Source: an optimization exercise on an open RTL-to-GDS flow (aim: small area). Production flows keep margins and buffers that such runs may drop. Only simulation tests tie the RTL to the original design; equivalence was not proved. The series may have gaps, and a smaller design here may also do less where the tests do not look. The clock cells of runs 8 to 13 come from the design's own scripts or RTL, not from TritonCTS. The clock port is modelled as an ideal driver, which makes a skipped or thinned clock tree look cheaper than it is; a real chip needs a root buffer or a tree.

--- run.sh ---
#!/bin/bash
# synth_recipe.tcl (not shown) runs the flow's synth.tcl, then flattens the netlist and writes it again
# the make line also repeats each setting of config.mk as NAME=value (left out here)
make -C /OpenROAD-flow-scripts/flow DESIGN_CONFIG=/design/flow/config.mk WORK_HOME=/design/flow/orfs CLKGATE_MAP_FILE= SYNTH_SCRIPT=/design/flow/synth_recipe.tcl finish
--- config.mk ---
export PLATFORM = sky130hd
export DESIGN_NAME = system
export DESIGN_NICKNAME = system
export VERILOG_FILES = /design/flow/design.v
export SDC_FILE = /design/flow/constraint.sdc
export NUM_CORES = 4
export LEC_CHECK = 0
export CAP_MARGIN = 20
export CORE_MARGIN = 2
export CORE_UTILIZATION = 40
export SLEW_MARGIN = 20
--- constraint.sdc ---
create_clock -name core_clock -period 12.0 [get_ports {CLOCK_50}]
set_input_delay 2.4000 -clock core_clock [delete_from_list [all_inputs] [get_ports {CLOCK_50}]]
set_output_delay 2.4000 -clock core_clock [all_outputs]
set_load 0.01 [all_outputs]
--- design.v ---
module Debouncer
#(
	parameter WIDTH = 19
)
(
	input wire iClock,
	input wire iReset_n,
	input wire iBouncy,
	output reg oPulse,
	output reg oState
);
reg [1:0] FF;
always @(posedge iClock)
	if (!iReset_n)
		FF <= 2'b0;
	else
		FF <= { FF[0], iBouncy };
reg [WIDTH-1:0] Counter;
wire [WIDTH-1:0] NextCounter;
wire CarryOut;
assign { CarryOut, NextCounter } = Counter + 1'b1;
always @(posedge iClock)
	if (!iReset_n)
		Counter <= {WIDTH{1'b0}};
	else if (^FF)
		Counter <= {WIDTH{1'b0}};
	else if (!CarryOut)
		Counter <= NextCounter;
reg State;
always @(posedge iClock)
	if (!iReset_n)
		State <= 1'b0;
	else if (CarryOut)
		State <= FF[1];
assign oState = State;
assign oPulse = State != FF[1] && CarryOut && !State;
endmodule
module controller #(
	parameter SCAN = 1000000,
	parameter DEB_WIDTH = 19
) (
	input   		clk,
	input   		reset_n,
	output [3:0] rowN,
	input 	  [3:0] columnN,
	output reg [3:0] key,
	output ready
	);
	reg [3:0] row;
	wire [3:0] column;
	assign rowN=~row;
	assign column=~columnN;
	wire [3:0] cold;
	wire [7:0] value;
	integer counter;
		assign value={row,cold};
	always @(posedge clk)
		if (!reset_n)
		begin
			counter<=0;
			row<=4'b0001;
		end
		else if (counter>=SCAN && ~ready)
		begin	
			counter<=0;
			if(row==4'b1000)
				row<=4'b0001;
			else
				row<=row<<1;
		end
		else
			counter<=counter+1;
	assign ready = (value[3:0]==4'b0000 ? 1'b0 : 1'b1);
	always @(posedge clk)
		if (!reset_n)
			key<=4'b0000;
		else
			case (value)
				8'b00010001: key<=4'b0001;
				8'b00010010: key<=4'b0010;
				8'b00010100: key<=4'b0011;		
				8'b00011000: key<=4'b1010;
				8'b00100001: key<=4'b0100;
				8'b00100010: key<=4'b0101;
				8'b00100100: key<=4'b0110;		
				8'b00101000: key<=4'b1011;
				8'b01000001: key<=4'b0111;
				8'b01000010: key<=4'b1000;
				8'b01000100: key<=4'b1001;		
				8'b01001000: key<=4'b1100;
				8'b10000001: key<=4'b1111;
				8'b10000010: key<=4'b0000;
				8'b10000100: key<=4'b1110;		
				8'b10001000: key<=4'b1101;
				default: key<=key;
			endcase
Debouncer #(.WIDTH(DEB_WIDTH)) d0 (.iClock(clk),.iReset_n(reset_n),.iBouncy(column[0]), .oPulse(), .oState(cold[0]));
Debouncer #(.WIDTH(DEB_WIDTH)) d1 (.iClock(clk),.iReset_n(reset_n),.iBouncy(column[1]), .oPulse(), .oState(cold[1]));
Debouncer #(.WIDTH(DEB_WIDTH)) d2 (.iClock(clk),.iReset_n(reset_n),.iBouncy(column[2]), .oPulse(), .oState(cold[2]));
Debouncer #(.WIDTH(DEB_WIDTH)) d3 (.iClock(clk),.iReset_n(reset_n),.iBouncy(column[3]), .oPulse(), .oState(cold[3]));
endmodule
module state(
	input logic clk,
	input logic [1:0] state,
	input logic [3:0] value,
	output logic passThrough,
	output logic [1:0] selector
	);
always @(posedge clk)
	casex({state,value})
		6'b 000xxx: {passThrough,selector} <= 3'b 100;
		6'b 00100x: {passThrough,selector} <= 3'b 100;
		6'b 001010: {passThrough,selector} <= 3'b 101;
		6'b 001011: {passThrough,selector} <= 3'b 101;
		6'b 001100: {passThrough,selector} <= 3'b 101;
		6'b 001101: {passThrough,selector} <= 3'b 000;
		6'b 001110: {passThrough,selector} <= 3'b 000;
		6'b 001111: {passThrough,selector} <= 3'b 100;
		6'b 010xxx: {passThrough,selector} <= 3'b 110;
		6'b 01100x: {passThrough,selector} <= 3'b 110;
		6'b 011010: {passThrough,selector} <= 3'b 101;
		6'b 011011: {passThrough,selector} <= 3'b 101;
		6'b 011100: {passThrough,selector} <= 3'b 101;
		6'b 011101: {passThrough,selector} <= 3'b 001;
		6'b 011110: {passThrough,selector} <= 3'b 001;
		6'b 011111: {passThrough,selector} <= 3'b 100;
		6'b 100xxx: {passThrough,selector} <= 3'b 110;
		6'b 10100x: {passThrough,selector} <= 3'b 110;
		6'b 101010: {passThrough,selector} <= 3'b 010;
		6'b 101011: {passThrough,selector} <= 3'b 010;
		6'b 101100: {passThrough,selector} <= 3'b 010;
		6'b 101101: {passThrough,selector} <= 3'b 011;
		6'b 101110: {passThrough,selector} <= 3'b 010;
		6'b 101111: {passThrough,selector} <= 3'b 100;
		6'b 110xxx: {passThrough,selector} <= 3'b 100;
		6'b 1110xx: {passThrough,selector} <= 3'b 100;
		6'b 11110x: {passThrough,selector} <= 3'b 011;
		6'b 111110: {passThrough,selector} <= 3'b 011;
		6'b 111111: {passThrough,selector} <= 3'b 100;
	endcase
endmodule
module filter(
	input logic clk,
	input logic reset,
	input logic released,
	input logic passThrough,
	input logic [1:0] selector,
	input logic [3:0] key,
	output logic [5:0] filtered
	);
logic released_q;
always_ff @(posedge clk)
	released_q <= released;
always_ff @(posedge clk)
	if (!reset)
		filtered <= 6'b 001111;
	else if (released & ~released_q & (passThrough | (selector == 2'b 11 && key == 4'b 1101)))
		filtered <= {selector,key};
endmodule
module memory(
    input logic clk,
    input logic enable,
    input logic reset,
    input logic [1:0] address,
    input logic [3:0] write,
    output logic [2:0][3:0] read
    );
always_ff @(posedge clk)
    if(!reset)
        read <= '1;
    else if(read[2] != 4'b 1111 & address == 2'b 00)
        read <= '1;
    else if (address != 2'b 11 && enable)
        read[address] <= write;
endmodule
module binToBCDConverter(
    input [7:0] bin,
    output reg [7:0] bcd
    );
reg [3:0] i;
always @(bin)
    begin
        bcd = 0;
        for (i = 0; i < 8; i = i+1)
            begin
                 bcd = {bcd[6:0],bin[7-i]};
                 if(i < 7 && bcd[3:0] > 4) 
                      bcd[3:0] = bcd[3:0] + 3;
                 if(i < 7 && bcd[7:4] > 4)
                      bcd[7:4] = bcd[7:4] + 3;
            end
        if (bcd[7:4] == 0)
            bcd = {4'b 1111,bcd[3:0]};
    end
endmodule
module operator(
    input logic enable,
    input logic [3:0] val0,
    input logic [3:0] operation,
    input logic [3:0] val1,
    output logic negative,
    output logic [7:0] result
    );
logic [7:0] toConvert;
wire [7:0] converted;
always_comb
    begin
        toConvert = 8'b 0;
        result = 8'b 11111111;
        negative = 1;
        if (enable)
            begin
                if (operation == 4'b 1010)
                    begin
                        toConvert = val0 * val1;
                        result = converted;
                        negative = 1;
                    end
                else if (operation == 4'b 1011)
                    begin
                        toConvert = val0 - val1;
                        if (toConvert[7])
                            begin
                                toConvert = ~({val0 - val1} - 1);  
                                result = {4'b 1111, converted[3:0]};
                                negative = 0;
                            end
                        else
                            begin
                                result = converted;
                                negative = 1;
                            end                    
                    end
                else
                    begin
                        toConvert = val0 + val1;
                        result = converted;
                    end
            end
    end
binToBCDConverter converter (.bin(toConvert),.bcd(converted));
endmodule
module calcDecoder7 (in, out);
    input [3:0] in;
    output reg[6:0] out;
    always_comb
        case (in)
            4'b0000 : out = ~7'b0111111;
            4'b0001 : out = ~7'b0000110;
            4'b0010 : out = ~7'b1011011;
            4'b0011 : out = ~7'b1001111;
            4'b0100 : out = ~7'b1100110;
            4'b0101 : out = ~7'b1101101;
            4'b0110 : out = ~7'b1111101;
            4'b0111 : out = ~7'b0000111;
            4'b1000 : out = ~7'b1111111;
            4'b1001 : out = ~7'b1101111;
            4'b1010 : out = ~7'b1110110;
            4'b1011 : out = ~7'b1000000;
            4'b1100 : out = ~7'b1110111;
            4'b1101 : out = ~7'b0000000;
            4'b1110 : out = ~7'b0000000;
            4'b1111 : out = ~7'b0000000;
            default : out = ~7'b0000000;
        endcase
endmodule
module lights(
    input logic [2:0][3:0] values,
    output logic [7:0] LEDR,
    output logic [1:0] LEDG
    );
always_comb
    begin
        if (&values[1])
            LEDG = 0;
        else
            LEDG = {~&values[1][3:2],~&values[1][1:0]};
        if (~&values[0] && &values[1])
            LEDR = {values[0],4'b 0000};
        else if (&values[0] && ~&values[2])
            LEDR = {4'b 0000,values[0]};
        else if (~&values[0] && ~&values[2])
            LEDR = {values[0],values[2]};
        else
            LEDR = 8'b 00000000;
    end
endmodule
module alu(
	input logic	clk,
	input logic	reset,
	input logic released,
	input logic	[3:0] key,
	output logic [6:0] HEX0,
	output logic [6:0] HEX1,
	output logic [6:0] HEX2,
	output logic [6:0] HEX4,
	output logic [6:0] HEX5,
	output logic [6:0] HEX6,
	output logic [7:0] LEDG,
	output logic [7:0] LEDR
	);
wire negative;
wire passThrough;
wire [1:0] selector;
wire [5:0] filtered;
wire [2:0][3:0] values;
wire [7:0] result;
assign LEDG[6:2] = 5'b 00000;
assign LEDG[7] = released & (~|filtered[5:4] | &filtered[5:4]);
state	s0(
	.clk(clk),
	.state(filtered[5:4]),
	.value(key),
	.selector(selector),
	.passThrough(passThrough)
	);
filter f0(
	.clk(clk),
	.reset(reset),
	.released(released),
	.passThrough(passThrough),
	.selector(selector),
	.key(key),
	.filtered(filtered)
	);
memory m0(
	.clk(clk),
	.enable(passThrough),
	.reset(reset),
	.address(filtered[5:4]),
	.write(filtered[3:0]),
	.read(values)
	);
operator	op0(
	.enable(&filtered[5:4]),
	.val0(values[0]),
	.val1(values[2]),
	.operation(values[1]),
	.result(result),
	.negative(negative)
	);
calcDecoder7 cd0(
	.in(result[3:0]),
	.out(HEX0)
	);
calcDecoder7 cd1(
	.in(result[7:4]),
	.out(HEX1)
	);
calcDecoder7 cd2(
	.in({1'b 1,negative,2'b 11}),
	.out(HEX2)
	);
calcDecoder7 cd3(
	.in(values[2]),
	.out(HEX4)
	);
calcDecoder7 cd4(
	.in(values[1]),
	.out(HEX5)
	);
calcDecoder7 cd5(
	.in(values[0]),
	.out(HEX6)
	);
lights L0(
	.values(values),
	.LEDR(LEDR),
	.LEDG(LEDG[1:0])
	);
endmodule
module system(
	input logic CLOCK_50,
	input logic RESET_N,
	input logic KEY0,
	input logic [3:0] COLUMN_N,
	output logic [3:0] ROW_N,
	output logic [7:0] LEDG,
	output logic [7:0] LEDR,
	output logic [6:0] HEX0,
	output logic [6:0] HEX1,
	output logic [6:0] HEX2,
	output logic [6:0] HEX4,
	output logic [6:0] HEX5,
	output logic [6:0] HEX6
	);
wire ready;
wire [3:0] key;
controller #(
	.SCAN(300),
	.DEB_WIDTH(7)
	) c0 (
	.clk(CLOCK_50),
	.reset_n(RESET_N),
	.rowN(ROW_N),
	.columnN(COLUMN_N),
	.key(key),
	.ready(ready)
	);
alu a0(
	.clk(CLOCK_50),
	.reset(RESET_N & (~&key | ~KEY0)),
	.released(~ready),
	.key(key),
	.HEX0(HEX0),
	.HEX1(HEX1),
	.HEX2(HEX2),
	.HEX4(HEX4),
	.HEX5(HEX5),
	.HEX6(HEX6),
	.LEDR(LEDR),
	.LEDG(LEDG)
	);
endmodule
run_1/m1.png
Scale: 3 px per um. Supply wires on this layer in grey.
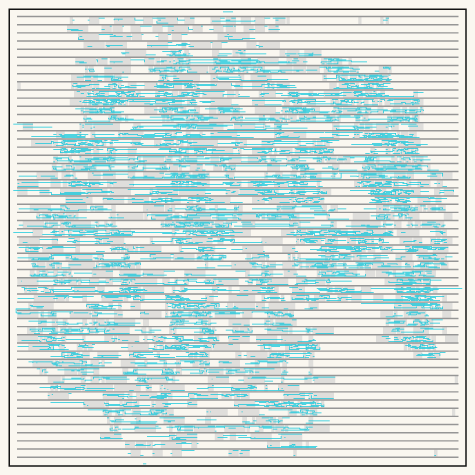
nets with wire on the layer: 1151
main direction: horizontal
longest straight run: 34.5 um
share of all routed wire: 47%

run_1/m2.png
Scale: 3 px per um.
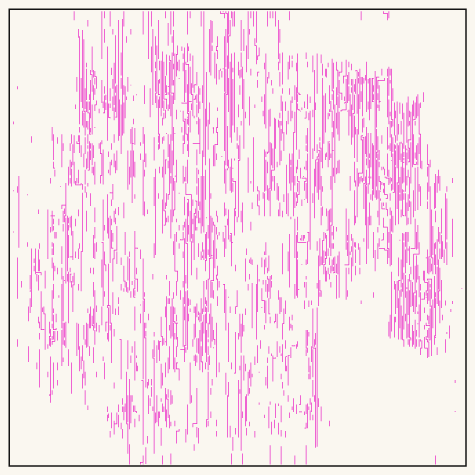
nets with wire on the layer: 1017
main direction: vertical
share of all routed wire: 47%
final wirelength: 20700 um
met2 usage in global routing: 29.8%

run_1/m3.png
Scale: 4 px per um.
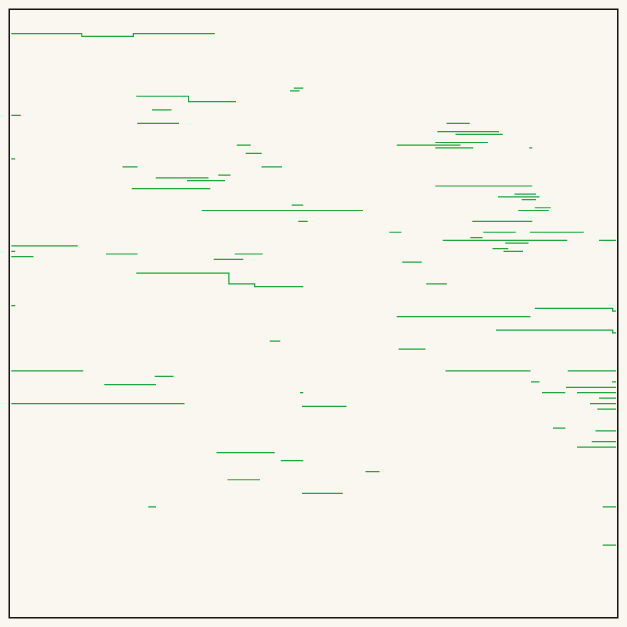
longest straight run: 43.0 um
wire length on this layer: 845 um
share of all routed wire: 4.1%
nets with wire on the layer: 67
main direction: horizontal

run_1/m4.png
Scale: 3 px per um. Supply wires on this layer in grey.
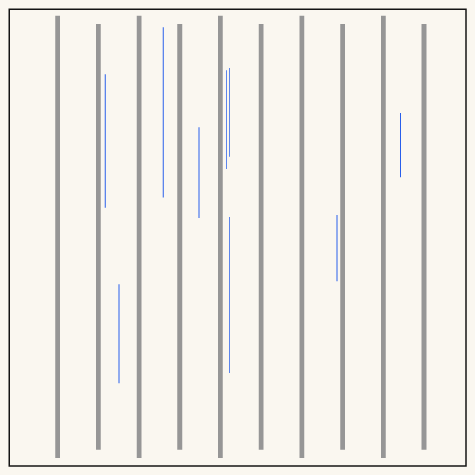
wire length on this layer: 320 um
nets with wire on the layer: 6
share of all routed wire: 1.5%
longest straight run: 56.4 um
main direction: vertical

==> qor.csv, run 1 <==
metric,value,unit
status,"complete, no violations",
Critical Path Start Type,register,
syn avg cell area,7.92,um2
Crit. End Element,output port,
worst setup path end,HEX1[6],
Clock Skews,0.00729,ns
min-delay src,c0.d1.Counter[0],
layout cell share with drive strength beyond 1,10.6,%
Signal buffers,89,
"top cells by count, synth","nand2_1, dfxtp_1, nor2_1",
Worst Reg-to-Reg Cells,11,
cell with the most instances after synthesis,nand2_1,
port bufs,57,
"worst slack, placed",-0.0127,ns
largest net degree at the start of global routing,33,
vias in the first global route,7207,
R2R Path End,HEX5[1],
DR WL/cell,14.1,um
DR WL met3,844,um
gr usage total,18.1,%
CP startpoint,a0.m0.read[0],
clk buf depth,2,
DR iter-0 viols,384,
Syn Std Cell Area,0.00874,mm2
met1 WL,9800,um
register bit total from synthesis,123,
Layout clock buffers,20,
die area,0.0230,mm2
register area,0.00247,mm2
Yosys top cell by area,dfxtp_1,
Top Layer Used,met4,
Setup Viol. Count Final,0,
Placed Area,0.00960,mm2
WP depth,46,
Final Wtd Congestion,0.845,
GRT overflow,0,
Max Slew Vio Count,0,
Rel. slew slack,32.6,%
Crit path top cell by count,inv_1,
worst-margin pin slew,1.01,ns
XOR/XNOR Fraction of Synth Area,5.70,%
slowest CP cell,or4b_4,
Final Non-Filler Cells,1465,
critical path's largest stage delay,0.54,ns
post-CTS sizing,17,
dominant kind of cell,multi-input gates,
adder-cell share of the synthesized area,11.0,%
Post-synth EDFFs,0,
Setup Total Neg Slack,0,ns
Synthesis Warnings,11,
run_1/placed.png
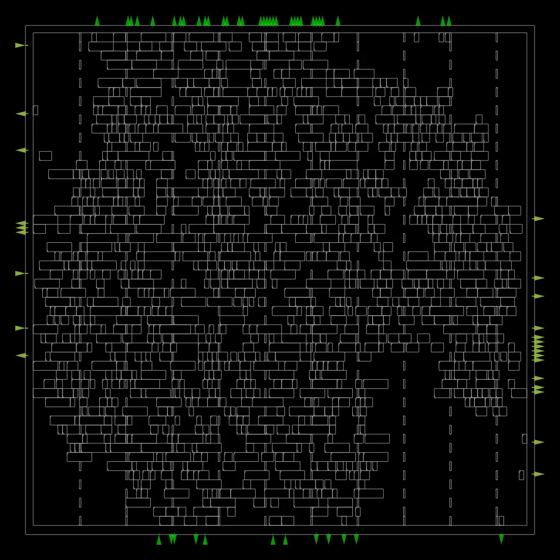

==> run 2: a larger rewrite; changed files in full <==
==> design.v <==
module Debouncer (
	input  wire iClock,
	input  wire iReset_n,
	input  wire iBouncy,
	output wire oState
);
reg [1:0] FF;
reg [6:0] Counter;
reg State;
wire low_ones = &Counter[5:0];
wire CarryOut = Counter[6] & low_ones;
wire fb = ~(Counter[6] ^ Counter[5]) | low_ones;
always @(posedge iClock) begin
	if (!iReset_n)
		FF <= 2'b00;
	else
		FF <= {FF[0], iBouncy};
	if (!iReset_n || (FF[1] ^ FF[0]))
		Counter <= 7'b1111110;
	else
		Counter <= {Counter[5:0], fb};
	if (!iReset_n)
		State <= 1'b0;
	else if (CarryOut)
		State <= FF[1];
end
assign oState = State;
endmodule
module controller (
	input        clk,
	input        reset_n,
	output [3:0] rowN,
	input  [3:0] columnN,
	output reg [3:0] key,
	output       ready
);
reg  [1:0] row;
reg  [8:0] counter;
wire [3:0] cold;
wire low_ones = &counter[7:0];
wire term = counter[8] & low_ones;
wire fb = ~(counter[8] ^ counter[4]) | low_ones;
assign ready = |cold;
assign rowN[0] = ~(row == 2'd0);
assign rowN[1] = ~(row == 2'd1);
assign rowN[2] = ~(row == 2'd2);
assign rowN[3] = ~(row == 2'd3);
always @(posedge clk)
	if (!reset_n) begin
		counter <= 9'b101111100;
		row <= 2'd0;
	end else if (term && !ready) begin
		counter <= 9'b101111100;
		row <= row + 2'd1;
	end else
		counter <= {counter[7:0], fb};
wire single = (cold == 4'b0001) | (cold == 4'b0010) | (cold == 4'b0100) | (cold == 4'b1000);
wire [1:0] col = {cold[2] | cold[3], cold[1] | cold[3]};
reg  [3:0] code;
always @* begin
	case ({row, col})
		4'b00_00: code = 4'h1;
		4'b00_01: code = 4'h2;
		4'b00_10: code = 4'h3;
		4'b00_11: code = 4'hA;
		4'b01_00: code = 4'h4;
		4'b01_01: code = 4'h5;
		4'b01_10: code = 4'h6;
		4'b01_11: code = 4'hB;
		4'b10_00: code = 4'h7;
		4'b10_01: code = 4'h8;
		4'b10_10: code = 4'h9;
		4'b10_11: code = 4'hC;
		4'b11_00: code = 4'hF;
		4'b11_01: code = 4'h0;
		4'b11_10: code = 4'hE;
		default:  code = 4'hD;
	endcase
end
always @(posedge clk)
	if (!reset_n)
		key <= 4'b0000;
	else if (single)
		key <= code;
Debouncer d0 (.iClock(clk), .iReset_n(reset_n), .iBouncy(~columnN[0]), .oState(cold[0]));
Debouncer d1 (.iClock(clk), .iReset_n(reset_n), .iBouncy(~columnN[1]), .oState(cold[1]));
Debouncer d2 (.iClock(clk), .iReset_n(reset_n), .iBouncy(~columnN[2]), .oState(cold[2]));
Debouncer d3 (.iClock(clk), .iReset_n(reset_n), .iBouncy(~columnN[3]), .oState(cold[3]));
endmodule
module state(
	input logic clk,
	input logic [1:0] state,
	input logic [3:0] value,
	output logic passThrough,
	output logic [1:0] selector
	);
always @(posedge clk)
	casex({state,value})
		6'b 000xxx: {passThrough,selector} <= 3'b 100;
		6'b 00100x: {passThrough,selector} <= 3'b 100;
		6'b 001010: {passThrough,selector} <= 3'b 101;
		6'b 001011: {passThrough,selector} <= 3'b 101;
		6'b 001100: {passThrough,selector} <= 3'b 101;
		6'b 001101: {passThrough,selector} <= 3'b 000;
		6'b 001110: {passThrough,selector} <= 3'b 000;
		6'b 001111: {passThrough,selector} <= 3'b 100;
		6'b 010xxx: {passThrough,selector} <= 3'b 110;
		6'b 01100x: {passThrough,selector} <= 3'b 110;
		6'b 011010: {passThrough,selector} <= 3'b 101;
		6'b 011011: {passThrough,selector} <= 3'b 101;
		6'b 011100: {passThrough,selector} <= 3'b 101;
		6'b 011101: {passThrough,selector} <= 3'b 001;
		6'b 011110: {passThrough,selector} <= 3'b 001;
		6'b 011111: {passThrough,selector} <= 3'b 100;
		6'b 100xxx: {passThrough,selector} <= 3'b 110;
		6'b 10100x: {passThrough,selector} <= 3'b 110;
		6'b 101010: {passThrough,selector} <= 3'b 010;
		6'b 101011: {passThrough,selector} <= 3'b 010;
		6'b 101100: {passThrough,selector} <= 3'b 010;
		6'b 101101: {passThrough,selector} <= 3'b 011;
		6'b 101110: {passThrough,selector} <= 3'b 010;
		6'b 101111: {passThrough,selector} <= 3'b 100;
		6'b 110xxx: {passThrough,selector} <= 3'b 100;
		6'b 1110xx: {passThrough,selector} <= 3'b 100;
		6'b 11110x: {passThrough,selector} <= 3'b 011;
		6'b 111110: {passThrough,selector} <= 3'b 011;
		6'b 111111: {passThrough,selector} <= 3'b 100;
	endcase
endmodule
module filter(
	input logic clk,
	input logic reset,
	input logic released,
	input logic passThrough,
	input logic [1:0] selector,
	input logic [3:0] key,
	output logic [5:0] filtered
	);
logic released_q;
always_ff @(posedge clk)
	released_q <= released;
always_ff @(posedge clk)
	if (!reset)
		filtered <= 6'b 001111;
	else if (released & ~released_q & (passThrough | (selector == 2'b 11 && key == 4'b 1101)))
		filtered <= {selector,key};
endmodule
module memory(
    input logic clk,
    input logic enable,
    input logic reset,
    input logic [1:0] address,
    input logic [3:0] write,
    output logic [2:0][3:0] read
    );
always_ff @(posedge clk)
    if(!reset)
        read <= '1;
    else if(read[2] != 4'b 1111 & address == 2'b 00)
        read <= '1;
    else if (address != 2'b 11 && enable)
        read[address] <= write;
endmodule
module operator (
    input  logic       enable,
    input  logic [3:0] val0,
    input  logic [3:0] operation,
    input  logic [3:0] val1,
    output logic       negative,
    output logic [6:0] hex0,
    output logic [6:0] hex1
    );
wire en = enable;
wire [3:0] a = val0, b = val1, op = operation;
wire [6:0] h0, h1;
wire neg;
wire mul = op == 4'hA;
wire sub = op == 4'hB;
wire [7:0] p = a * b;
wire [4:0] s = a + b;
wire lt = a < b;
wire [3:0] d = lt ? b - a : a - b;
wire [7:0] V = mul ? p : sub ? {4'b0, d} : {3'b0, s};
reg [7:0] bcd;
integer i;
always @* begin
  bcd = 0;
  for (i = 0; i < 8; i = i + 1) begin
    bcd = {bcd[6:0], V[7-i]};
    if (i < 7 && bcd[3:0] > 4) bcd[3:0] = bcd[3:0] + 3;
    if (i < 7 && bcd[7:4] > 4) bcd[7:4] = bcd[7:4] + 3;
  end
end
wire hib = ~en | (bcd[7:4] == 0) | (sub & lt);
function [6:0] seg(input [3:0] x);
  case (x)
    4'd0: seg = 7'b1000000; 4'd1: seg = 7'b1111001; 4'd2: seg = 7'b0100100; 4'd3: seg = 7'b0110000;
    4'd4: seg = 7'b0011001; 4'd5: seg = 7'b0010010; 4'd6: seg = 7'b0000010; 4'd7: seg = 7'b1111000;
    4'd8: seg = 7'b0000000; 4'd9: seg = 7'b0010000; default: seg = 7'bxxxxxxx;
  endcase
endfunction
assign h0 = en ? seg(bcd[3:0]) : 7'h7f;
assign h1 = hib ? 7'h7f : seg(bcd[7:4]);
assign neg = ~(en & sub & lt);
assign hex0 = h0;
assign hex1 = h1;
assign negative = neg;
endmodule
module calcDecoder7 (in, out);
    input [3:0] in;
    output [6:0] out;
    wire [15:0] m = 16'b1 << in;
    assign out[0] = ~(m[0] | m[2] | m[3] | m[5] | m[6] | m[7] | m[8] | m[9] | m[12]);
    assign out[1] = ~(m[0] | m[1] | m[2] | m[3] | m[4] | m[7] | m[8] | m[9] | m[10] | m[12]);
    assign out[2] = ~(m[0] | m[1] | m[3] | m[4] | m[5] | m[6] | m[7] | m[8] | m[9] | m[10] | m[12]);
    assign out[3] = ~(m[0] | m[2] | m[3] | m[5] | m[6] | m[8] | m[9]);
    assign out[4] = ~(m[0] | m[2] | m[6] | m[8] | m[10] | m[12]);
    assign out[5] = ~(m[0] | m[4] | m[5] | m[6] | m[8] | m[9] | m[10] | m[12]);
    assign out[6] = ~(m[2] | m[3] | m[4] | m[5] | m[6] | m[8] | m[9] | m[10] | m[11] | m[12]);
endmodule
module lights(
    input logic [2:0][3:0] values,
    output logic [7:0] LEDR,
    output logic [1:0] LEDG
    );
always_comb
    begin
        if (&values[1])
            LEDG = 0;
        else
            LEDG = {~&values[1][3:2],~&values[1][1:0]};
        if (~&values[0] && &values[1])
            LEDR = {values[0],4'b 0000};
        else if (&values[0] && ~&values[2])
            LEDR = {4'b 0000,values[0]};
        else if (~&values[0] && ~&values[2])
            LEDR = {values[0],values[2]};
        else
            LEDR = 8'b 00000000;
    end
endmodule
module alu(
	input logic	clk,
	input logic	reset,
	input logic released,
	input logic	[3:0] key,
	output logic [6:0] HEX0,
	output logic [6:0] HEX1,
	output logic [6:0] HEX2,
	output logic [6:0] HEX4,
	output logic [6:0] HEX5,
	output logic [6:0] HEX6,
	output logic [7:0] LEDG,
	output logic [7:0] LEDR
	);
wire negative;
wire passThrough;
wire [1:0] selector;
wire [5:0] filtered;
wire [2:0][3:0] values;
assign LEDG[6:2] = 5'b 00000;
assign LEDG[7] = released & ~(filtered[5] ^ filtered[4]);
state	s0(
	.clk(clk),
	.state(filtered[5:4]),
	.value(key),
	.selector(selector),
	.passThrough(passThrough)
	);
filter f0(
	.clk(clk),
	.reset(reset),
	.released(released),
	.passThrough(passThrough),
	.selector(selector),
	.key(key),
	.filtered(filtered)
	);
memory m0(
	.clk(clk),
	.enable(passThrough),
	.reset(reset),
	.address(filtered[5:4]),
	.write(filtered[3:0]),
	.read(values)
	);
operator	op0(
	.enable(&filtered[5:4]),
	.val0(values[0]),
	.val1(values[2]),
	.operation(values[1]),
	.hex0(HEX0),
	.hex1(HEX1),
	.negative(negative)
	);
assign HEX2 = {negative, 6'b111111};
calcDecoder7 cd3(
	.in(values[2]),
	.out(HEX4)
	);
calcDecoder7 cd4(
	.in(values[1]),
	.out(HEX5)
	);
calcDecoder7 cd5(
	.in(values[0]),
	.out(HEX6)
	);
lights L0(
	.values(values),
	.LEDR(LEDR),
	.LEDG(LEDG[1:0])
	);
endmodule
module system(
	input logic CLOCK_50,
	input logic RESET_N,
	input logic KEY0,
	input logic [3:0] COLUMN_N,
	output logic [3:0] ROW_N,
	output logic [7:0] LEDG,
	output logic [7:0] LEDR,
	output logic [6:0] HEX0,
	output logic [6:0] HEX1,
	output logic [6:0] HEX2,
	output logic [6:0] HEX4,
	output logic [6:0] HEX5,
	output logic [6:0] HEX6
	);
wire ready;
wire [3:0] key;
controller c0 (
	.clk(CLOCK_50),
	.reset_n(RESET_N),
	.rowN(ROW_N),
	.columnN(COLUMN_N),
	.key(key),
	.ready(ready)
	);
alu a0(
	.clk(CLOCK_50),
	.reset(RESET_N & (~&key | ~KEY0)),
	.released(~ready),
	.key(key),
	.HEX0(HEX0),
	.HEX1(HEX1),
	.HEX2(HEX2),
	.HEX4(HEX4),
	.HEX5(HEX5),
	.HEX6(HEX6),
	.LEDR(LEDR),
	.LEDG(LEDG)
	);
endmodule
run_2/placed.png
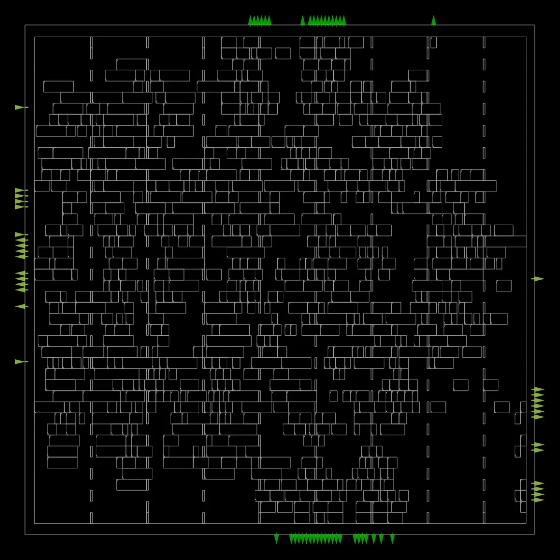
Final Non-Filler Cells: 944
Site Rows: 44
FFs & Latches: 77
Filler cells: 1372
core area: 0.0145 mm2

run_2/m2.png
Scale: 4 px per um.
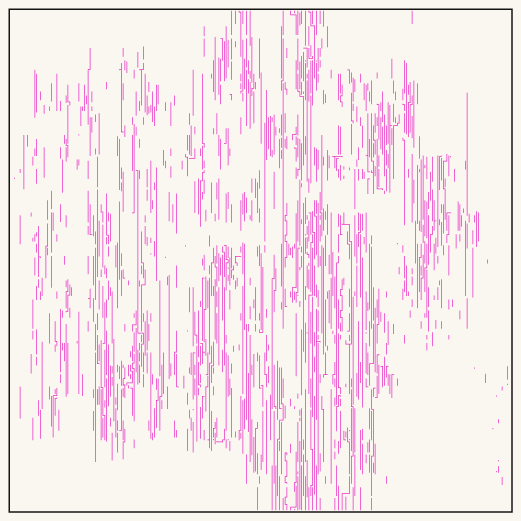
longest straight run: 61.2 um
nets with wire on the layer: 687
share of all routed wire: 50%
main direction: vertical

==> run 2 against run 1 <==
Non-clock buffer count fell by 32; register-to-register slack improved by 1.1 ns; setup slack improved by 0.53 ns; fmax rose by 4.8%; clock skew fell by 0.0029 ns; count of clock-buffer cells in the layout fell by 9; largest cell class unchanged; sequential share of layout area fell by 1.3 points; first-iteration DRC count fell by 33%.
==> qor.csv, run 2 <==
metric,value,unit
DR WL met3,456,um
Final Wtd Congestion,0.867,
port bufs,57,
R2R Path End,a0.m0.read[4],
die area,0.0157,mm2
Placed Area,0.00651,mm2
register area,0.00154,mm2
Setup Viol. Count Final,0,
Crit. End Element,output port,
Rel. slew slack,50.2,%
GRT overflow,0,
dominant kind of cell,multi-input gates,
WP depth,36,
CP startpoint,a0.m0.read[1],
Syn Std Cell Area,0.00589,mm2
Signal buffers,57,
XOR/XNOR Fraction of Synth Area,4.16,%
"top cells by count, synth","dfxtp_1, nand2_1, ha_1",
syn avg cell area,8.16,um2
DR WL/cell,14.2,um
met2 usage in global routing,30.1,%
adder-cell share of the synthesized area,14.1,%
clk buf depth,2,
vias in the first global route,4939,
met1 WL,6090,um
min-delay src,c0.counter[0],
layout cell share with drive strength beyond 1,9.74,%
worst setup path end,HEX0[5],
"worst slack, placed",1.35,ns
Synthesis Warnings,7,
Post-synth EDFFs,0,
status,"complete, no violations",
Crit path top cell by count,inv_1,
critical path's largest stage delay,0.75,ns
Worst Reg-to-Reg Cells,5,
run_2/m4.png
Scale: 4 px per um. Supply wires on this layer in grey.
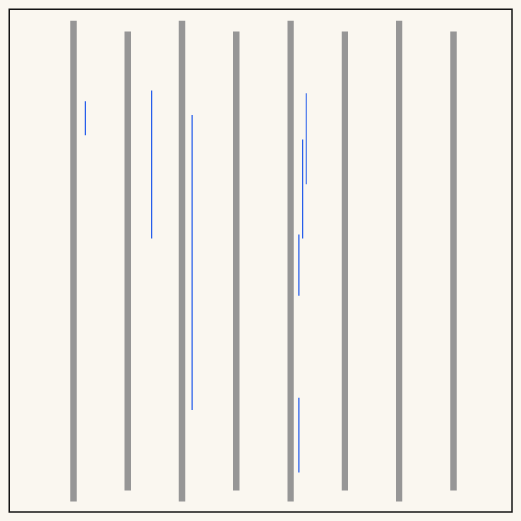

==> run 3: changes to the inputs <==
--- a/config.mk
+++ b/config.mk
@@ -5,6 +5,7 @@
 export SDC_FILE = /design/flow/constraint.sdc
 export NUM_CORES = 4
 export LEC_CHECK = 0
+export ABC_AREA = 1
 export CAP_MARGIN = 20
 export CORE_MARGIN = 2
 export CORE_UTILIZATION = 40
run_3/m4.png
Scale: 4 px per um. Supply wires on this layer in grey.
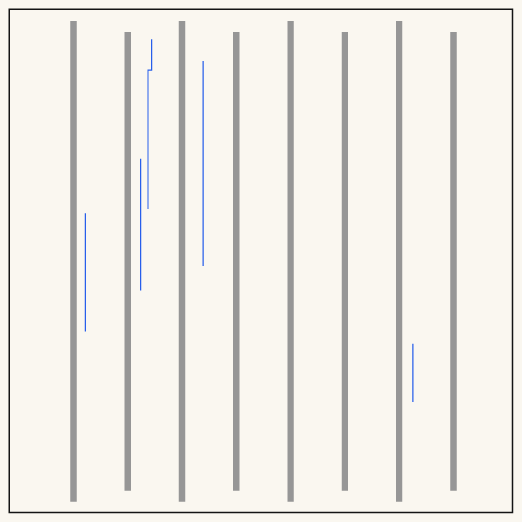
main direction: vertical
longest straight run: 51.0 um
nets with wire on the layer: 4
wire length on this layer: 170 um
share of all routed wire: 1.3%
final wirelength: 12800 um
vias: 5360

==> run 3 against run 2 <==
Non-clock buffer count unchanged; routed wire length is 4.3% lower; core utilization increased by 0.37 points; clock skew rose by 0.0023 ns; largest cell class unchanged.
==> qor.csv, run 3 <==
metric,value,unit
status,"complete, no violations",
Final Non-Filler Cells,1115,
Syn Std Cell Area,0.00590,mm2
R2R Path End,a0.f0.filtered[5],
Post-synth EDFFs,0,
Critical Path Start Type,register,
critical path's largest stage delay,0.68,ns
worst setup path end,HEX0[0],
Synthesis Warnings,7,
Hold Path End,c0.counter[1],
Yosys top cell by area,dfxtp_1,
Clock Skews,0.00672,ns
gr usage total,16.4,%
Crit. End Element,output port,
DR iter-0 viols,334,
min-delay src,c0.counter[0],
post-CTS sizing,0,
largest net degree at the start of global routing,18,
worst-margin pin slew,0.861,ns
Worst Reg-to-Reg Cells,8,
clk buf depth,2,
Setup Total Neg Slack,0,ns
layout cell share with drive strength beyond 1,11.7,%
CP startpoint,a0.m0.read[1],
Signal buffers,57,
Rel. slew slack,41.1,%
syn avg cell area,6.76,um2
DR WL met3,419,um
Filler cells,1500,
Crit path top cell by count,nand2_1,
XOR/XNOR Fraction of Synth Area,1.34,%
Site Rows,44,
dominant kind of cell,multi-input gates,
port bufs,57,
register bit total from synthesis,77,
Final Wtd Congestion,0.853,
WP depth,43,
"top cells by count, synth","nand2_1, inv_1, nor2_1",
Setup Viol. Count Final,0,
Layout clock buffers,9,
"worst slack, placed",2.38,ns
slowest CP cell,dfxtp_1,
Top Layer Used,met4,
cell with the most instances after synthesis,nand2_1,
vias in the first global route,4811,
met1 WL,6310,um
"commonest non-fill, non-tap cell in the layout",nand2_1,
run_3/m3.png
Scale: 4 px per um.
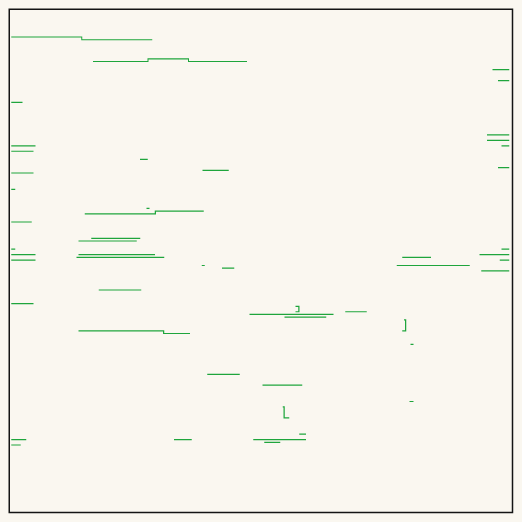
wire length on this layer: 419 um
longest straight run: 21.6 um
share of all routed wire: 3.3%
nets with wire on the layer: 45
main direction: horizontal

run_3/m2.png
Scale: 4 px per um.
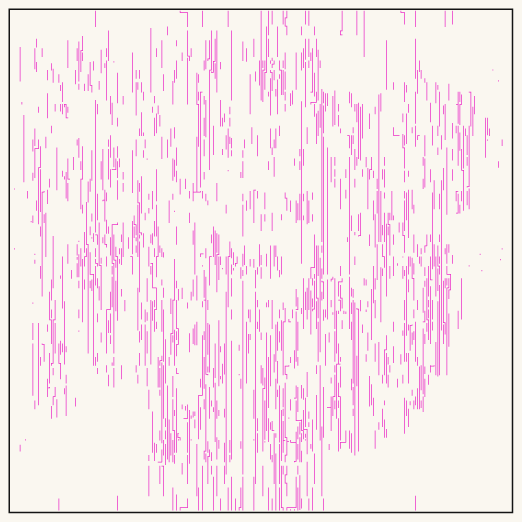

==> run 4: changes to the inputs <==
==> flow/run.sh (new file) <==
#!/bin/bash
# Standard ORFS layout; only the synthesis mapping differs (see my_synth.tcl).
set -euo pipefail
HERE=$(pwd)
export FLOW_FLOW_ABC_SCRIPT=$HERE/flow/area.abc
bash standard.sh SYNTH_SCRIPT=$HERE/flow/my_synth.tcl finish > flow_make.log 2>&1
==> flow/area.abc (new file) <==
strash
balance; rewrite; refactor; balance; rewrite; rewrite -z; balance; refactor -z; rewrite -z; balance
balance -l; resub -K 6 -l; rewrite -l; resub -K 6 -N 2 -l; refactor -l; resub -K 8 -l; balance -l; resub -K 8 -N 2 -l; rewrite -l; resub -K 10 -l; rewrite -z -l; resub -K 10 -N 2 -l; balance -l; resub -K 12 -l; refactor -z -l; resub -K 12 -N 2 -l; rewrite -z -l; balance -l
dch -f
amap
topo
stime -c
==> flow/my_synth.tcl (new file) <==
# The standard flow's synthesis (synth_recipe.tcl), with two changes to the mapping only:
# no full/half-adder extraction, and an area-oriented ABC script.
# Registers are inferred and mapped exactly as in the standard synthesis.
proc synth {args} { yosys synth -nofsm -noshare {*}$args }
proc extract_fa {args} { puts "extract_fa skipped" }
proc abc {args} {
  set i [lsearch -exact $args -script]
  if { $i >= 0 } { lset args [expr { $i + 1 }] $::env(FLOW_FLOW_ABC_SCRIPT) }
  yosys abc {*}$args
}
source $::env(SCRIPTS_DIR)/synth.tcl
# left out here: clear keep_hierarchy, flatten, clean up, hide names made inside functions, write 1_2_yosys.v
==> standard.sh (new file) <==
#!/bin/bash
# synth_recipe.tcl (not shown) runs the flow's synth.tcl, then flattens the netlist and writes it again
# the make line also repeats each setting of config.mk as NAME=value (left out here)
make -C /OpenROAD-flow-scripts/flow DESIGN_CONFIG=/design/flow/config.mk WORK_HOME=/design/flow/orfs CLKGATE_MAP_FILE= SYNTH_SCRIPT=/design/flow/synth_recipe.tcl "${@:-finish}"
--- a/config.mk
+++ b/config.mk
@@ -5,7 +5,6 @@
 export SDC_FILE = /design/flow/constraint.sdc
 export NUM_CORES = 4
 export LEC_CHECK = 0
-export ABC_AREA = 1
 export CAP_MARGIN = 20
 export CORE_MARGIN = 2
 export CORE_UTILIZATION = 40
removed: run.sh
run_4/m2.png
Scale: 4 px per um.
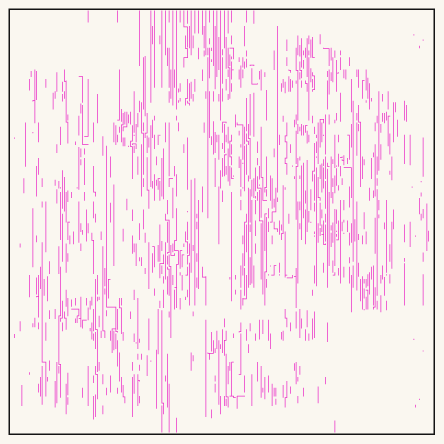
longest straight run: 41.5 um
share of all routed wire: 44%

run_4/placed.png
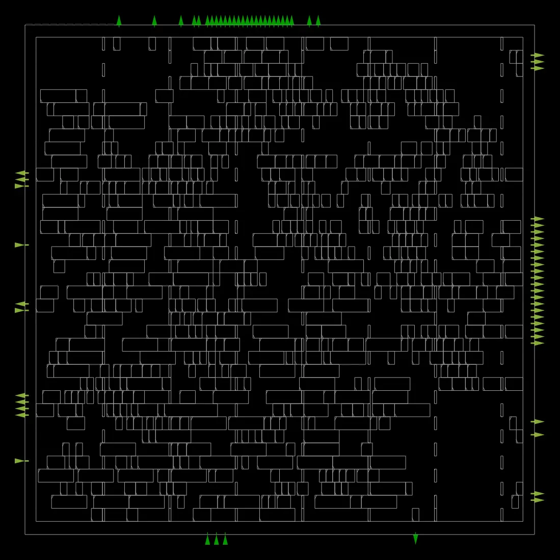
sequential portion of the cell area: 30.5%
Site Rows: 37
Final Non-Filler Cells: 805
tap cells: 136

==> run 4 against run 3 <==
Flip-flop and latch count did not move; count of clock-buffer cells in the layout did not move; via count fell by 23%; critical endpoint unchanged; largest cell class unchanged.
==> qor.csv, run 4 <==
metric,value,unit
Yosys top cell by area,dfxtp_1,
register area,0.00154,mm2
Placed Area,0.00484,mm2
inverters,73,
worst-margin pin slew,0.740,ns
Post-synth top flop,dfxtp_1,
Layout clock buffers,9,
DR WL met3,562,um
met1 WL,4990,um
GRT overflow,0,
layout cell share with drive strength beyond 1,2.39,%
Worst Reg-to-Reg Cells,6,
Syn Std Cell Area,0.00415,mm2
"worst slack, placed",2.04,ns
Setup Viol. Count Final,0,
slowest CP cell,clkdlybuf4s50_1,
met2 usage in global routing,30.3,%
DR WL/cell,12.6,um
syn avg cell area,6.93,um2
Rel. slew slack,50.4,%
final wirelength,10100,um
Hold Path End,c0.d2.FF[1],
die area,0.0112,mm2
adder-cell share of the synthesized area,0,%
FFs & Latches,77,
WP depth,44,
vias in the first global route,3736,
port bufs,57,
Critical Path Start Type,register,
Signal buffers,57,
R2R Path End,a0.m0.read[6],
Filler cells,1013,
Crit path top cell by count,nor2_1,
Post-synth EDFFs,0,
dominant kind of cell,multi-input gates,
Crit. End Element,output port,
worst setup path end,HEX0[0],
largest net degree at the start of global routing,23,
register bit total from synthesis,77,
DR iter-0 viols,239,
core area,0.0102,mm2
Clock Skews,0.0159,ns
post-CTS sizing,0,
Top Layer Used,met4,
"top cells by count, synth","nor2_1, dfxtp_1, clkinv_1",
XOR/XNOR Fraction of Synth Area,0,%
status,"complete, no violations",
min-delay src,c0.d2.FF[0],
Final Wtd Congestion,0.962,
clk buf depth,2,
vias,4152,
"commonest non-fill, non-tap cell in the layout",nor2_1,
CP startpoint,a0.m0.read[10],
run_4/m3.png
Scale: 6 px per um.
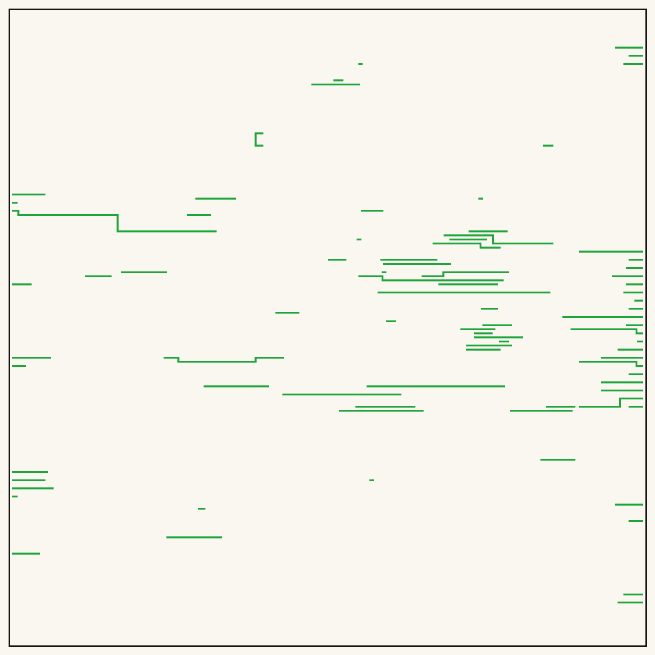

==> run 5: changes to the inputs <==
==> flow/run.sh (replaced) <==
#!/bin/bash
# Standard ORFS layout with: area-oriented synthesis mapping (my_synth.tcl),
# small port buffers, and a clock tree without dummy loads.
set -euo pipefail
HERE=$(pwd)
export FLOW_FLOW_ABC_SCRIPT=$HERE/flow/area.abc
bash standard.sh \
  SYNTH_SCRIPT=$HERE/flow/my_synth.tcl \
  "BUFFER_PORTS_ARGS=-buffer_cell sky130_fd_sc_hd__buf_1" \
  "CTS_ARGS=-sink_clustering_enable -repair_clock_nets -dont_use_dummy_load -buf_list {sky130_fd_sc_hd__clkbuf_2 sky130_fd_sc_hd__clkbuf_4 sky130_fd_sc_hd__clkbuf_8}" \
  finish > flow_make.log 2>&1
run_5/m3.png
Scale: 6 px per um.
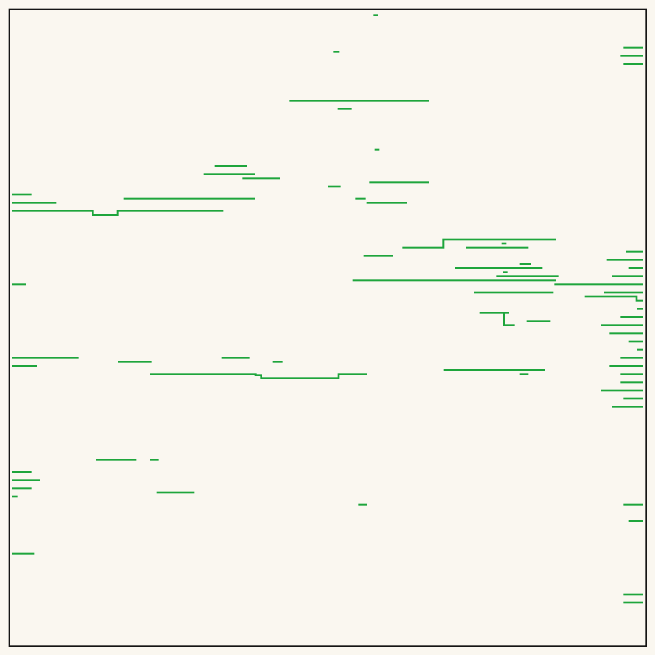
longest straight run: 33.6 um
main direction: horizontal
nets with wire on the layer: 63
wire length on this layer: 487 um
share of all routed wire: 4.9%
vias: 4062
GR Layer Usage met3: 3.49%
final wirelength: 9940 um

run_5/placed.png
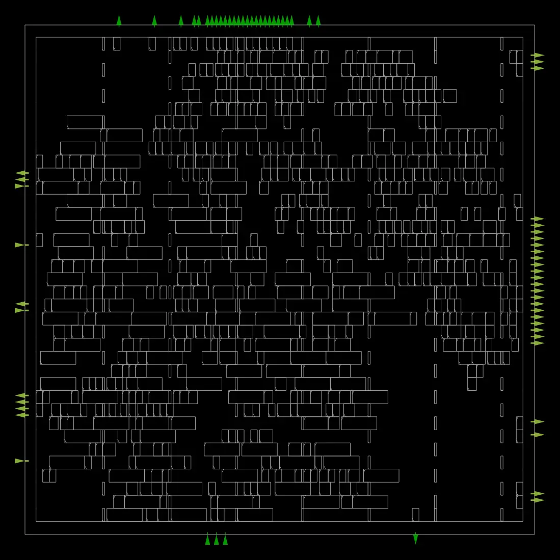
Final Non-Filler Cells: 798
post-layout util: 45.2%
Filler cells: 1060
sequential portion of the cell area: 33.5%
core area: 0.0102 mm2

==> run 5 against run 4 <==
Core utilization is 4.4 points lower; critical path depth did not move; routed wire length down 1.7%; non-clock buffer count did not move; flip-flop and latch count unchanged; sequential share of layout area is 3.0 points higher; global-route usage grew 0.38 points; via count down 2.2%; synthesized area stayed put.
==> qor.csv, run 5 <==
metric,value,unit
Final Wtd Congestion,0.923,
XOR/XNOR Fraction of Synth Area,0,%
Setup Viol. Count Final,0,
Crit. End Element,output port,
dominant kind of cell,multi-input gates,
layout cell share with drive strength beyond 1,1.36,%
Crit path top cell by count,nor2_1,
vias in the first global route,3852,
critical path's largest stage delay,0.51,ns
syn avg cell area,6.93,um2
Max Slew Vio Count,0,
FFs & Latches,77,
Post-synth EDFFs,0,
Post-synth top flop,dfxtp_1,
R2R Path End,a0.m0.read[4],
CP startpoint,a0.m0.read[10],
Hold Path End,c0.d2.FF[1],
Rel. slew slack,50.7,%
Setup Total Neg Slack,0,ns
DR WL met3,486,um
worst setup path end,HEX0[0],
Yosys top cell by area,dfxtp_1,
register area,0.00154,mm2
met1 WL,4950,um
Clock Skews,0.0247,ns
clk buf depth,2,
Critical Path Start Type,register,
WP depth,44,
Layout clock buffers,9,
Worst Reg-to-Reg Cells,6,
register bit total from synthesis,77,
min-delay src,c0.d2.FF[0],
tap cells,136,
status,"complete, no violations",
adder-cell share of the synthesized area,0,%
"top cells by count, synth","nor2_1, dfxtp_1, clkinv_1",
Placed Area,0.00448,mm2
inverters,73,
post-CTS sizing,0,
DR iter-0 viols,224,
Site Rows,37,
slowest CP cell,dfxtp_1,
"commonest non-fill, non-tap cell in the layout",nor2_1,
GRT overflow,0,
run_5/m1.png
Scale: 4 px per um. Supply wires on this layer in grey.
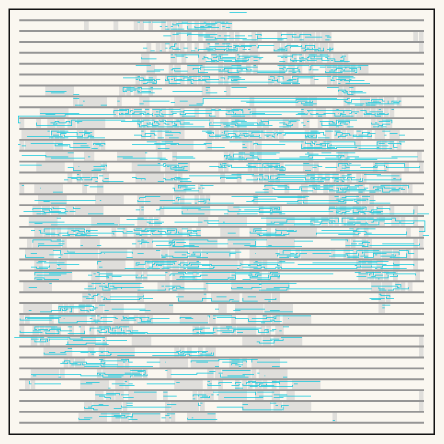

==> run 6: changes to the inputs <==
--- a/design.v
+++ b/design.v
@@ -4,25 +4,30 @@
 	input  wire iBouncy,
 	output wire oState
 );
-reg [1:0] FF;
+reg FF0, FF1n;
 reg [6:0] Counter;
 reg State;
-wire low_ones = &Counter[5:0];
-wire CarryOut = Counter[6] & low_ones;
-wire fb = ~(Counter[6] ^ Counter[5]) | low_ones;
+wire FF1 = ~FF1n;
+wire [6:0] s = Counter ^ 7'b0101010;
+wire low_ones = &s[5:0];
+wire CarryOut = s[6] & low_ones;
+wire fb = ~(s[6] ^ s[5]) | low_ones;
 always @(posedge iClock) begin
-	if (!iReset_n)
-		FF <= 2'b00;
-	else
-		FF <= {FF[0], iBouncy};
-	if (!iReset_n || (FF[1] ^ FF[0]))
-		Counter <= 7'b1111110;
+	if (!iReset_n) begin
+		FF0 <= 1'b0;
+		FF1n <= 1'b1;
+	end else begin
+		FF0 <= iBouncy;
+		FF1n <= ~FF0;
+	end
+	if (!iReset_n || (FF1 ^ FF0))
+		Counter <= 7'b1010100;
 	else
-		Counter <= {Counter[5:0], fb};
+		Counter <= {~Counter[5:0], fb};
 	if (!iReset_n)
 		State <= 1'b0;
 	else if (CarryOut)
-		State <= FF[1];
+		State <= FF1;
 end
 assign oState = State;
 endmodule
@@ -37,9 +42,10 @@
 reg  [1:0] row;
 reg  [8:0] counter;
 wire [3:0] cold;
-wire low_ones = &counter[7:0];
-wire term = counter[8] & low_ones;
-wire fb = ~(counter[8] ^ counter[4]) | low_ones;
+wire [8:0] cs = counter ^ 9'b010101010;
+wire low_ones = &cs[7:0];
+wire term = cs[8] & low_ones;
+wire fb = ~(cs[8] ^ cs[4]) | low_ones;
 assign ready = |cold;
 assign rowN[0] = ~(row == 2'd0);
 assign rowN[1] = ~(row == 2'd1);
@@ -47,13 +53,13 @@
 assign rowN[3] = ~(row == 2'd3);
 always @(posedge clk)
 	if (!reset_n) begin
-		counter <= 9'b101111100;
+		counter <= 9'b111010110;
 		row <= 2'd0;
 	end else if (term && !ready) begin
-		counter <= 9'b101111100;
+		counter <= 9'b111010110;
 		row <= row + 2'd1;
 	end else
-		counter <= {counter[7:0], fb};
+		counter <= {~counter[7:0], fb};
 wire single = (cold == 4'b0001) | (cold == 4'b0010) | (cold == 4'b0100) | (cold == 4'b1000);
 wire [1:0] col = {cold[2] | cold[3], cold[1] | cold[3]};
 reg  [3:0] code;
@@ -172,15 +178,22 @@
     );
 wire en = enable;
 wire [3:0] a = val0, b = val1, op = operation;
-wire [6:0] h0, h1;
-wire neg;
 wire mul = op == 4'hA;
 wire sub = op == 4'hB;
+function [6:0] seg(input [3:0] x);
+  case (x)
+    4'd0: seg = 7'b1000000; 4'd1: seg = 7'b1111001; 4'd2: seg = 7'b0100100; 4'd3: seg = 7'b0110000;
+    4'd4: seg = 7'b0011001; 4'd5: seg = 7'b0010010; 4'd6: seg = 7'b0000010; 4'd7: seg = 7'b1111000;
+    4'd8: seg = 7'b0000000; 4'd9: seg = 7'b0010000; default: seg = 7'b1111111;
+  endcase
+endfunction
+wire [3:0] bx = sub ? ~b : b;
+wire [4:0] t = a + bx + sub;       
+wire lt = sub & ~t[4];
+wire [3:0] dn = ~t[3:0] + 4'd1;    
+wire [4:0] as = lt ? {1'b0, dn} : sub ? {1'b0, t[3:0]} : t;
 wire [7:0] p = a * b;
-wire [4:0] s = a + b;
-wire lt = a < b;
-wire [3:0] d = lt ? b - a : a - b;
-wire [7:0] V = mul ? p : sub ? {4'b0, d} : {3'b0, s};
+wire [7:0] V = mul ? p : {3'b0, as};
 reg [7:0] bcd;
 integer i;
 always @* begin
@@ -191,20 +204,10 @@
     if (i < 7 && bcd[7:4] > 4) bcd[7:4] = bcd[7:4] + 3;
   end
 end
-wire hib = ~en | (bcd[7:4] == 0) | (sub & lt);
-function [6:0] seg(input [3:0] x);
-  case (x)
-    4'd0: seg = 7'b1000000; 4'd1: seg = 7'b1111001; 4'd2: seg = 7'b0100100; 4'd3: seg = 7'b0110000;
-    4'd4: seg = 7'b0011001; 4'd5: seg = 7'b0010010; 4'd6: seg = 7'b0000010; 4'd7: seg = 7'b1111000;
-    4'd8: seg = 7'b0000000; 4'd9: seg = 7'b0010000; default: seg = 7'bxxxxxxx;
-  endcase
-endfunction
-assign h0 = en ? seg(bcd[3:0]) : 7'h7f;
-assign h1 = hib ? 7'h7f : seg(bcd[7:4]);
-assign neg = ~(en & sub & lt);
-assign hex0 = h0;
-assign hex1 = h1;
-assign negative = neg;
+wire hib = ~en | (bcd[7:4] == 0) | lt;
+assign hex0 = en ? seg(bcd[3:0]) : 7'h7f;
+assign hex1 = hib ? 7'h7f : seg(bcd[7:4]);
+assign negative = ~(en & lt);
 endmodule
 module calcDecoder7 (in, out);
     input [3:0] in;
run_6/m1.png
Scale: 4 px per um. Supply wires on this layer in grey.
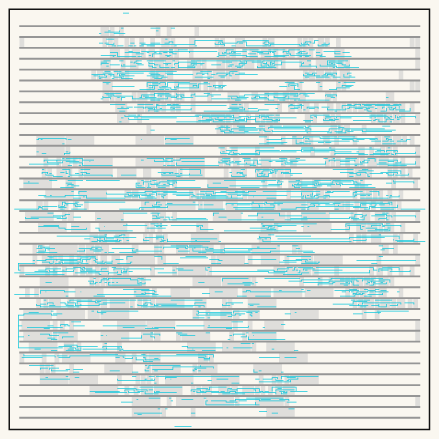
longest straight run: 34.0 um
nets with wire on the layer: 596
main direction: horizontal
wire length on this layer: 4650 um
share of all routed wire: 48%

run_6/m4.png
Scale: 4 px per um. Supply wires on this layer in grey.
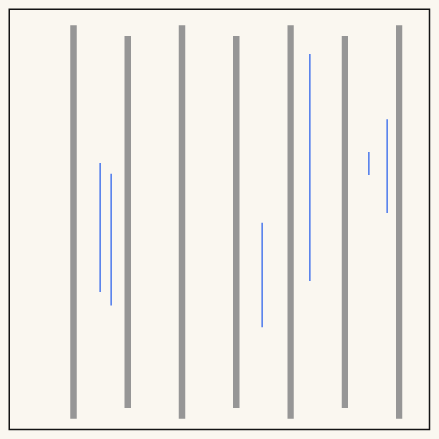
main direction: vertical
longest straight run: 56.4 um
nets with wire on the layer: 5
vias: 4092
final wirelength: 9660 um

==> run 6 against run 5 <==
Still clean; flip-flop and latch count unchanged; non-clock buffer count unchanged; critical path depth down 4; setup slack worse by 0.30 ns; synthesized area down 2.4%; fmax down 2.9%; global-route usage down 1.1 points; critical path type unchanged.
==> qor.csv, run 6 <==
metric,value,unit
syn avg cell area,7.03,um2
worst setup path end,HEX0[0],
Setup Viol. Count Final,0,
critical path's largest stage delay,0.37,ns
Clock Skews,0.0224,ns
Post-synth top flop,dfxtp_1,
Critical Path Start Type,register,
adder-cell share of the synthesized area,0,%
port bufs,57,
"top cells by count, synth","nor2_1, dfxtp_1, clkinv_1",
Top Layer Used,met4,
inverters,69,
Final Non-Filler Cells,773,
WP depth,40,
register area,0.00154,mm2
Placed Area,0.00438,mm2
Crit. End Element,output port,
Rel. slew slack,47.9,%
R2R Path End,a0.f0.filtered[5],
"commonest non-fill, non-tap cell in the layout",nor2_1,
status,"complete, no violations",
DR WL met3,616,um
CP startpoint,a0.m0.read[7],
Synthesis Warnings,7,
run_6/placed.png
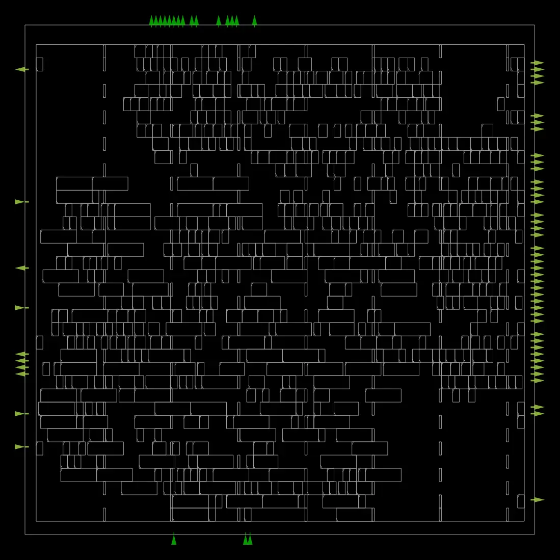

==> run 7: changes to the inputs <==
==> flow/area.abc (replaced) <==
strash
 balance
 rewrite
 refactor
 balance
 rewrite
 rewrite -z
 balance
 refactor -z
 rewrite -z
 balance
 balance -l
 resub -K 6 -l
 rewrite -l
 resub -K 6 -N 2 -l
 refactor -l
 resub -K 8 -l
 balance -l
 resub -K 8 -N 2 -l
 rewrite -l
 resub -K 10 -l
 rewrite -z -l
 resub -K 10 -N 2 -l
 balance -l
 resub -K 12 -l
 refactor -z -l
 resub -K 12 -N 2 -l
 rewrite -z -l
 balance -l
 &get -n
 &deepsyn -T 30
 &put
 dch -f
 amap
 topo
 stime -c
run_7/placed.png
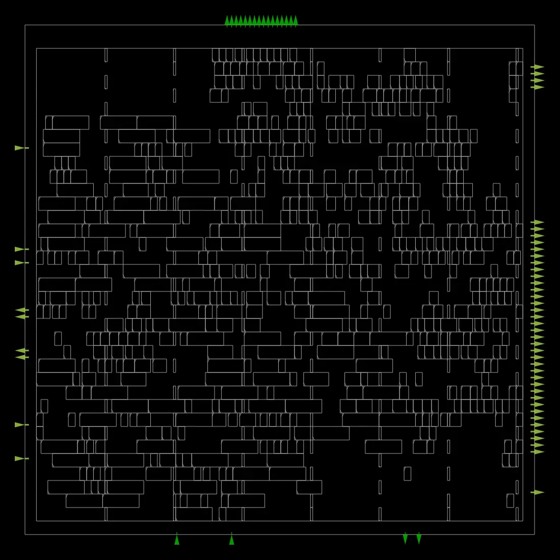
tap cells: 129
Filler cells: 967

==> run 7 against run 6 <==
Synthesized cell count shrank 5.9%; count of clock-buffer cells in the layout is the same.
==> qor.csv, run 7 <==
metric,value,unit
worst setup path end,HEX0[3],
Top Layer Used,met4,
Post-synth EDFFs,0,
Crit. End Element,output port,
Setup Total Neg Slack,0,ns
syn avg cell area,7.17,um2
cell with the most instances after synthesis,nor2_1,
Post-synth top flop,dfxtp_1,
layout cell share with drive strength beyond 1,1.49,%
core area,0.00933,mm2
Yosys top cell by area,dfxtp_1,
clk buf depth,2,
slowest CP cell,dfxtp_1,
critical path's largest stage delay,0.49,ns
"worst slack, placed",1.80,ns
"commonest non-fill, non-tap cell in the layout",nor2_1,
register bit total from synthesis,77,
Critical Path Start Type,register,
Layout clock buffers,9,
Clock Skews,0.0252,ns
largest net degree at the start of global routing,20,
status,"complete, no violations",
worst-margin pin slew,0.721,ns
adder-cell share of the synthesized area,0,%
Final Wtd Congestion,0.859,
R2R Path End,a0.f0.filtered[4],
met2 usage in global routing,29.1,%
Placed Area,0.00421,mm2
FFs & Latches,77,
run_7/m4.png
Scale: 4 px per um. Supply wires on this layer in grey.
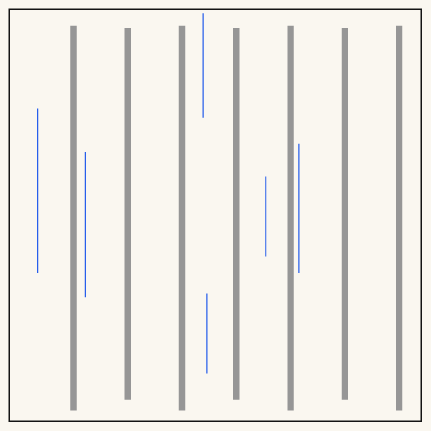
longest straight run: 40.8 um
nets with wire on the layer: 5
wire length on this layer: 174 um
share of all routed wire: 2.0%
vias: 3807
final wirelength: 8860 um

run_7/m3.png
Scale: 6 px per um.
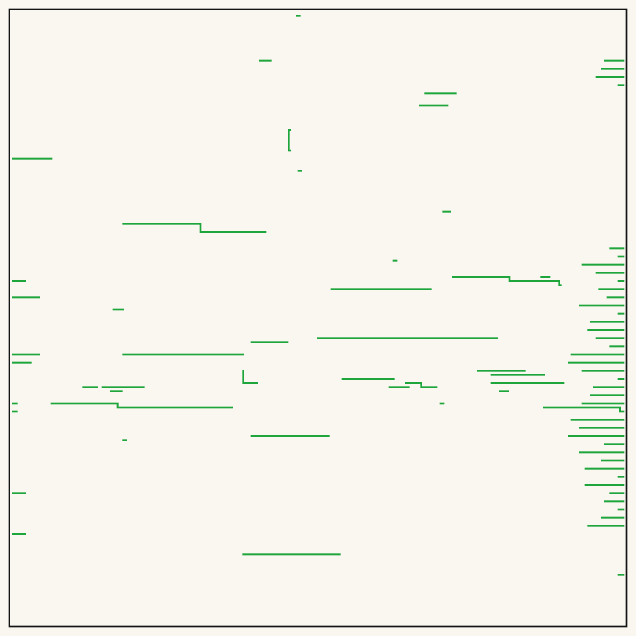

==> run 8: changes to the inputs <==
==> flow/run.sh (replaced) <==
#!/bin/bash
# Standard ORFS layout with: area-oriented synthesis mapping (my_synth.tcl),
# small port buffers, and a one-level clock tree (cts_pre.tcl).
set -euo pipefail
HERE=$(pwd)
export FLOW_FLOW_ABC_SCRIPT=$HERE/flow/area.abc
bash standard.sh \
  SYNTH_SCRIPT=$HERE/flow/my_synth.tcl \
  "BUFFER_PORTS_ARGS=-buffer_cell sky130_fd_sc_hd__buf_1" \
  PRE_CTS_TCL=$HERE/flow/cts_pre.tcl \
  finish > flow_make.log 2>&1
==> flow/cts_pre.tcl (new file) <==
# Sourced by ORFS's cts.tcl just before clock tree synthesis (PRE_CTS_TCL).
# Replaces TritonCTS with a one-level tree: the clock port drives three
# clkbuf_16 buffers, each driving one placement cluster of flip-flops.
source [file join [file dirname [info script]] my_cts.tcl]
proc clock_tree_synthesis { args } {
  my_clock_tree 3 sky130_fd_sc_hd__clkbuf_16
  set_propagated_clock [all_clocks]
}
==> flow/my_cts.tcl (new file) <==
# Clock tree: the clock port drives a few clock buffers directly, each
# buffer drives one cluster of flip-flops (k-means on their placement).
# Every flip-flop sits behind exactly one buffer of the same type.
proc my_clock_tree { nclusters bufcell } {
  set block [ord::get_db_block]
  set db [ord::get_db]
  set clknet [$block findNet CLOCK_50]
  set sinks {}
  foreach it [$clknet getITerms] {
    if { [$it isInputSignal] } { lappend sinks $it }
  }
  set n [llength $sinks]
  set xs {}; set ys {}
  foreach it $sinks {
    set inst [$it getInst]
    set bb [$inst getBBox]
    lappend xs [expr { ([$bb xMin] + [$bb xMax]) / 2.0 }]
    lappend ys [expr { ([$bb yMin] + [$bb yMax]) / 2.0 }]
  }
  # k-means, deterministic start: sinks sorted by angle around the centroid
  set cx 0.0; set cy 0.0
  for {set i 0} {$i < $n} {incr i} { set cx [expr {$cx + [lindex $xs $i]}]; set cy [expr {$cy + [lindex $ys $i]}] }
  set cx [expr {$cx / $n}]; set cy [expr {$cy / $n}]
  set order {}
  for {set i 0} {$i < $n} {incr i} {
    lappend order [list $i [expr {atan2([lindex $ys $i] - $cy, [lindex $xs $i] - $cx)}]]
  }
  set order [lsort -real -index 1 $order]
  set assign [lrepeat $n 0]
  for {set k 0} {$k < $n} {incr k} {
    lset assign [lindex $order $k 0] [expr {$k * $nclusters / $n}]
  }
  for {set iter 0} {$iter < 50} {incr iter} {
    set mx [lrepeat $nclusters 0.0]; set my [lrepeat $nclusters 0.0]; set mc [lrepeat $nclusters 0]
    for {set i 0} {$i < $n} {incr i} {
      set c [lindex $assign $i]
      lset mx $c [expr {[lindex $mx $c] + [lindex $xs $i]}]
      lset my $c [expr {[lindex $my $c] + [lindex $ys $i]}]
      lset mc $c [expr {[lindex $mc $c] + 1}]
    }
    for {set c 0} {$c < $nclusters} {incr c} {
      if {[lindex $mc $c] > 0} {
        lset mx $c [expr {[lindex $mx $c] / [lindex $mc $c]}]
        lset my $c [expr {[lindex $my $c] / [lindex $mc $c]}]
      }
    }
    # balanced assignment: each cluster takes at most ceil(n/k) sinks, greedy by distance
    set cap [expr {($n + $nclusters - 1) / $nclusters}]
    set pairs {}
    for {set i 0} {$i < $n} {incr i} {
      for {set c 0} {$c < $nclusters} {incr c} {
        set d [expr {abs([lindex $xs $i] - [lindex $mx $c]) + abs([lindex $ys $i] - [lindex $my $c])}]
        lappend pairs [list $d $i $c]
      }
    }
    set pairs [lsort -real -index 0 $pairs]
    set newassign [lrepeat $n -1]
    set cnt [lrepeat $nclusters 0]
    foreach p $pairs {
      lassign $p d i c
      if {[lindex $newassign $i] >= 0} continue
      if {[lindex $cnt $c] >= $cap} continue
      lset newassign $i $c
      lset cnt $c [expr {[lindex $cnt $c] + 1}]
    }
    if {$newassign == $assign} break
    set assign $newassign
  }
  set master [$db findMaster $bufcell]
  for {set c 0} {$c < $nclusters} {incr c} {
    set inst [odb::dbInst_create $block $master "clkbuf_leaf_$c"]
    set net [odb::dbNet_create $block "clknet_leaf_$c"]
    $net setSigType CLOCK
    [$inst findITerm A] connect $clknet
    [$inst findITerm X] connect $net
    $inst setLocation [expr {int([lindex $mx $c])}] [expr {int([lindex $my $c])}]
    $inst setPlacementStatus PLACED
  }
  for {set i 0} {$i < $n} {incr i} {
    set it [lindex $sinks $i]
    set net [$block findNet "clknet_leaf_[lindex $assign $i]"]
    $it disconnect
    $it connect $net
  }
  puts "my_clock_tree: $n sinks in $nclusters clusters of $bufcell"
}
run_8/m3.png
Scale: 6 px per um.
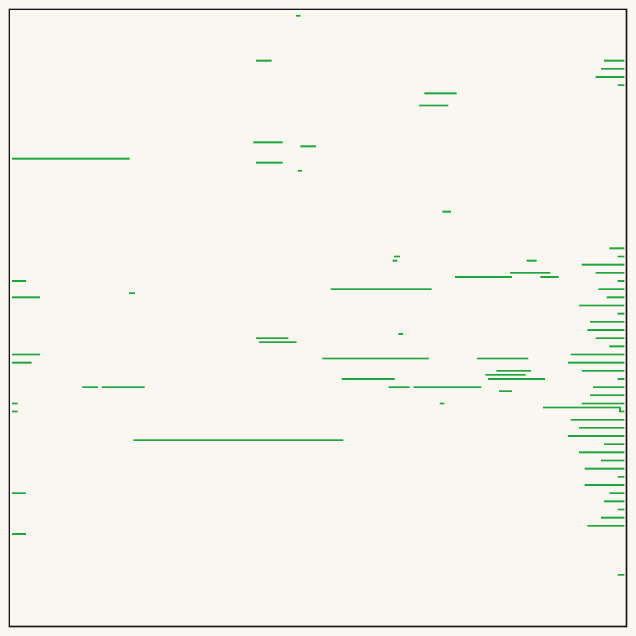
longest straight run: 34.7 um
nets with wire on the layer: 74
main direction: horizontal
share of all routed wire: 4.8%
wire length on this layer: 413 um

run_8/placed.png
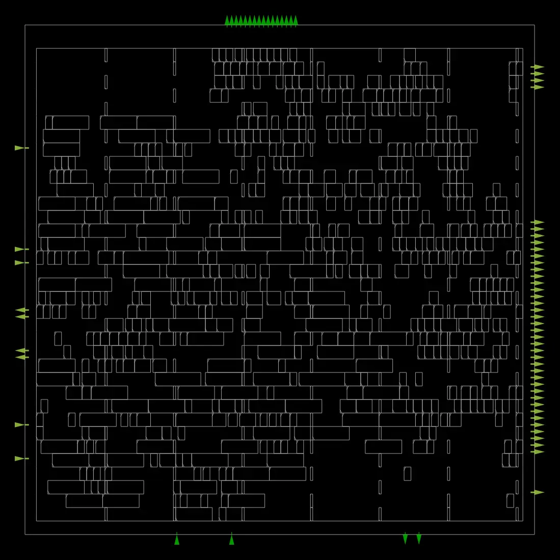
sequential portion of the cell area: 36.0%
Site Rows: 35
Filler cells: 965
Final Non-Filler Cells: 729
core area: 0.00933 mm2

==> run 8 against run 7 <==
Flip-flop and latch count stayed put; cell count is 0.82% lower; fmax is 1.8% higher; register-to-register slack hardly changed; clock skew is 0.016 ns lower; critical endpoint unchanged; global-route usage is 1.4 points lower; synthesized area stayed put; die area stayed put.
==> qor.csv, run 8 <==
metric,value,unit
DR WL/cell,11.9,um
vias,3780,
WP depth,44,
R2R Path End,a0.f0.filtered[4],
Max Slew Vio Count,0,
worst-margin pin slew,0.721,ns
met2 usage in global routing,29.4,%
Synthesis Warnings,7,
DR WL met3,412,um
register area,0.00154,mm2
status,"complete, no violations",
Rel. slew slack,51.6,%
die area,0.0105,mm2
"commonest non-fill, non-tap cell in the layout",nor2_1,
gr usage total,16.7,%
GR Layer Usage met3,0.814,%
met1 WL,4240,um
post-layout util,45.9,%
inverters,67,
slowest CP cell,dfxtp_1,
cell with the most instances after synthesis,nor2_1,
Post-synth EDFFs,0,
register bit total from synthesis,77,
Placed Area,0.00421,mm2
Final Wtd Congestion,0.859,
Crit. End Element,output port,
vias in the first global route,3450,
"worst slack, placed",1.80,ns
adder-cell share of the synthesized area,0,%
syn avg cell area,7.17,um2
Top Layer Used,met4,
port bufs,57,
largest net degree at the start of global routing,27,
FFs & Latches,77,
Worst Reg-to-Reg Cells,7,
CP startpoint,a0.m0.read[10],
Crit path top cell by count,nor2_1,
dominant kind of cell,multi-input gates,
tap cells,129,
"top cells by count, synth","nor2_1, dfxtp_1, nand2_1",
XOR/XNOR Fraction of Synth Area,0.900,%
run_8/m2.png
Scale: 4 px per um.
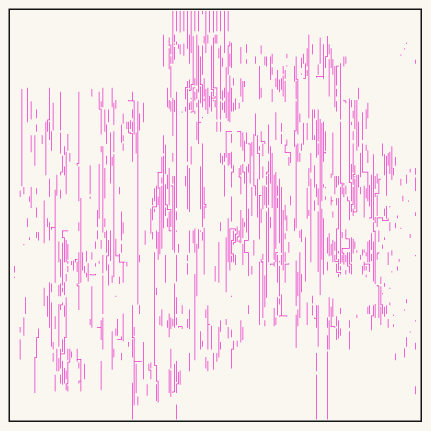

==> run 9: changes to the inputs <==
--- a/design.v
+++ b/design.v
@@ -143,13 +143,20 @@
 	output logic [5:0] filtered
 	);
 logic released_q;
+logic [1:0] state_q;
+logic [3:0] key_n;	 
 always_ff @(posedge clk)
 	released_q <= released;
 always_ff @(posedge clk)
-	if (!reset)
-		filtered <= 6'b 001111;
-	else if (released & ~released_q & (passThrough | (selector == 2'b 11 && key == 4'b 1101)))
-		filtered <= {selector,key};
+	if (!reset) begin
+		state_q <= 2'b 00;
+		key_n <= 4'b 0000;
+	end
+	else if (released & ~released_q & (passThrough | (selector == 2'b 11 && key == 4'b 1101))) begin
+		state_q <= selector;
+		key_n <= ~key;
+	end
+assign filtered = {state_q, ~key_n};
 endmodule
 module memory(
     input logic clk,
@@ -192,7 +199,21 @@
 wire lt = sub & ~t[4];
 wire [3:0] dn = ~t[3:0] + 4'd1;    
 wire [4:0] as = lt ? {1'b0, dn} : sub ? {1'b0, t[3:0]} : t;
-wire [7:0] p = a * b;
+function [1:0] fa(input x, y, z); fa = {(x & y) | (x & z) | (y & z), x ^ y ^ z}; endfunction
+wire [3:0] pp0 = a & {4{b[0]}}, pp1 = a & {4{b[1]}}, pp2 = a & {4{b[2]}}, pp3 = a & {4{b[3]}};
+wire [1:0] s10 = fa(pp0[1], pp1[0], 1'b0);
+wire [1:0] s11 = fa(pp0[2], pp1[1], s10[1]);
+wire [1:0] s12 = fa(pp0[3], pp1[2], s11[1]);
+wire [1:0] s13 = fa(1'b0, pp1[3], s12[1]);
+wire [1:0] s20 = fa(s11[0], pp2[0], 1'b0);
+wire [1:0] s21 = fa(s12[0], pp2[1], s20[1]);
+wire [1:0] s22 = fa(s13[0], pp2[2], s21[1]);
+wire [1:0] s23 = fa(s13[1], pp2[3], s22[1]);
+wire [1:0] s30 = fa(s21[0], pp3[0], 1'b0);
+wire [1:0] s31 = fa(s22[0], pp3[1], s30[1]);
+wire [1:0] s32 = fa(s23[0], pp3[2], s31[1]);
+wire [1:0] s33 = fa(s23[1], pp3[3], s32[1]);
+wire [7:0] p = {s33[1], s33[0], s32[0], s31[0], s30[0], s20[0], s10[0], pp0[0]};
 wire [7:0] V = mul ? p : {3'b0, as};
 reg [7:0] bcd;
 integer i;
--- a/flow/run.sh
+++ b/flow/run.sh
@@ -3,7 +3,7 @@
 # small port buffers, and a one-level clock tree (cts_pre.tcl).
 set -euo pipefail
 HERE=$(pwd)
-export FLOW_FLOW_ABC_SCRIPT=$HERE/flow/area.abc
+export FLOW_FLOW_DIR=$HERE/flow
 bash standard.sh \
   SYNTH_SCRIPT=$HERE/flow/my_synth.tcl \
   "BUFFER_PORTS_ARGS=-buffer_cell sky130_fd_sc_hd__buf_1" \
==> flow/abc_a.script (new file) <==
strash
balance
rewrite
refactor
balance
rewrite
rewrite -z
balance
refactor -z
rewrite -z
balance
balance -l
resub -K 6 -l
rewrite -l
resub -K 6 -N 2 -l
refactor -l
resub -K 8 -l
balance -l
resub -K 8 -N 2 -l
rewrite -l
resub -K 10 -l
rewrite -z -l
resub -K 10 -N 2 -l
balance -l
resub -K 12 -l
refactor -z -l
resub -K 12 -N 2 -l
rewrite -z -l
balance -l
dch -f
amap
topo
stime -c
==> flow/abc_d1.script (new file) <==
strash
balance
rewrite
refactor
balance
rewrite
rewrite -z
balance
refactor -z
rewrite -z
balance
balance -l
resub -K 6 -l
rewrite -l
resub -K 6 -N 2 -l
refactor -l
resub -K 8 -l
balance -l
resub -K 8 -N 2 -l
rewrite -l
resub -K 10 -l
rewrite -z -l
resub -K 10 -N 2 -l
balance -l
resub -K 12 -l
refactor -z -l
resub -K 12 -N 2 -l
rewrite -z -l
balance -l
&get -n
&deepsyn -T 30 -S 1
&put
dch -f
amap
topo
stime -c
==> flow/abc_d2.script (new file) <==
strash
balance
rewrite
refactor
balance
rewrite
rewrite -z
balance
refactor -z
rewrite -z
balance
balance -l
resub -K 6 -l
rewrite -l
resub -K 6 -N 2 -l
refactor -l
resub -K 8 -l
balance -l
resub -K 8 -N 2 -l
rewrite -l
resub -K 10 -l
rewrite -z -l
resub -K 10 -N 2 -l
balance -l
resub -K 12 -l
refactor -z -l
resub -K 12 -N 2 -l
rewrite -z -l
balance -l
&get -n
&deepsyn -T 30 -S 2
&put
dch -f
amap
topo
stime -c
==> flow/abc_d3.script (new file) <==
strash
balance
rewrite
refactor
balance
rewrite
rewrite -z
balance
refactor -z
rewrite -z
balance
balance -l
resub -K 6 -l
rewrite -l
resub -K 6 -N 2 -l
refactor -l
resub -K 8 -l
balance -l
resub -K 8 -N 2 -l
rewrite -l
resub -K 10 -l
rewrite -z -l
resub -K 10 -N 2 -l
balance -l
resub -K 12 -l
refactor -z -l
resub -K 12 -N 2 -l
rewrite -z -l
balance -l
&get -n
&deepsyn -T 30 -S 3
&put
dch -f
amap
topo
stime -c
==> flow/my_synth.tcl (replaced) <==
# The standard flow's synthesis (synth_recipe.tcl), with changes to the combinational
# mapping only: no full/half-adder extraction, and area-oriented ABC
# scripts, of which the one giving the smallest area is kept.
# Registers are inferred and mapped exactly as in the standard synthesis.
proc synth {args} { yosys synth -nofsm -noshare {*}$args }
proc extract_fa {args} { puts "extract_fa skipped" }
proc abc {args} {
  set i [lsearch -exact $args -script]
  set dir $::env(FLOW_FLOW_DIR)
  set libs {}
  foreach lib $::env(LIB_FILES) { lappend libs -liberty $lib }
  yosys design -save pre_abc
  set best_area 1e30
  set best ""
  foreach s {abc_a abc_d1 abc_d2 abc_d3} {
    yosys design -load pre_abc
    lset args [expr { $i + 1 }] [file join $dir $s.script]
    yosys abc {*}$args
    set rpt [file join $::env(OBJECTS_DIR) abc_try_$s.txt]
    yosys tee -q -o $rpt stat {*}$libs
    set fh [open $rpt r]
    set txt [read $fh]
    close $fh
    if { [regexp {Chip area for module '[^']*': ([0-9.]+)} $txt -> area] } {
      puts "abc script $s: area $area"
      if { $area < $best_area } {
        set best_area $area
        set best $s
        yosys design -save best_abc
      }
    }
  }
  puts "abc script kept: $best (area $best_area)"
  yosys design -load best_abc
}
source $::env(SCRIPTS_DIR)/synth.tcl
# left out here: clear keep_hierarchy, flatten, clean up, hide names made inside functions, write 1_2_yosys.v
removed: flow/area.abc
run_9/m2.png
Scale: 4 px per um.
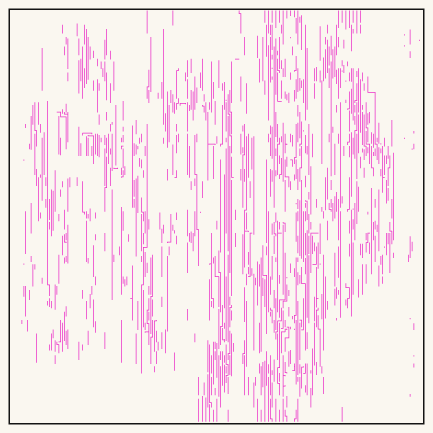
wire length on this layer: 4630 um
share of all routed wire: 50%
nets with wire on the layer: 543
longest straight run: 45.9 um
main direction: vertical

run_9/placed.png
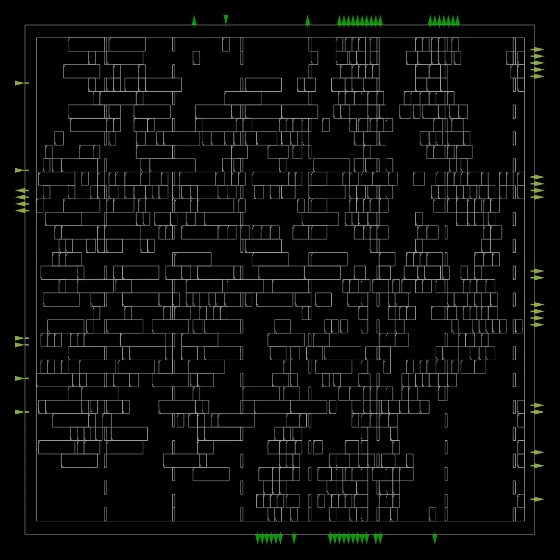
post-layout util: 44.8%
Filler cells: 1004
Site Rows: 36

==> run 9 against run 8 <==
Still clean on timing, DRC and antenna; die area up 1.2%; clock skew down 0.0017 ns; global-route usage up 0.080 points; worst hold slack better by 0.00092 ns; first-iteration DRC count up 6.6%; cell count up 2.3%; synthesized cell count up 2.2%; sequential share of layout area down 0.48 points; critical path depth up 5; core utilization down 1.1 points; setup slack worse by 0.19 ns; critical path type unchanged; largest cell class unchanged.
==> qor.csv, run 9 <==
metric,value,unit
status,"complete, no violations",
final wirelength,9280,um
"top cells by count, synth","nor2_1, dfxtp_1, nand2_1",
GRT overflow,0,
critical path's largest stage delay,0.51,ns
vias,3918,
Final Non-Filler Cells,746,
GR Layer Usage met3,0.672,%
"commonest non-fill, non-tap cell in the layout",nor2_1,
layout cell share with drive strength beyond 1,0.653,%
adder-cell share of the synthesized area,0,%
DR iter-0 viols,145,
WP depth,49,
Final Wtd Congestion,0.940,
syn avg cell area,7.10,um2
Crit path top cell by count,nor2_1,
Crit. End Element,output port,
DR WL/cell,12.4,um
cell with the most instances after synthesis,nor2_1,
Rel. slew slack,53.0,%
Hold Path End,c0.d3.Counter[4],
Top Layer Used,met4,
die area,0.0107,mm2
post-CTS sizing,0,
largest net degree at the start of global routing,27,
Worst Reg-to-Reg Cells,6,
Placed Area,0.00426,mm2
Yosys top cell by area,dfxtp_1,
met2 usage in global routing,32.7,%
run_9/m4.png
Scale: 4 px per um. Supply wires on this layer in grey.
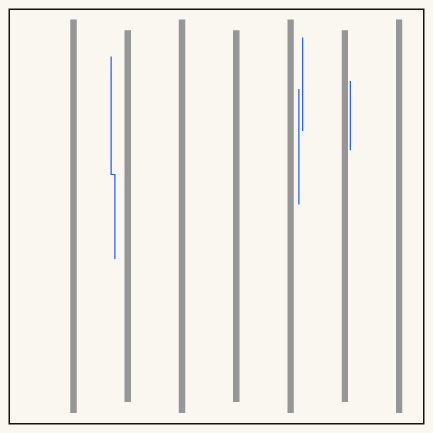

==> run 10: changes to the inputs <==
--- a/flow/run.sh
+++ b/flow/run.sh
@@ -7,5 +7,6 @@
 bash standard.sh \
   SYNTH_SCRIPT=$HERE/flow/my_synth.tcl \
   "BUFFER_PORTS_ARGS=-buffer_cell sky130_fd_sc_hd__buf_1" \
+  SKIP_REPAIR_TIE_FANOUT=1 \
   PRE_CTS_TCL=$HERE/flow/cts_pre.tcl \
   finish > flow_make.log 2>&1
run_10/m4.png
Scale: 4 px per um. Supply wires on this layer in grey.
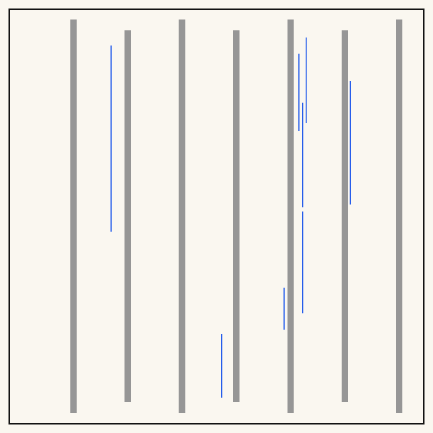
share of all routed wire: 2.1%
nets with wire on the layer: 8
wire length on this layer: 194 um
longest straight run: 46.2 um
main direction: vertical
final wirelength: 9260 um
vias: 3904

run_10/m1.png
Scale: 4 px per um. Supply wires on this layer in grey.
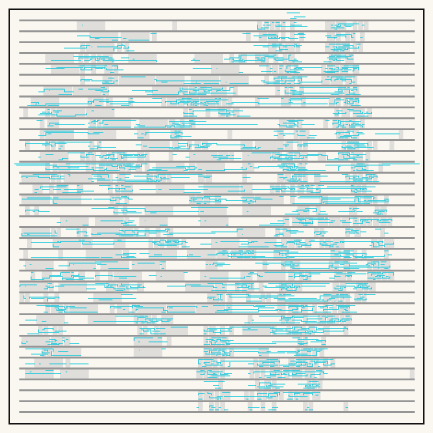
main direction: horizontal
wire length on this layer: 4210 um
share of all routed wire: 45%
nets with wire on the layer: 575

==> run 10 against run 9 <==
Register-to-register slack worse by 0.26 ns; final area down 0.89%; cell count down 1.3%; largest cell class unchanged; fmax up 0.12%; worst hold slack worse by 0.0092 ns; routed wire length down 0.18%; highest routed layer unchanged.
==> qor.csv, run 10 <==
metric,value,unit
critical path's largest stage delay,0.49,ns
Setup Viol. Count Final,0,
worst setup path end,HEX0[3],
GRT overflow,0,
syn avg cell area,7.10,um2
met1 WL,4210,um
Final Wtd Congestion,0.928,
Clock Skews,0.00987,ns
status,"complete, no violations",
sequential portion of the cell area,35.8,%
met2 usage in global routing,33.4,%
tap cells,133,
GR Layer Usage met3,0.941,%
XOR/XNOR Fraction of Synth Area,0.889,%
post-CTS sizing,0,
Syn Std Cell Area,0.00394,mm2
Setup Total Neg Slack,0,ns
register bit total from synthesis,77,
Crit path top cell by count,nor2_1,
"commonest non-fill, non-tap cell in the layout",nor2_1,
layout cell share with drive strength beyond 1,0.498,%
inverters,56,
R2R Path End,a0.f0.state_q[1],
Site Rows,36,
Worst Reg-to-Reg Cells,6,
CP startpoint,a0.m0.read[2],
Yosys top cell by area,dfxtp_1,
run_10/m3.png
Scale: 6 px per um.
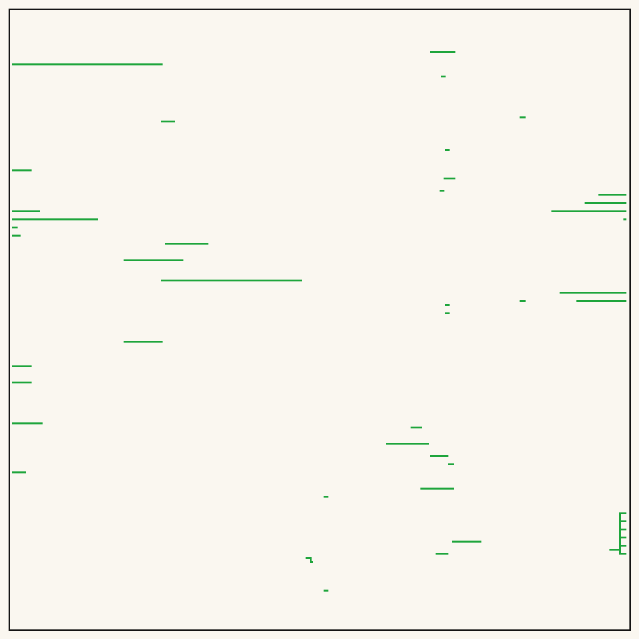

==> run 11: changes to the inputs <==
==> flow/my_synth.tcl (replaced) <==
# The standard flow's synthesis (synth_recipe.tcl), with changes to the combinational
# mapping only: no full/half-adder extraction, and an area-oriented ABC
# script (AIG rewriting, &deepsyn, area mapping) run with several random
# seeds, of which the one giving the smallest cell area is kept.
# Registers are inferred and mapped exactly as in the standard synthesis.
proc synth {args} { yosys synth -nofsm -noshare {*}$args }
proc extract_fa {args} { puts "extract_fa skipped" }

set ::abc_pre "strash
balance; rewrite; refactor; balance; rewrite; rewrite -z; balance; refactor -z; rewrite -z; balance
balance -l; resub -K 6 -l; rewrite -l; resub -K 6 -N 2 -l; refactor -l; resub -K 8 -l; balance -l; resub -K 8 -N 2 -l; rewrite -l; resub -K 10 -l; rewrite -z -l; resub -K 10 -N 2 -l; balance -l; resub -K 12 -l; refactor -z -l; resub -K 12 -N 2 -l; rewrite -z -l; balance -l"
set ::abc_post "dch -f
amap
topo
stime -c"

proc abc_script { name body } {
  set f [file join $::env(OBJECTS_DIR) $name.script]
  set fh [open $f w]
  puts $fh $body
  close $fh
  return $f
}

proc abc {args} {
  set i [lsearch -exact $args -script]
  set libs {}
  foreach lib $::env(LIB_FILES) { lappend libs -liberty $lib }
  set scripts [list [abc_script abc_plain "$::abc_pre\n$::abc_post"]]
  for {set s 0} {$s < 16} {incr s} {
    lappend scripts [abc_script abc_seed$s "$::abc_pre\n&get -n\n&deepsyn -J 20 -T 60 -S $s\n&put\n$::abc_post"]
  }
  yosys design -save pre_abc
  set best_area 1e30
  set best ""
  foreach script $scripts {
    yosys design -load pre_abc
    lset args [expr { $i + 1 }] $script
    yosys abc {*}$args
    set rpt [file join $::env(OBJECTS_DIR) abc_area.txt]
    yosys tee -q -o $rpt stat {*}$libs
    set fh [open $rpt r]
    set txt [read $fh]
    close $fh
    if { [regexp {Chip area for module '[^']*': ([0-9.]+)} $txt -> area] } {
      puts "abc [file tail $script]: area $area"
      if { $area < $best_area } {
        set best_area $area
        set best $script
        yosys design -save best_abc
      }
    }
  }
  puts "abc kept: [file tail $best] (area $best_area)"
  yosys design -load best_abc
}

source $::env(SCRIPTS_DIR)/synth.tcl
# left out here: clear keep_hierarchy, flatten, clean up, hide names made inside functions, write 1_2_yosys.v
removed: flow/abc_a.script
removed: flow/abc_d1.script
removed: flow/abc_d2.script
removed: flow/abc_d3.script
run_11/m3.png
Scale: 6 px per um.
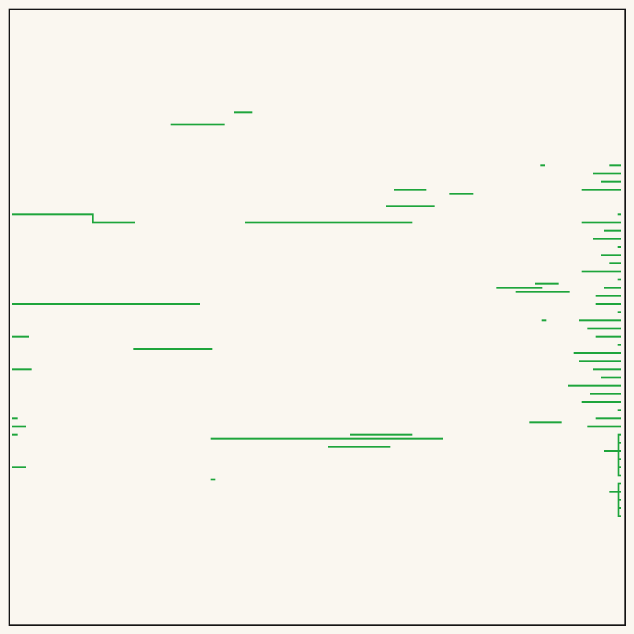
nets with wire on the layer: 54
main direction: horizontal
wire length on this layer: 352 um
GR Layer Usage met3: 0.958%
vias: 3762
final wirelength: 8800 um

==> run 11 against run 10 <==
Still clean on timing, DRC and antenna; fmax up 1.7%; via count fell by 3.6%; critical path depth did not move; clock skew down 0.0015 ns; critical path type unchanged; flip-flop and latch count unchanged; sequential share of layout area increased by 0.56 points; synthesized cell count fell by 1.8%; register-to-register slack improved by 0.12 ns; global-route usage decreased by 0.51 points; synthesized area fell by 1.7%; critical endpoint unchanged; worst hold slack gained 0.010 ns; final area is 1.5% lower.
==> qor.csv, run 11 <==
metric,value,unit
status,"complete, no violations",
DR WL/cell,12.2,um
core area,0.00933,mm2
Yosys top cell by area,dfxtp_1,
Final Non-Filler Cells,722,
"top cells by count, synth","nor2_1, dfxtp_1, nand2_1",
slowest CP cell,dfxtp_1,
WP depth,50,
largest net degree at the start of global routing,27,
cell with the most instances after synthesis,nor2_1,
Syn Std Cell Area,0.00387,mm2
port bufs,57,
min-delay src,c0.counter[7],
Hold Path End,c0.counter[8],
sequential portion of the cell area,36.4,%
DR WL met3,351,um
Setup Total Neg Slack,0,ns
GRT overflow,0,
tap cells,129,
R2R Path End,a0.f0.state_q[1],
post-CTS sizing,0,
register bit total from synthesis,77,
Site Rows,35,
worst-margin pin slew,0.677,ns
Worst Reg-to-Reg Cells,8,
vias in the first global route,3259,
Max Slew Vio Count,0,
critical path's largest stage delay,0.42,ns
Placed Area,0.00416,mm2
worst setup path end,HEX0[3],
adder-cell share of the synthesized area,0,%
layout cell share with drive strength beyond 1,0.675,%
Clock Skews,0.00833,ns
Crit path top cell by count,nor2_1,
inverters,54,
Rel. slew slack,54.5,%
Final Wtd Congestion,0.844,
DR iter-0 viols,134,
XOR/XNOR Fraction of Synth Area,0.905,%
syn avg cell area,7.11,um2
run_11/m2.png
Scale: 4 px per um.
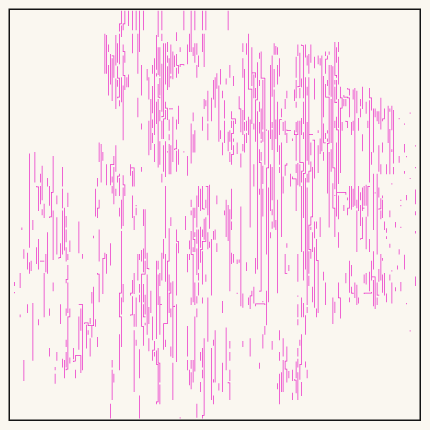
share of all routed wire: 46%
nets with wire on the layer: 507
longest straight run: 39.4 um
met2 usage in global routing: 29.4%

run_11/m1.png
Scale: 4 px per um. Supply wires on this layer in grey.
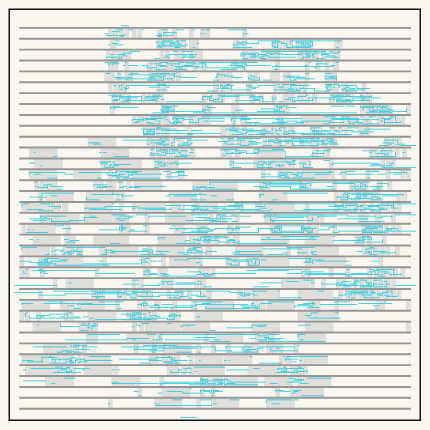

==> run 12: changes to the inputs <==
==> flow/cts_pre.tcl (replaced) <==
source [file join [file dirname [info script]] my_cts.tcl]
proc clock_tree_synthesis { args } {
  my_clock_tree_auto 0.115
}
--- a/flow/my_cts.tcl
+++ b/flow/my_cts.tcl
@@ -84,3 +84,53 @@
   }
   puts "my_clock_tree: $n sinks in $nclusters clusters of $bufcell"
 }
+
+# Undo my_clock_tree: reconnect every sink to the clock port net and remove
+# the leaf buffers and their nets.
+proc my_clock_tree_undo { nclusters } {
+  set block [ord::get_db_block]
+  set clknet [$block findNet CLOCK_50]
+  for {set c 0} {$c < $nclusters} {incr c} {
+    set inst [$block findInst "clkbuf_leaf_$c"]
+    set net [$block findNet "clknet_leaf_$c"]
+    foreach it [$net getITerms] {
+      if { [$it getInst] != $inst } {
+        $it disconnect
+        $it connect $clknet
+      }
+    }
+    odb::dbInst_destroy $inst
+    odb::dbNet_destroy $net
+  }
+}
+
+proc my_worst_clock_slew { } {
+  estimate_parasitics -placement
+  set worst 0
+  foreach pin [get_pins -hierarchical */CLK] {
+    set s [get_property $pin slew_max]
+    if { $s > $worst } { set worst $s }
+  }
+  return $worst
+}
+
+proc my_clock_tree_auto { limit } {
+  set configs {
+    {3 sky130_fd_sc_hd__clkbuf_8}
+    {2 sky130_fd_sc_hd__clkbuf_16}
+    {4 sky130_fd_sc_hd__clkbuf_8}
+    {3 sky130_fd_sc_hd__clkbuf_16}
+  }
+  foreach cfg $configs {
+    lassign $cfg n cell
+    my_clock_tree $n $cell
+    set_propagated_clock [all_clocks]
+    set slew [my_worst_clock_slew]
+    puts "my_clock_tree_auto: $n x $cell, estimated worst clock slew $slew"
+    if { $slew <= $limit } { return }
+    my_clock_tree_undo $n
+  }
+  my_clock_tree 4 sky130_fd_sc_hd__clkbuf_16
+  set_propagated_clock [all_clocks]
+  puts "my_clock_tree_auto: fell back to 4 x clkbuf_16"
+}
--- a/config.mk
+++ b/config.mk
@@ -7,5 +7,5 @@
 export LEC_CHECK = 0
 export CAP_MARGIN = 20
 export CORE_MARGIN = 2
-export CORE_UTILIZATION = 40
+export CORE_UTILIZATION = 78
 export SLEW_MARGIN = 20
run_12/m1.png
Scale: 6 px per um. Supply wires on this layer in grey.
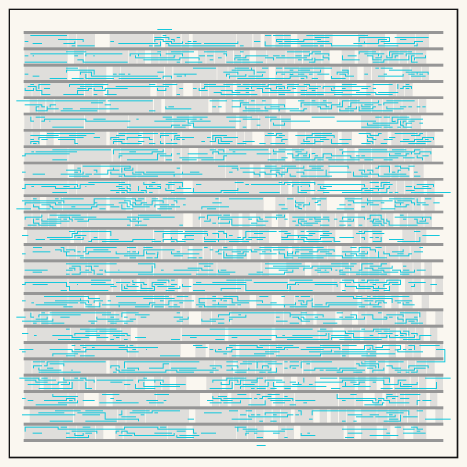
longest straight run: 17.0 um
main direction: horizontal
wire length on this layer: 3820 um

run_12/m4.png
Scale: 6 px per um. Supply wires on this layer in grey.
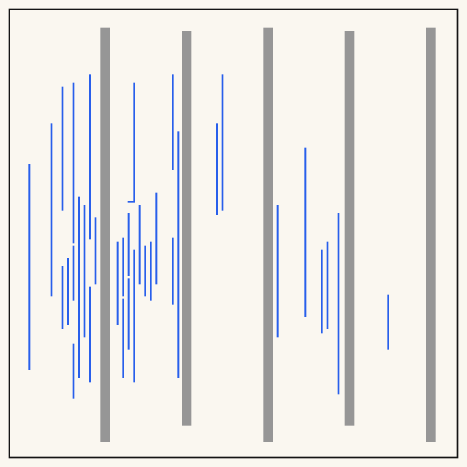
wire length on this layer: 620 um
nets with wire on the layer: 34
main direction: vertical
share of all routed wire: 5.9%
longest straight run: 40.8 um
final wirelength: 10600 um
vias: 4280

==> run 12 against run 11 <==
Core utilization up 42 points; setup slack worse by 0.32 ns; critical endpoint unchanged; largest cell class unchanged; highest routed layer unchanged.
==> qor.csv, run 12 <==
metric,value,unit
Post-synth top flop,dfxtp_1,
Site Rows,25,
Synthesis Warnings,7,
status,"complete, no violations",
dominant kind of cell,multi-input gates,
GRT overflow,0,
"worst slack, placed",1.69,ns
gr usage total,38.4,%
tap cells,67,
"commonest non-fill, non-tap cell in the layout",nor2_1,
worst-margin pin slew,0.978,ns
port bufs,57,
WP depth,50,
Clock Skews,0.0102,ns
DR iter-0 viols,488,
slowest CP cell,dfxtp_1,
Placed Area,0.00408,mm2
Max Slew Vio Count,0,
R2R Path End,a0.f0.state_q[1],
met2 usage in global routing,72.1,%
vias per cell,6.48,
core area,0.00475,mm2
Crit path top cell by count,nor2_1,
Yosys top cell by area,dfxtp_1,
min-delay src,c0.d1.Counter[3],
syn avg cell area,7.11,um2
Post-synth EDFFs,0,
XOR/XNOR Fraction of Synth Area,0.905,%
post-CTS sizing,0,
Setup Viol. Count Final,0,
inverters,54,
worst setup path end,HEX0[3],
sequential portion of the cell area,37.3,%
die area,0.00554,mm2
CP startpoint,a0.m0.read[1],
post-layout util,87.0,%
Critical Path Start Type,register,
Setup Total Neg Slack,0,ns
Crit. End Element,output port,
DR WL/cell,16.0,um
DR WL met3,758,um
"top cells by count, synth","nor2_1, dfxtp_1, nand2_1",
met1 WL,3820,um
Top Layer Used,met4,
cell with the most instances after synthesis,nor2_1,
Rel. slew slack,34.3,%
Die Y,74.5,um
layout cell share with drive strength beyond 1,0.673,%
Final Wtd Congestion,1.01,
adder-cell share of the synthesized area,0,%
critical path's largest stage delay,0.43,ns
Hold Path End,c0.d1.Counter[4],
run_12/placed.png
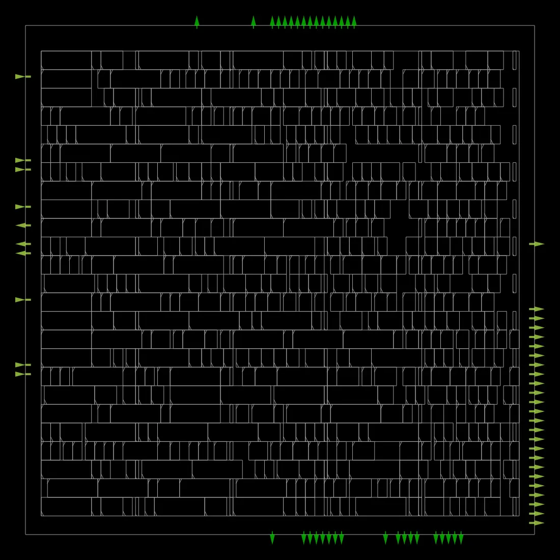

==> run 13: changes to the inputs <==
--- a/config.mk
+++ b/config.mk
@@ -7,5 +7,5 @@
 export LEC_CHECK = 0
 export CAP_MARGIN = 20
 export CORE_MARGIN = 2
-export CORE_UTILIZATION = 78
+export CORE_UTILIZATION = 65
 export SLEW_MARGIN = 20
run_13/placed.png
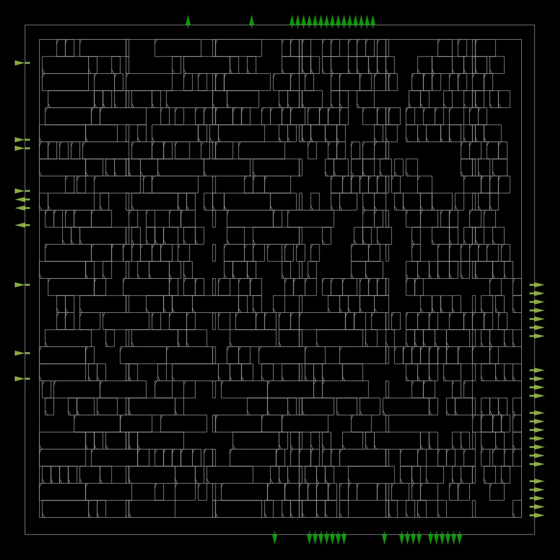
sequential portion of the cell area: 37.2%
tap cells: 75
core area: 0.00585 mm2

==> run 13 against run 12 <==
Critical path type unchanged; register-to-register slack improved by 0.09 ns.
==> qor.csv, run 13 <==
metric,value,unit
GR Layer Usage met3,2.11,%
Post-synth EDFFs,0,
Site Rows,28,
largest net degree at the start of global routing,21,
R2R Path End,a0.f0.state_q[1],
vias,3869,
Yosys top cell by area,dfxtp_1,
Syn Std Cell Area,0.00387,mm2
register area,0.00154,mm2
vias per cell,5.78,
adder-cell share of the synthesized area,0,%
CP startpoint,a0.m0.read[1],
cell with the most instances after synthesis,nor2_1,
Max Slew Vio Count,0,
"worst slack, placed",1.77,ns
slowest CP cell,dfxtp_1,
dominant kind of cell,multi-input gates,
Setup Viol. Count Final,0,
DR WL met3,396,um
die area,0.00659,mm2
DR iter-0 viols,205,
"commonest non-fill, non-tap cell in the layout",nor2_1,
vias in the first global route,3294,
met1 WL,3760,um
status,"complete, no violations",
Rel. slew slack,33.5,%
layout cell share with drive strength beyond 1,0.673,%
gr usage total,24.8,%
GRT overflow,0,
run_13/m1.png
Scale: 6 px per um. Supply wires on this layer in grey.
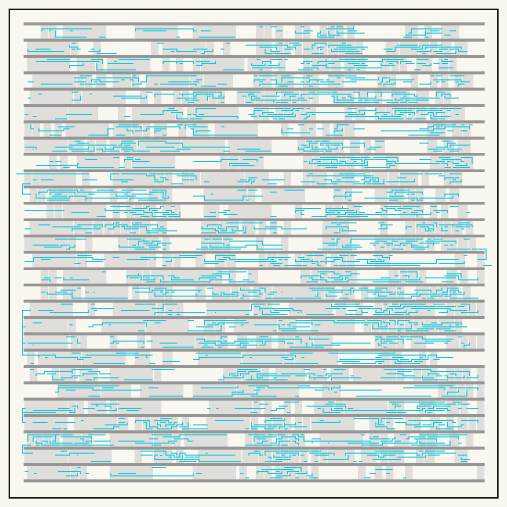
longest straight run: 15.2 um
main direction: horizontal
wire length on this layer: 3760 um
nets with wire on the layer: 560


==> notes/layouts.md <==
Pictures saved along the way, in no particular order.

Metal 1.
Scale: 4 px per um. Supply wires on this layer in grey.
(a)
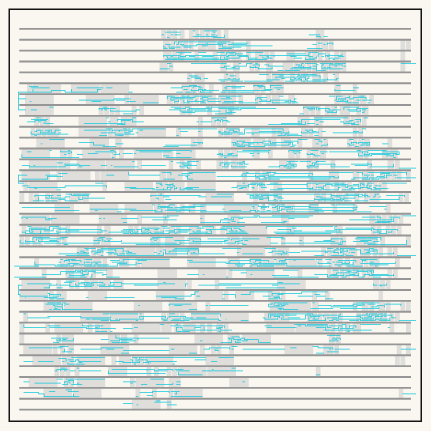
(b)
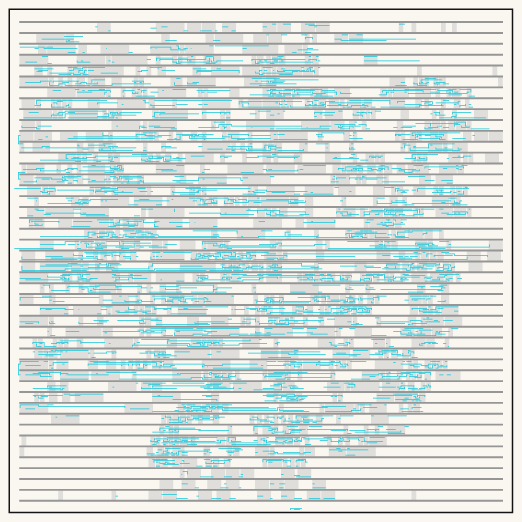
(c)
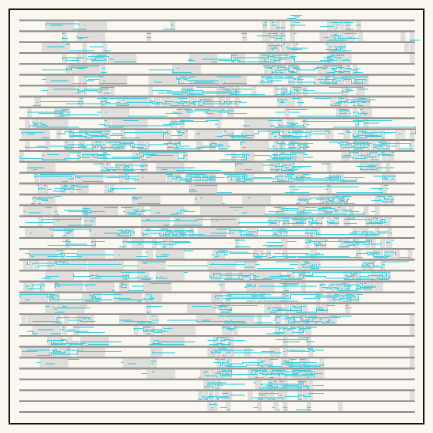
(d)
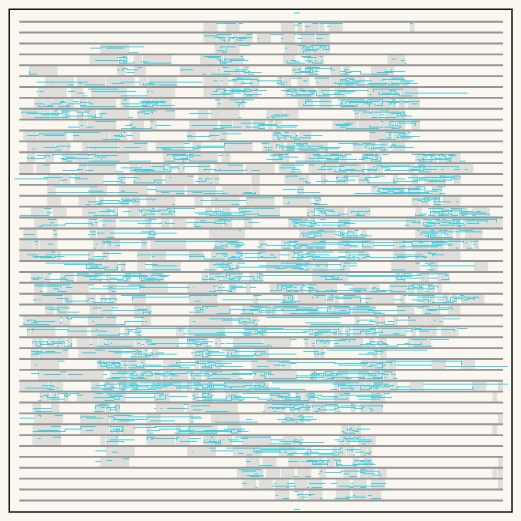
(e)
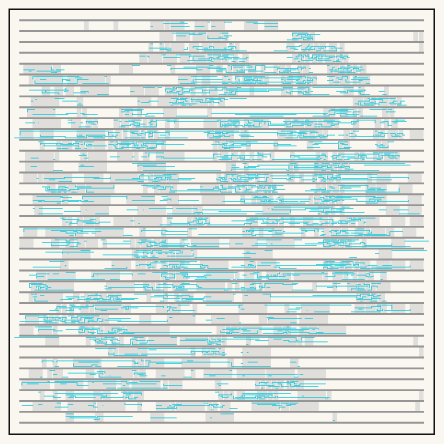
run 4: (e)
run 2: (d)
run 7: (a)
run 9: (c)
run 3: (b)


## Gallery

Placed standard cells.
picture 1
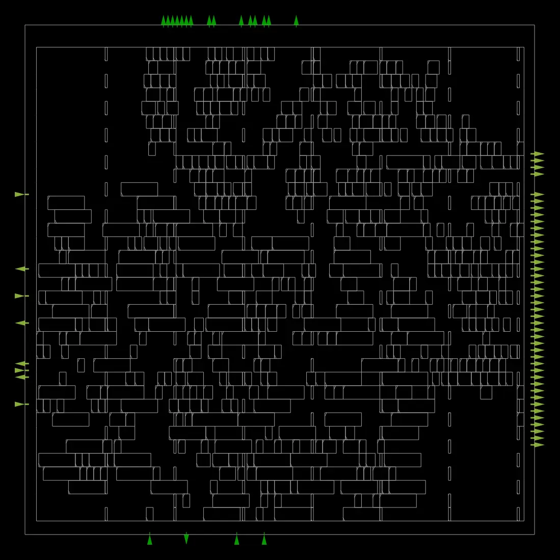
picture 2
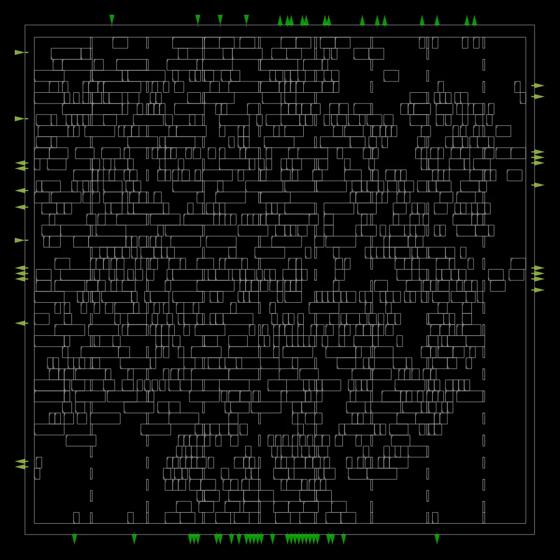
picture 3
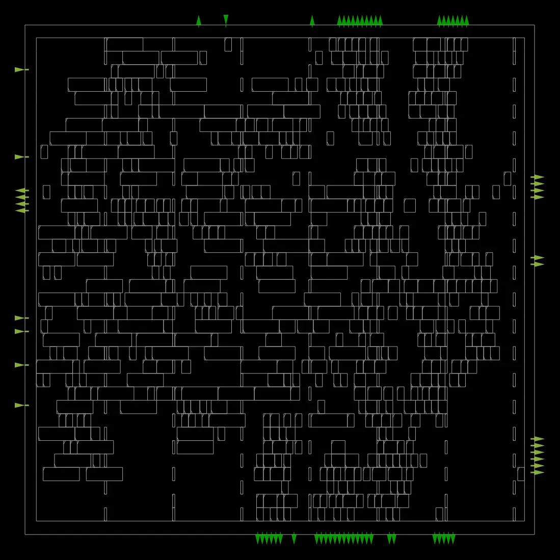
Run 11 is picture 1.
Run 3 is picture 2.
Run 10 is picture 3.
- most cells: picture 2

afterwards: timing with drivers on the ports:
Ports are ideal in the flow. The routed layouts listed here were re-timed in OpenROAD. Step 1 assumes that a clkbuf_16 drives the clock port and a buf_2 every other input. Step 2, shift: input delay + t, output delay - t, t = (earliest + latest rising clock arrival at the registers) / 2. This alone moves slack from input paths to output paths. a / b / c = ideal ports / drivers / drivers and shift; a / b = the first two.
run | shift t [ns] | setup WS [ns] | hold WS [ns] | worst setup path after step 2 | clock arrival spread, ns
run 1 | 0.462 | 0.399 / 0.356 / 0.818 | 0.459 / 0.459 / 0.459 | register to output | 0.008 / 0.008
run 2 | 0.361 | 0.934 / 0.900 / 1.261 | 0.428 / 0.428 / 0.428 | register to output | 0.006 / 0.006
run 3 | 0.372 | 2.083 / 2.050 / 2.422 | 0.428 / 0.428 / 0.428 | register to output | 0.009 / 0.008
run 4 | 0.376 | 1.516 / 1.490 / 1.866 | 0.423 / 0.423 / 0.423 | register to output | 0.017 / 0.016
run 5 | 0.361 | 1.882 / 1.854 / 2.215 | 0.415 / 0.415 / 0.415 | register to output | 0.031 / 0.032
run 6 | 0.365 | 1.584 / 1.555 / 1.920 | 0.374 / 0.374 / 0.374 | register to output | 0.022 / 0.022
run 7 | 0.365 | 1.269 / 1.239 / 1.604 | 0.356 / 0.356 / 0.356 | register to output | 0.026 / 0.026
run 8 | 0.209 | 1.458 / 1.402 / 1.611 | 0.386 / 0.386 / 0.386 | register to output | 0.011 / 0.011
run 9 | 0.214 | 1.272 / 1.214 / 1.428 | 0.387 / 0.387 / 0.387 | register to output | 0.008 / 0.008
run 10 | 0.213 | 1.285 / 1.228 / 1.441 | 0.378 / 0.378 / 0.378 | register to output | 0.010 / 0.010
run 11 | 0.217 | 1.462 / 1.401 / 1.619 | 0.388 / 0.388 / 0.388 | register to output | 0.009 / 0.009
run 12 | 0.222 | 1.147 / 1.092 / 1.313 | 0.385 / 0.385 / 0.385 | register to output | 0.011 / 0.011
run 13 | 0.216 | 1.447 / 1.392 / 1.608 | 0.383 / 0.383 / 0.383 | register to output | 0.008 / 0.008
After both steps setup and hold are still met in every run listed.
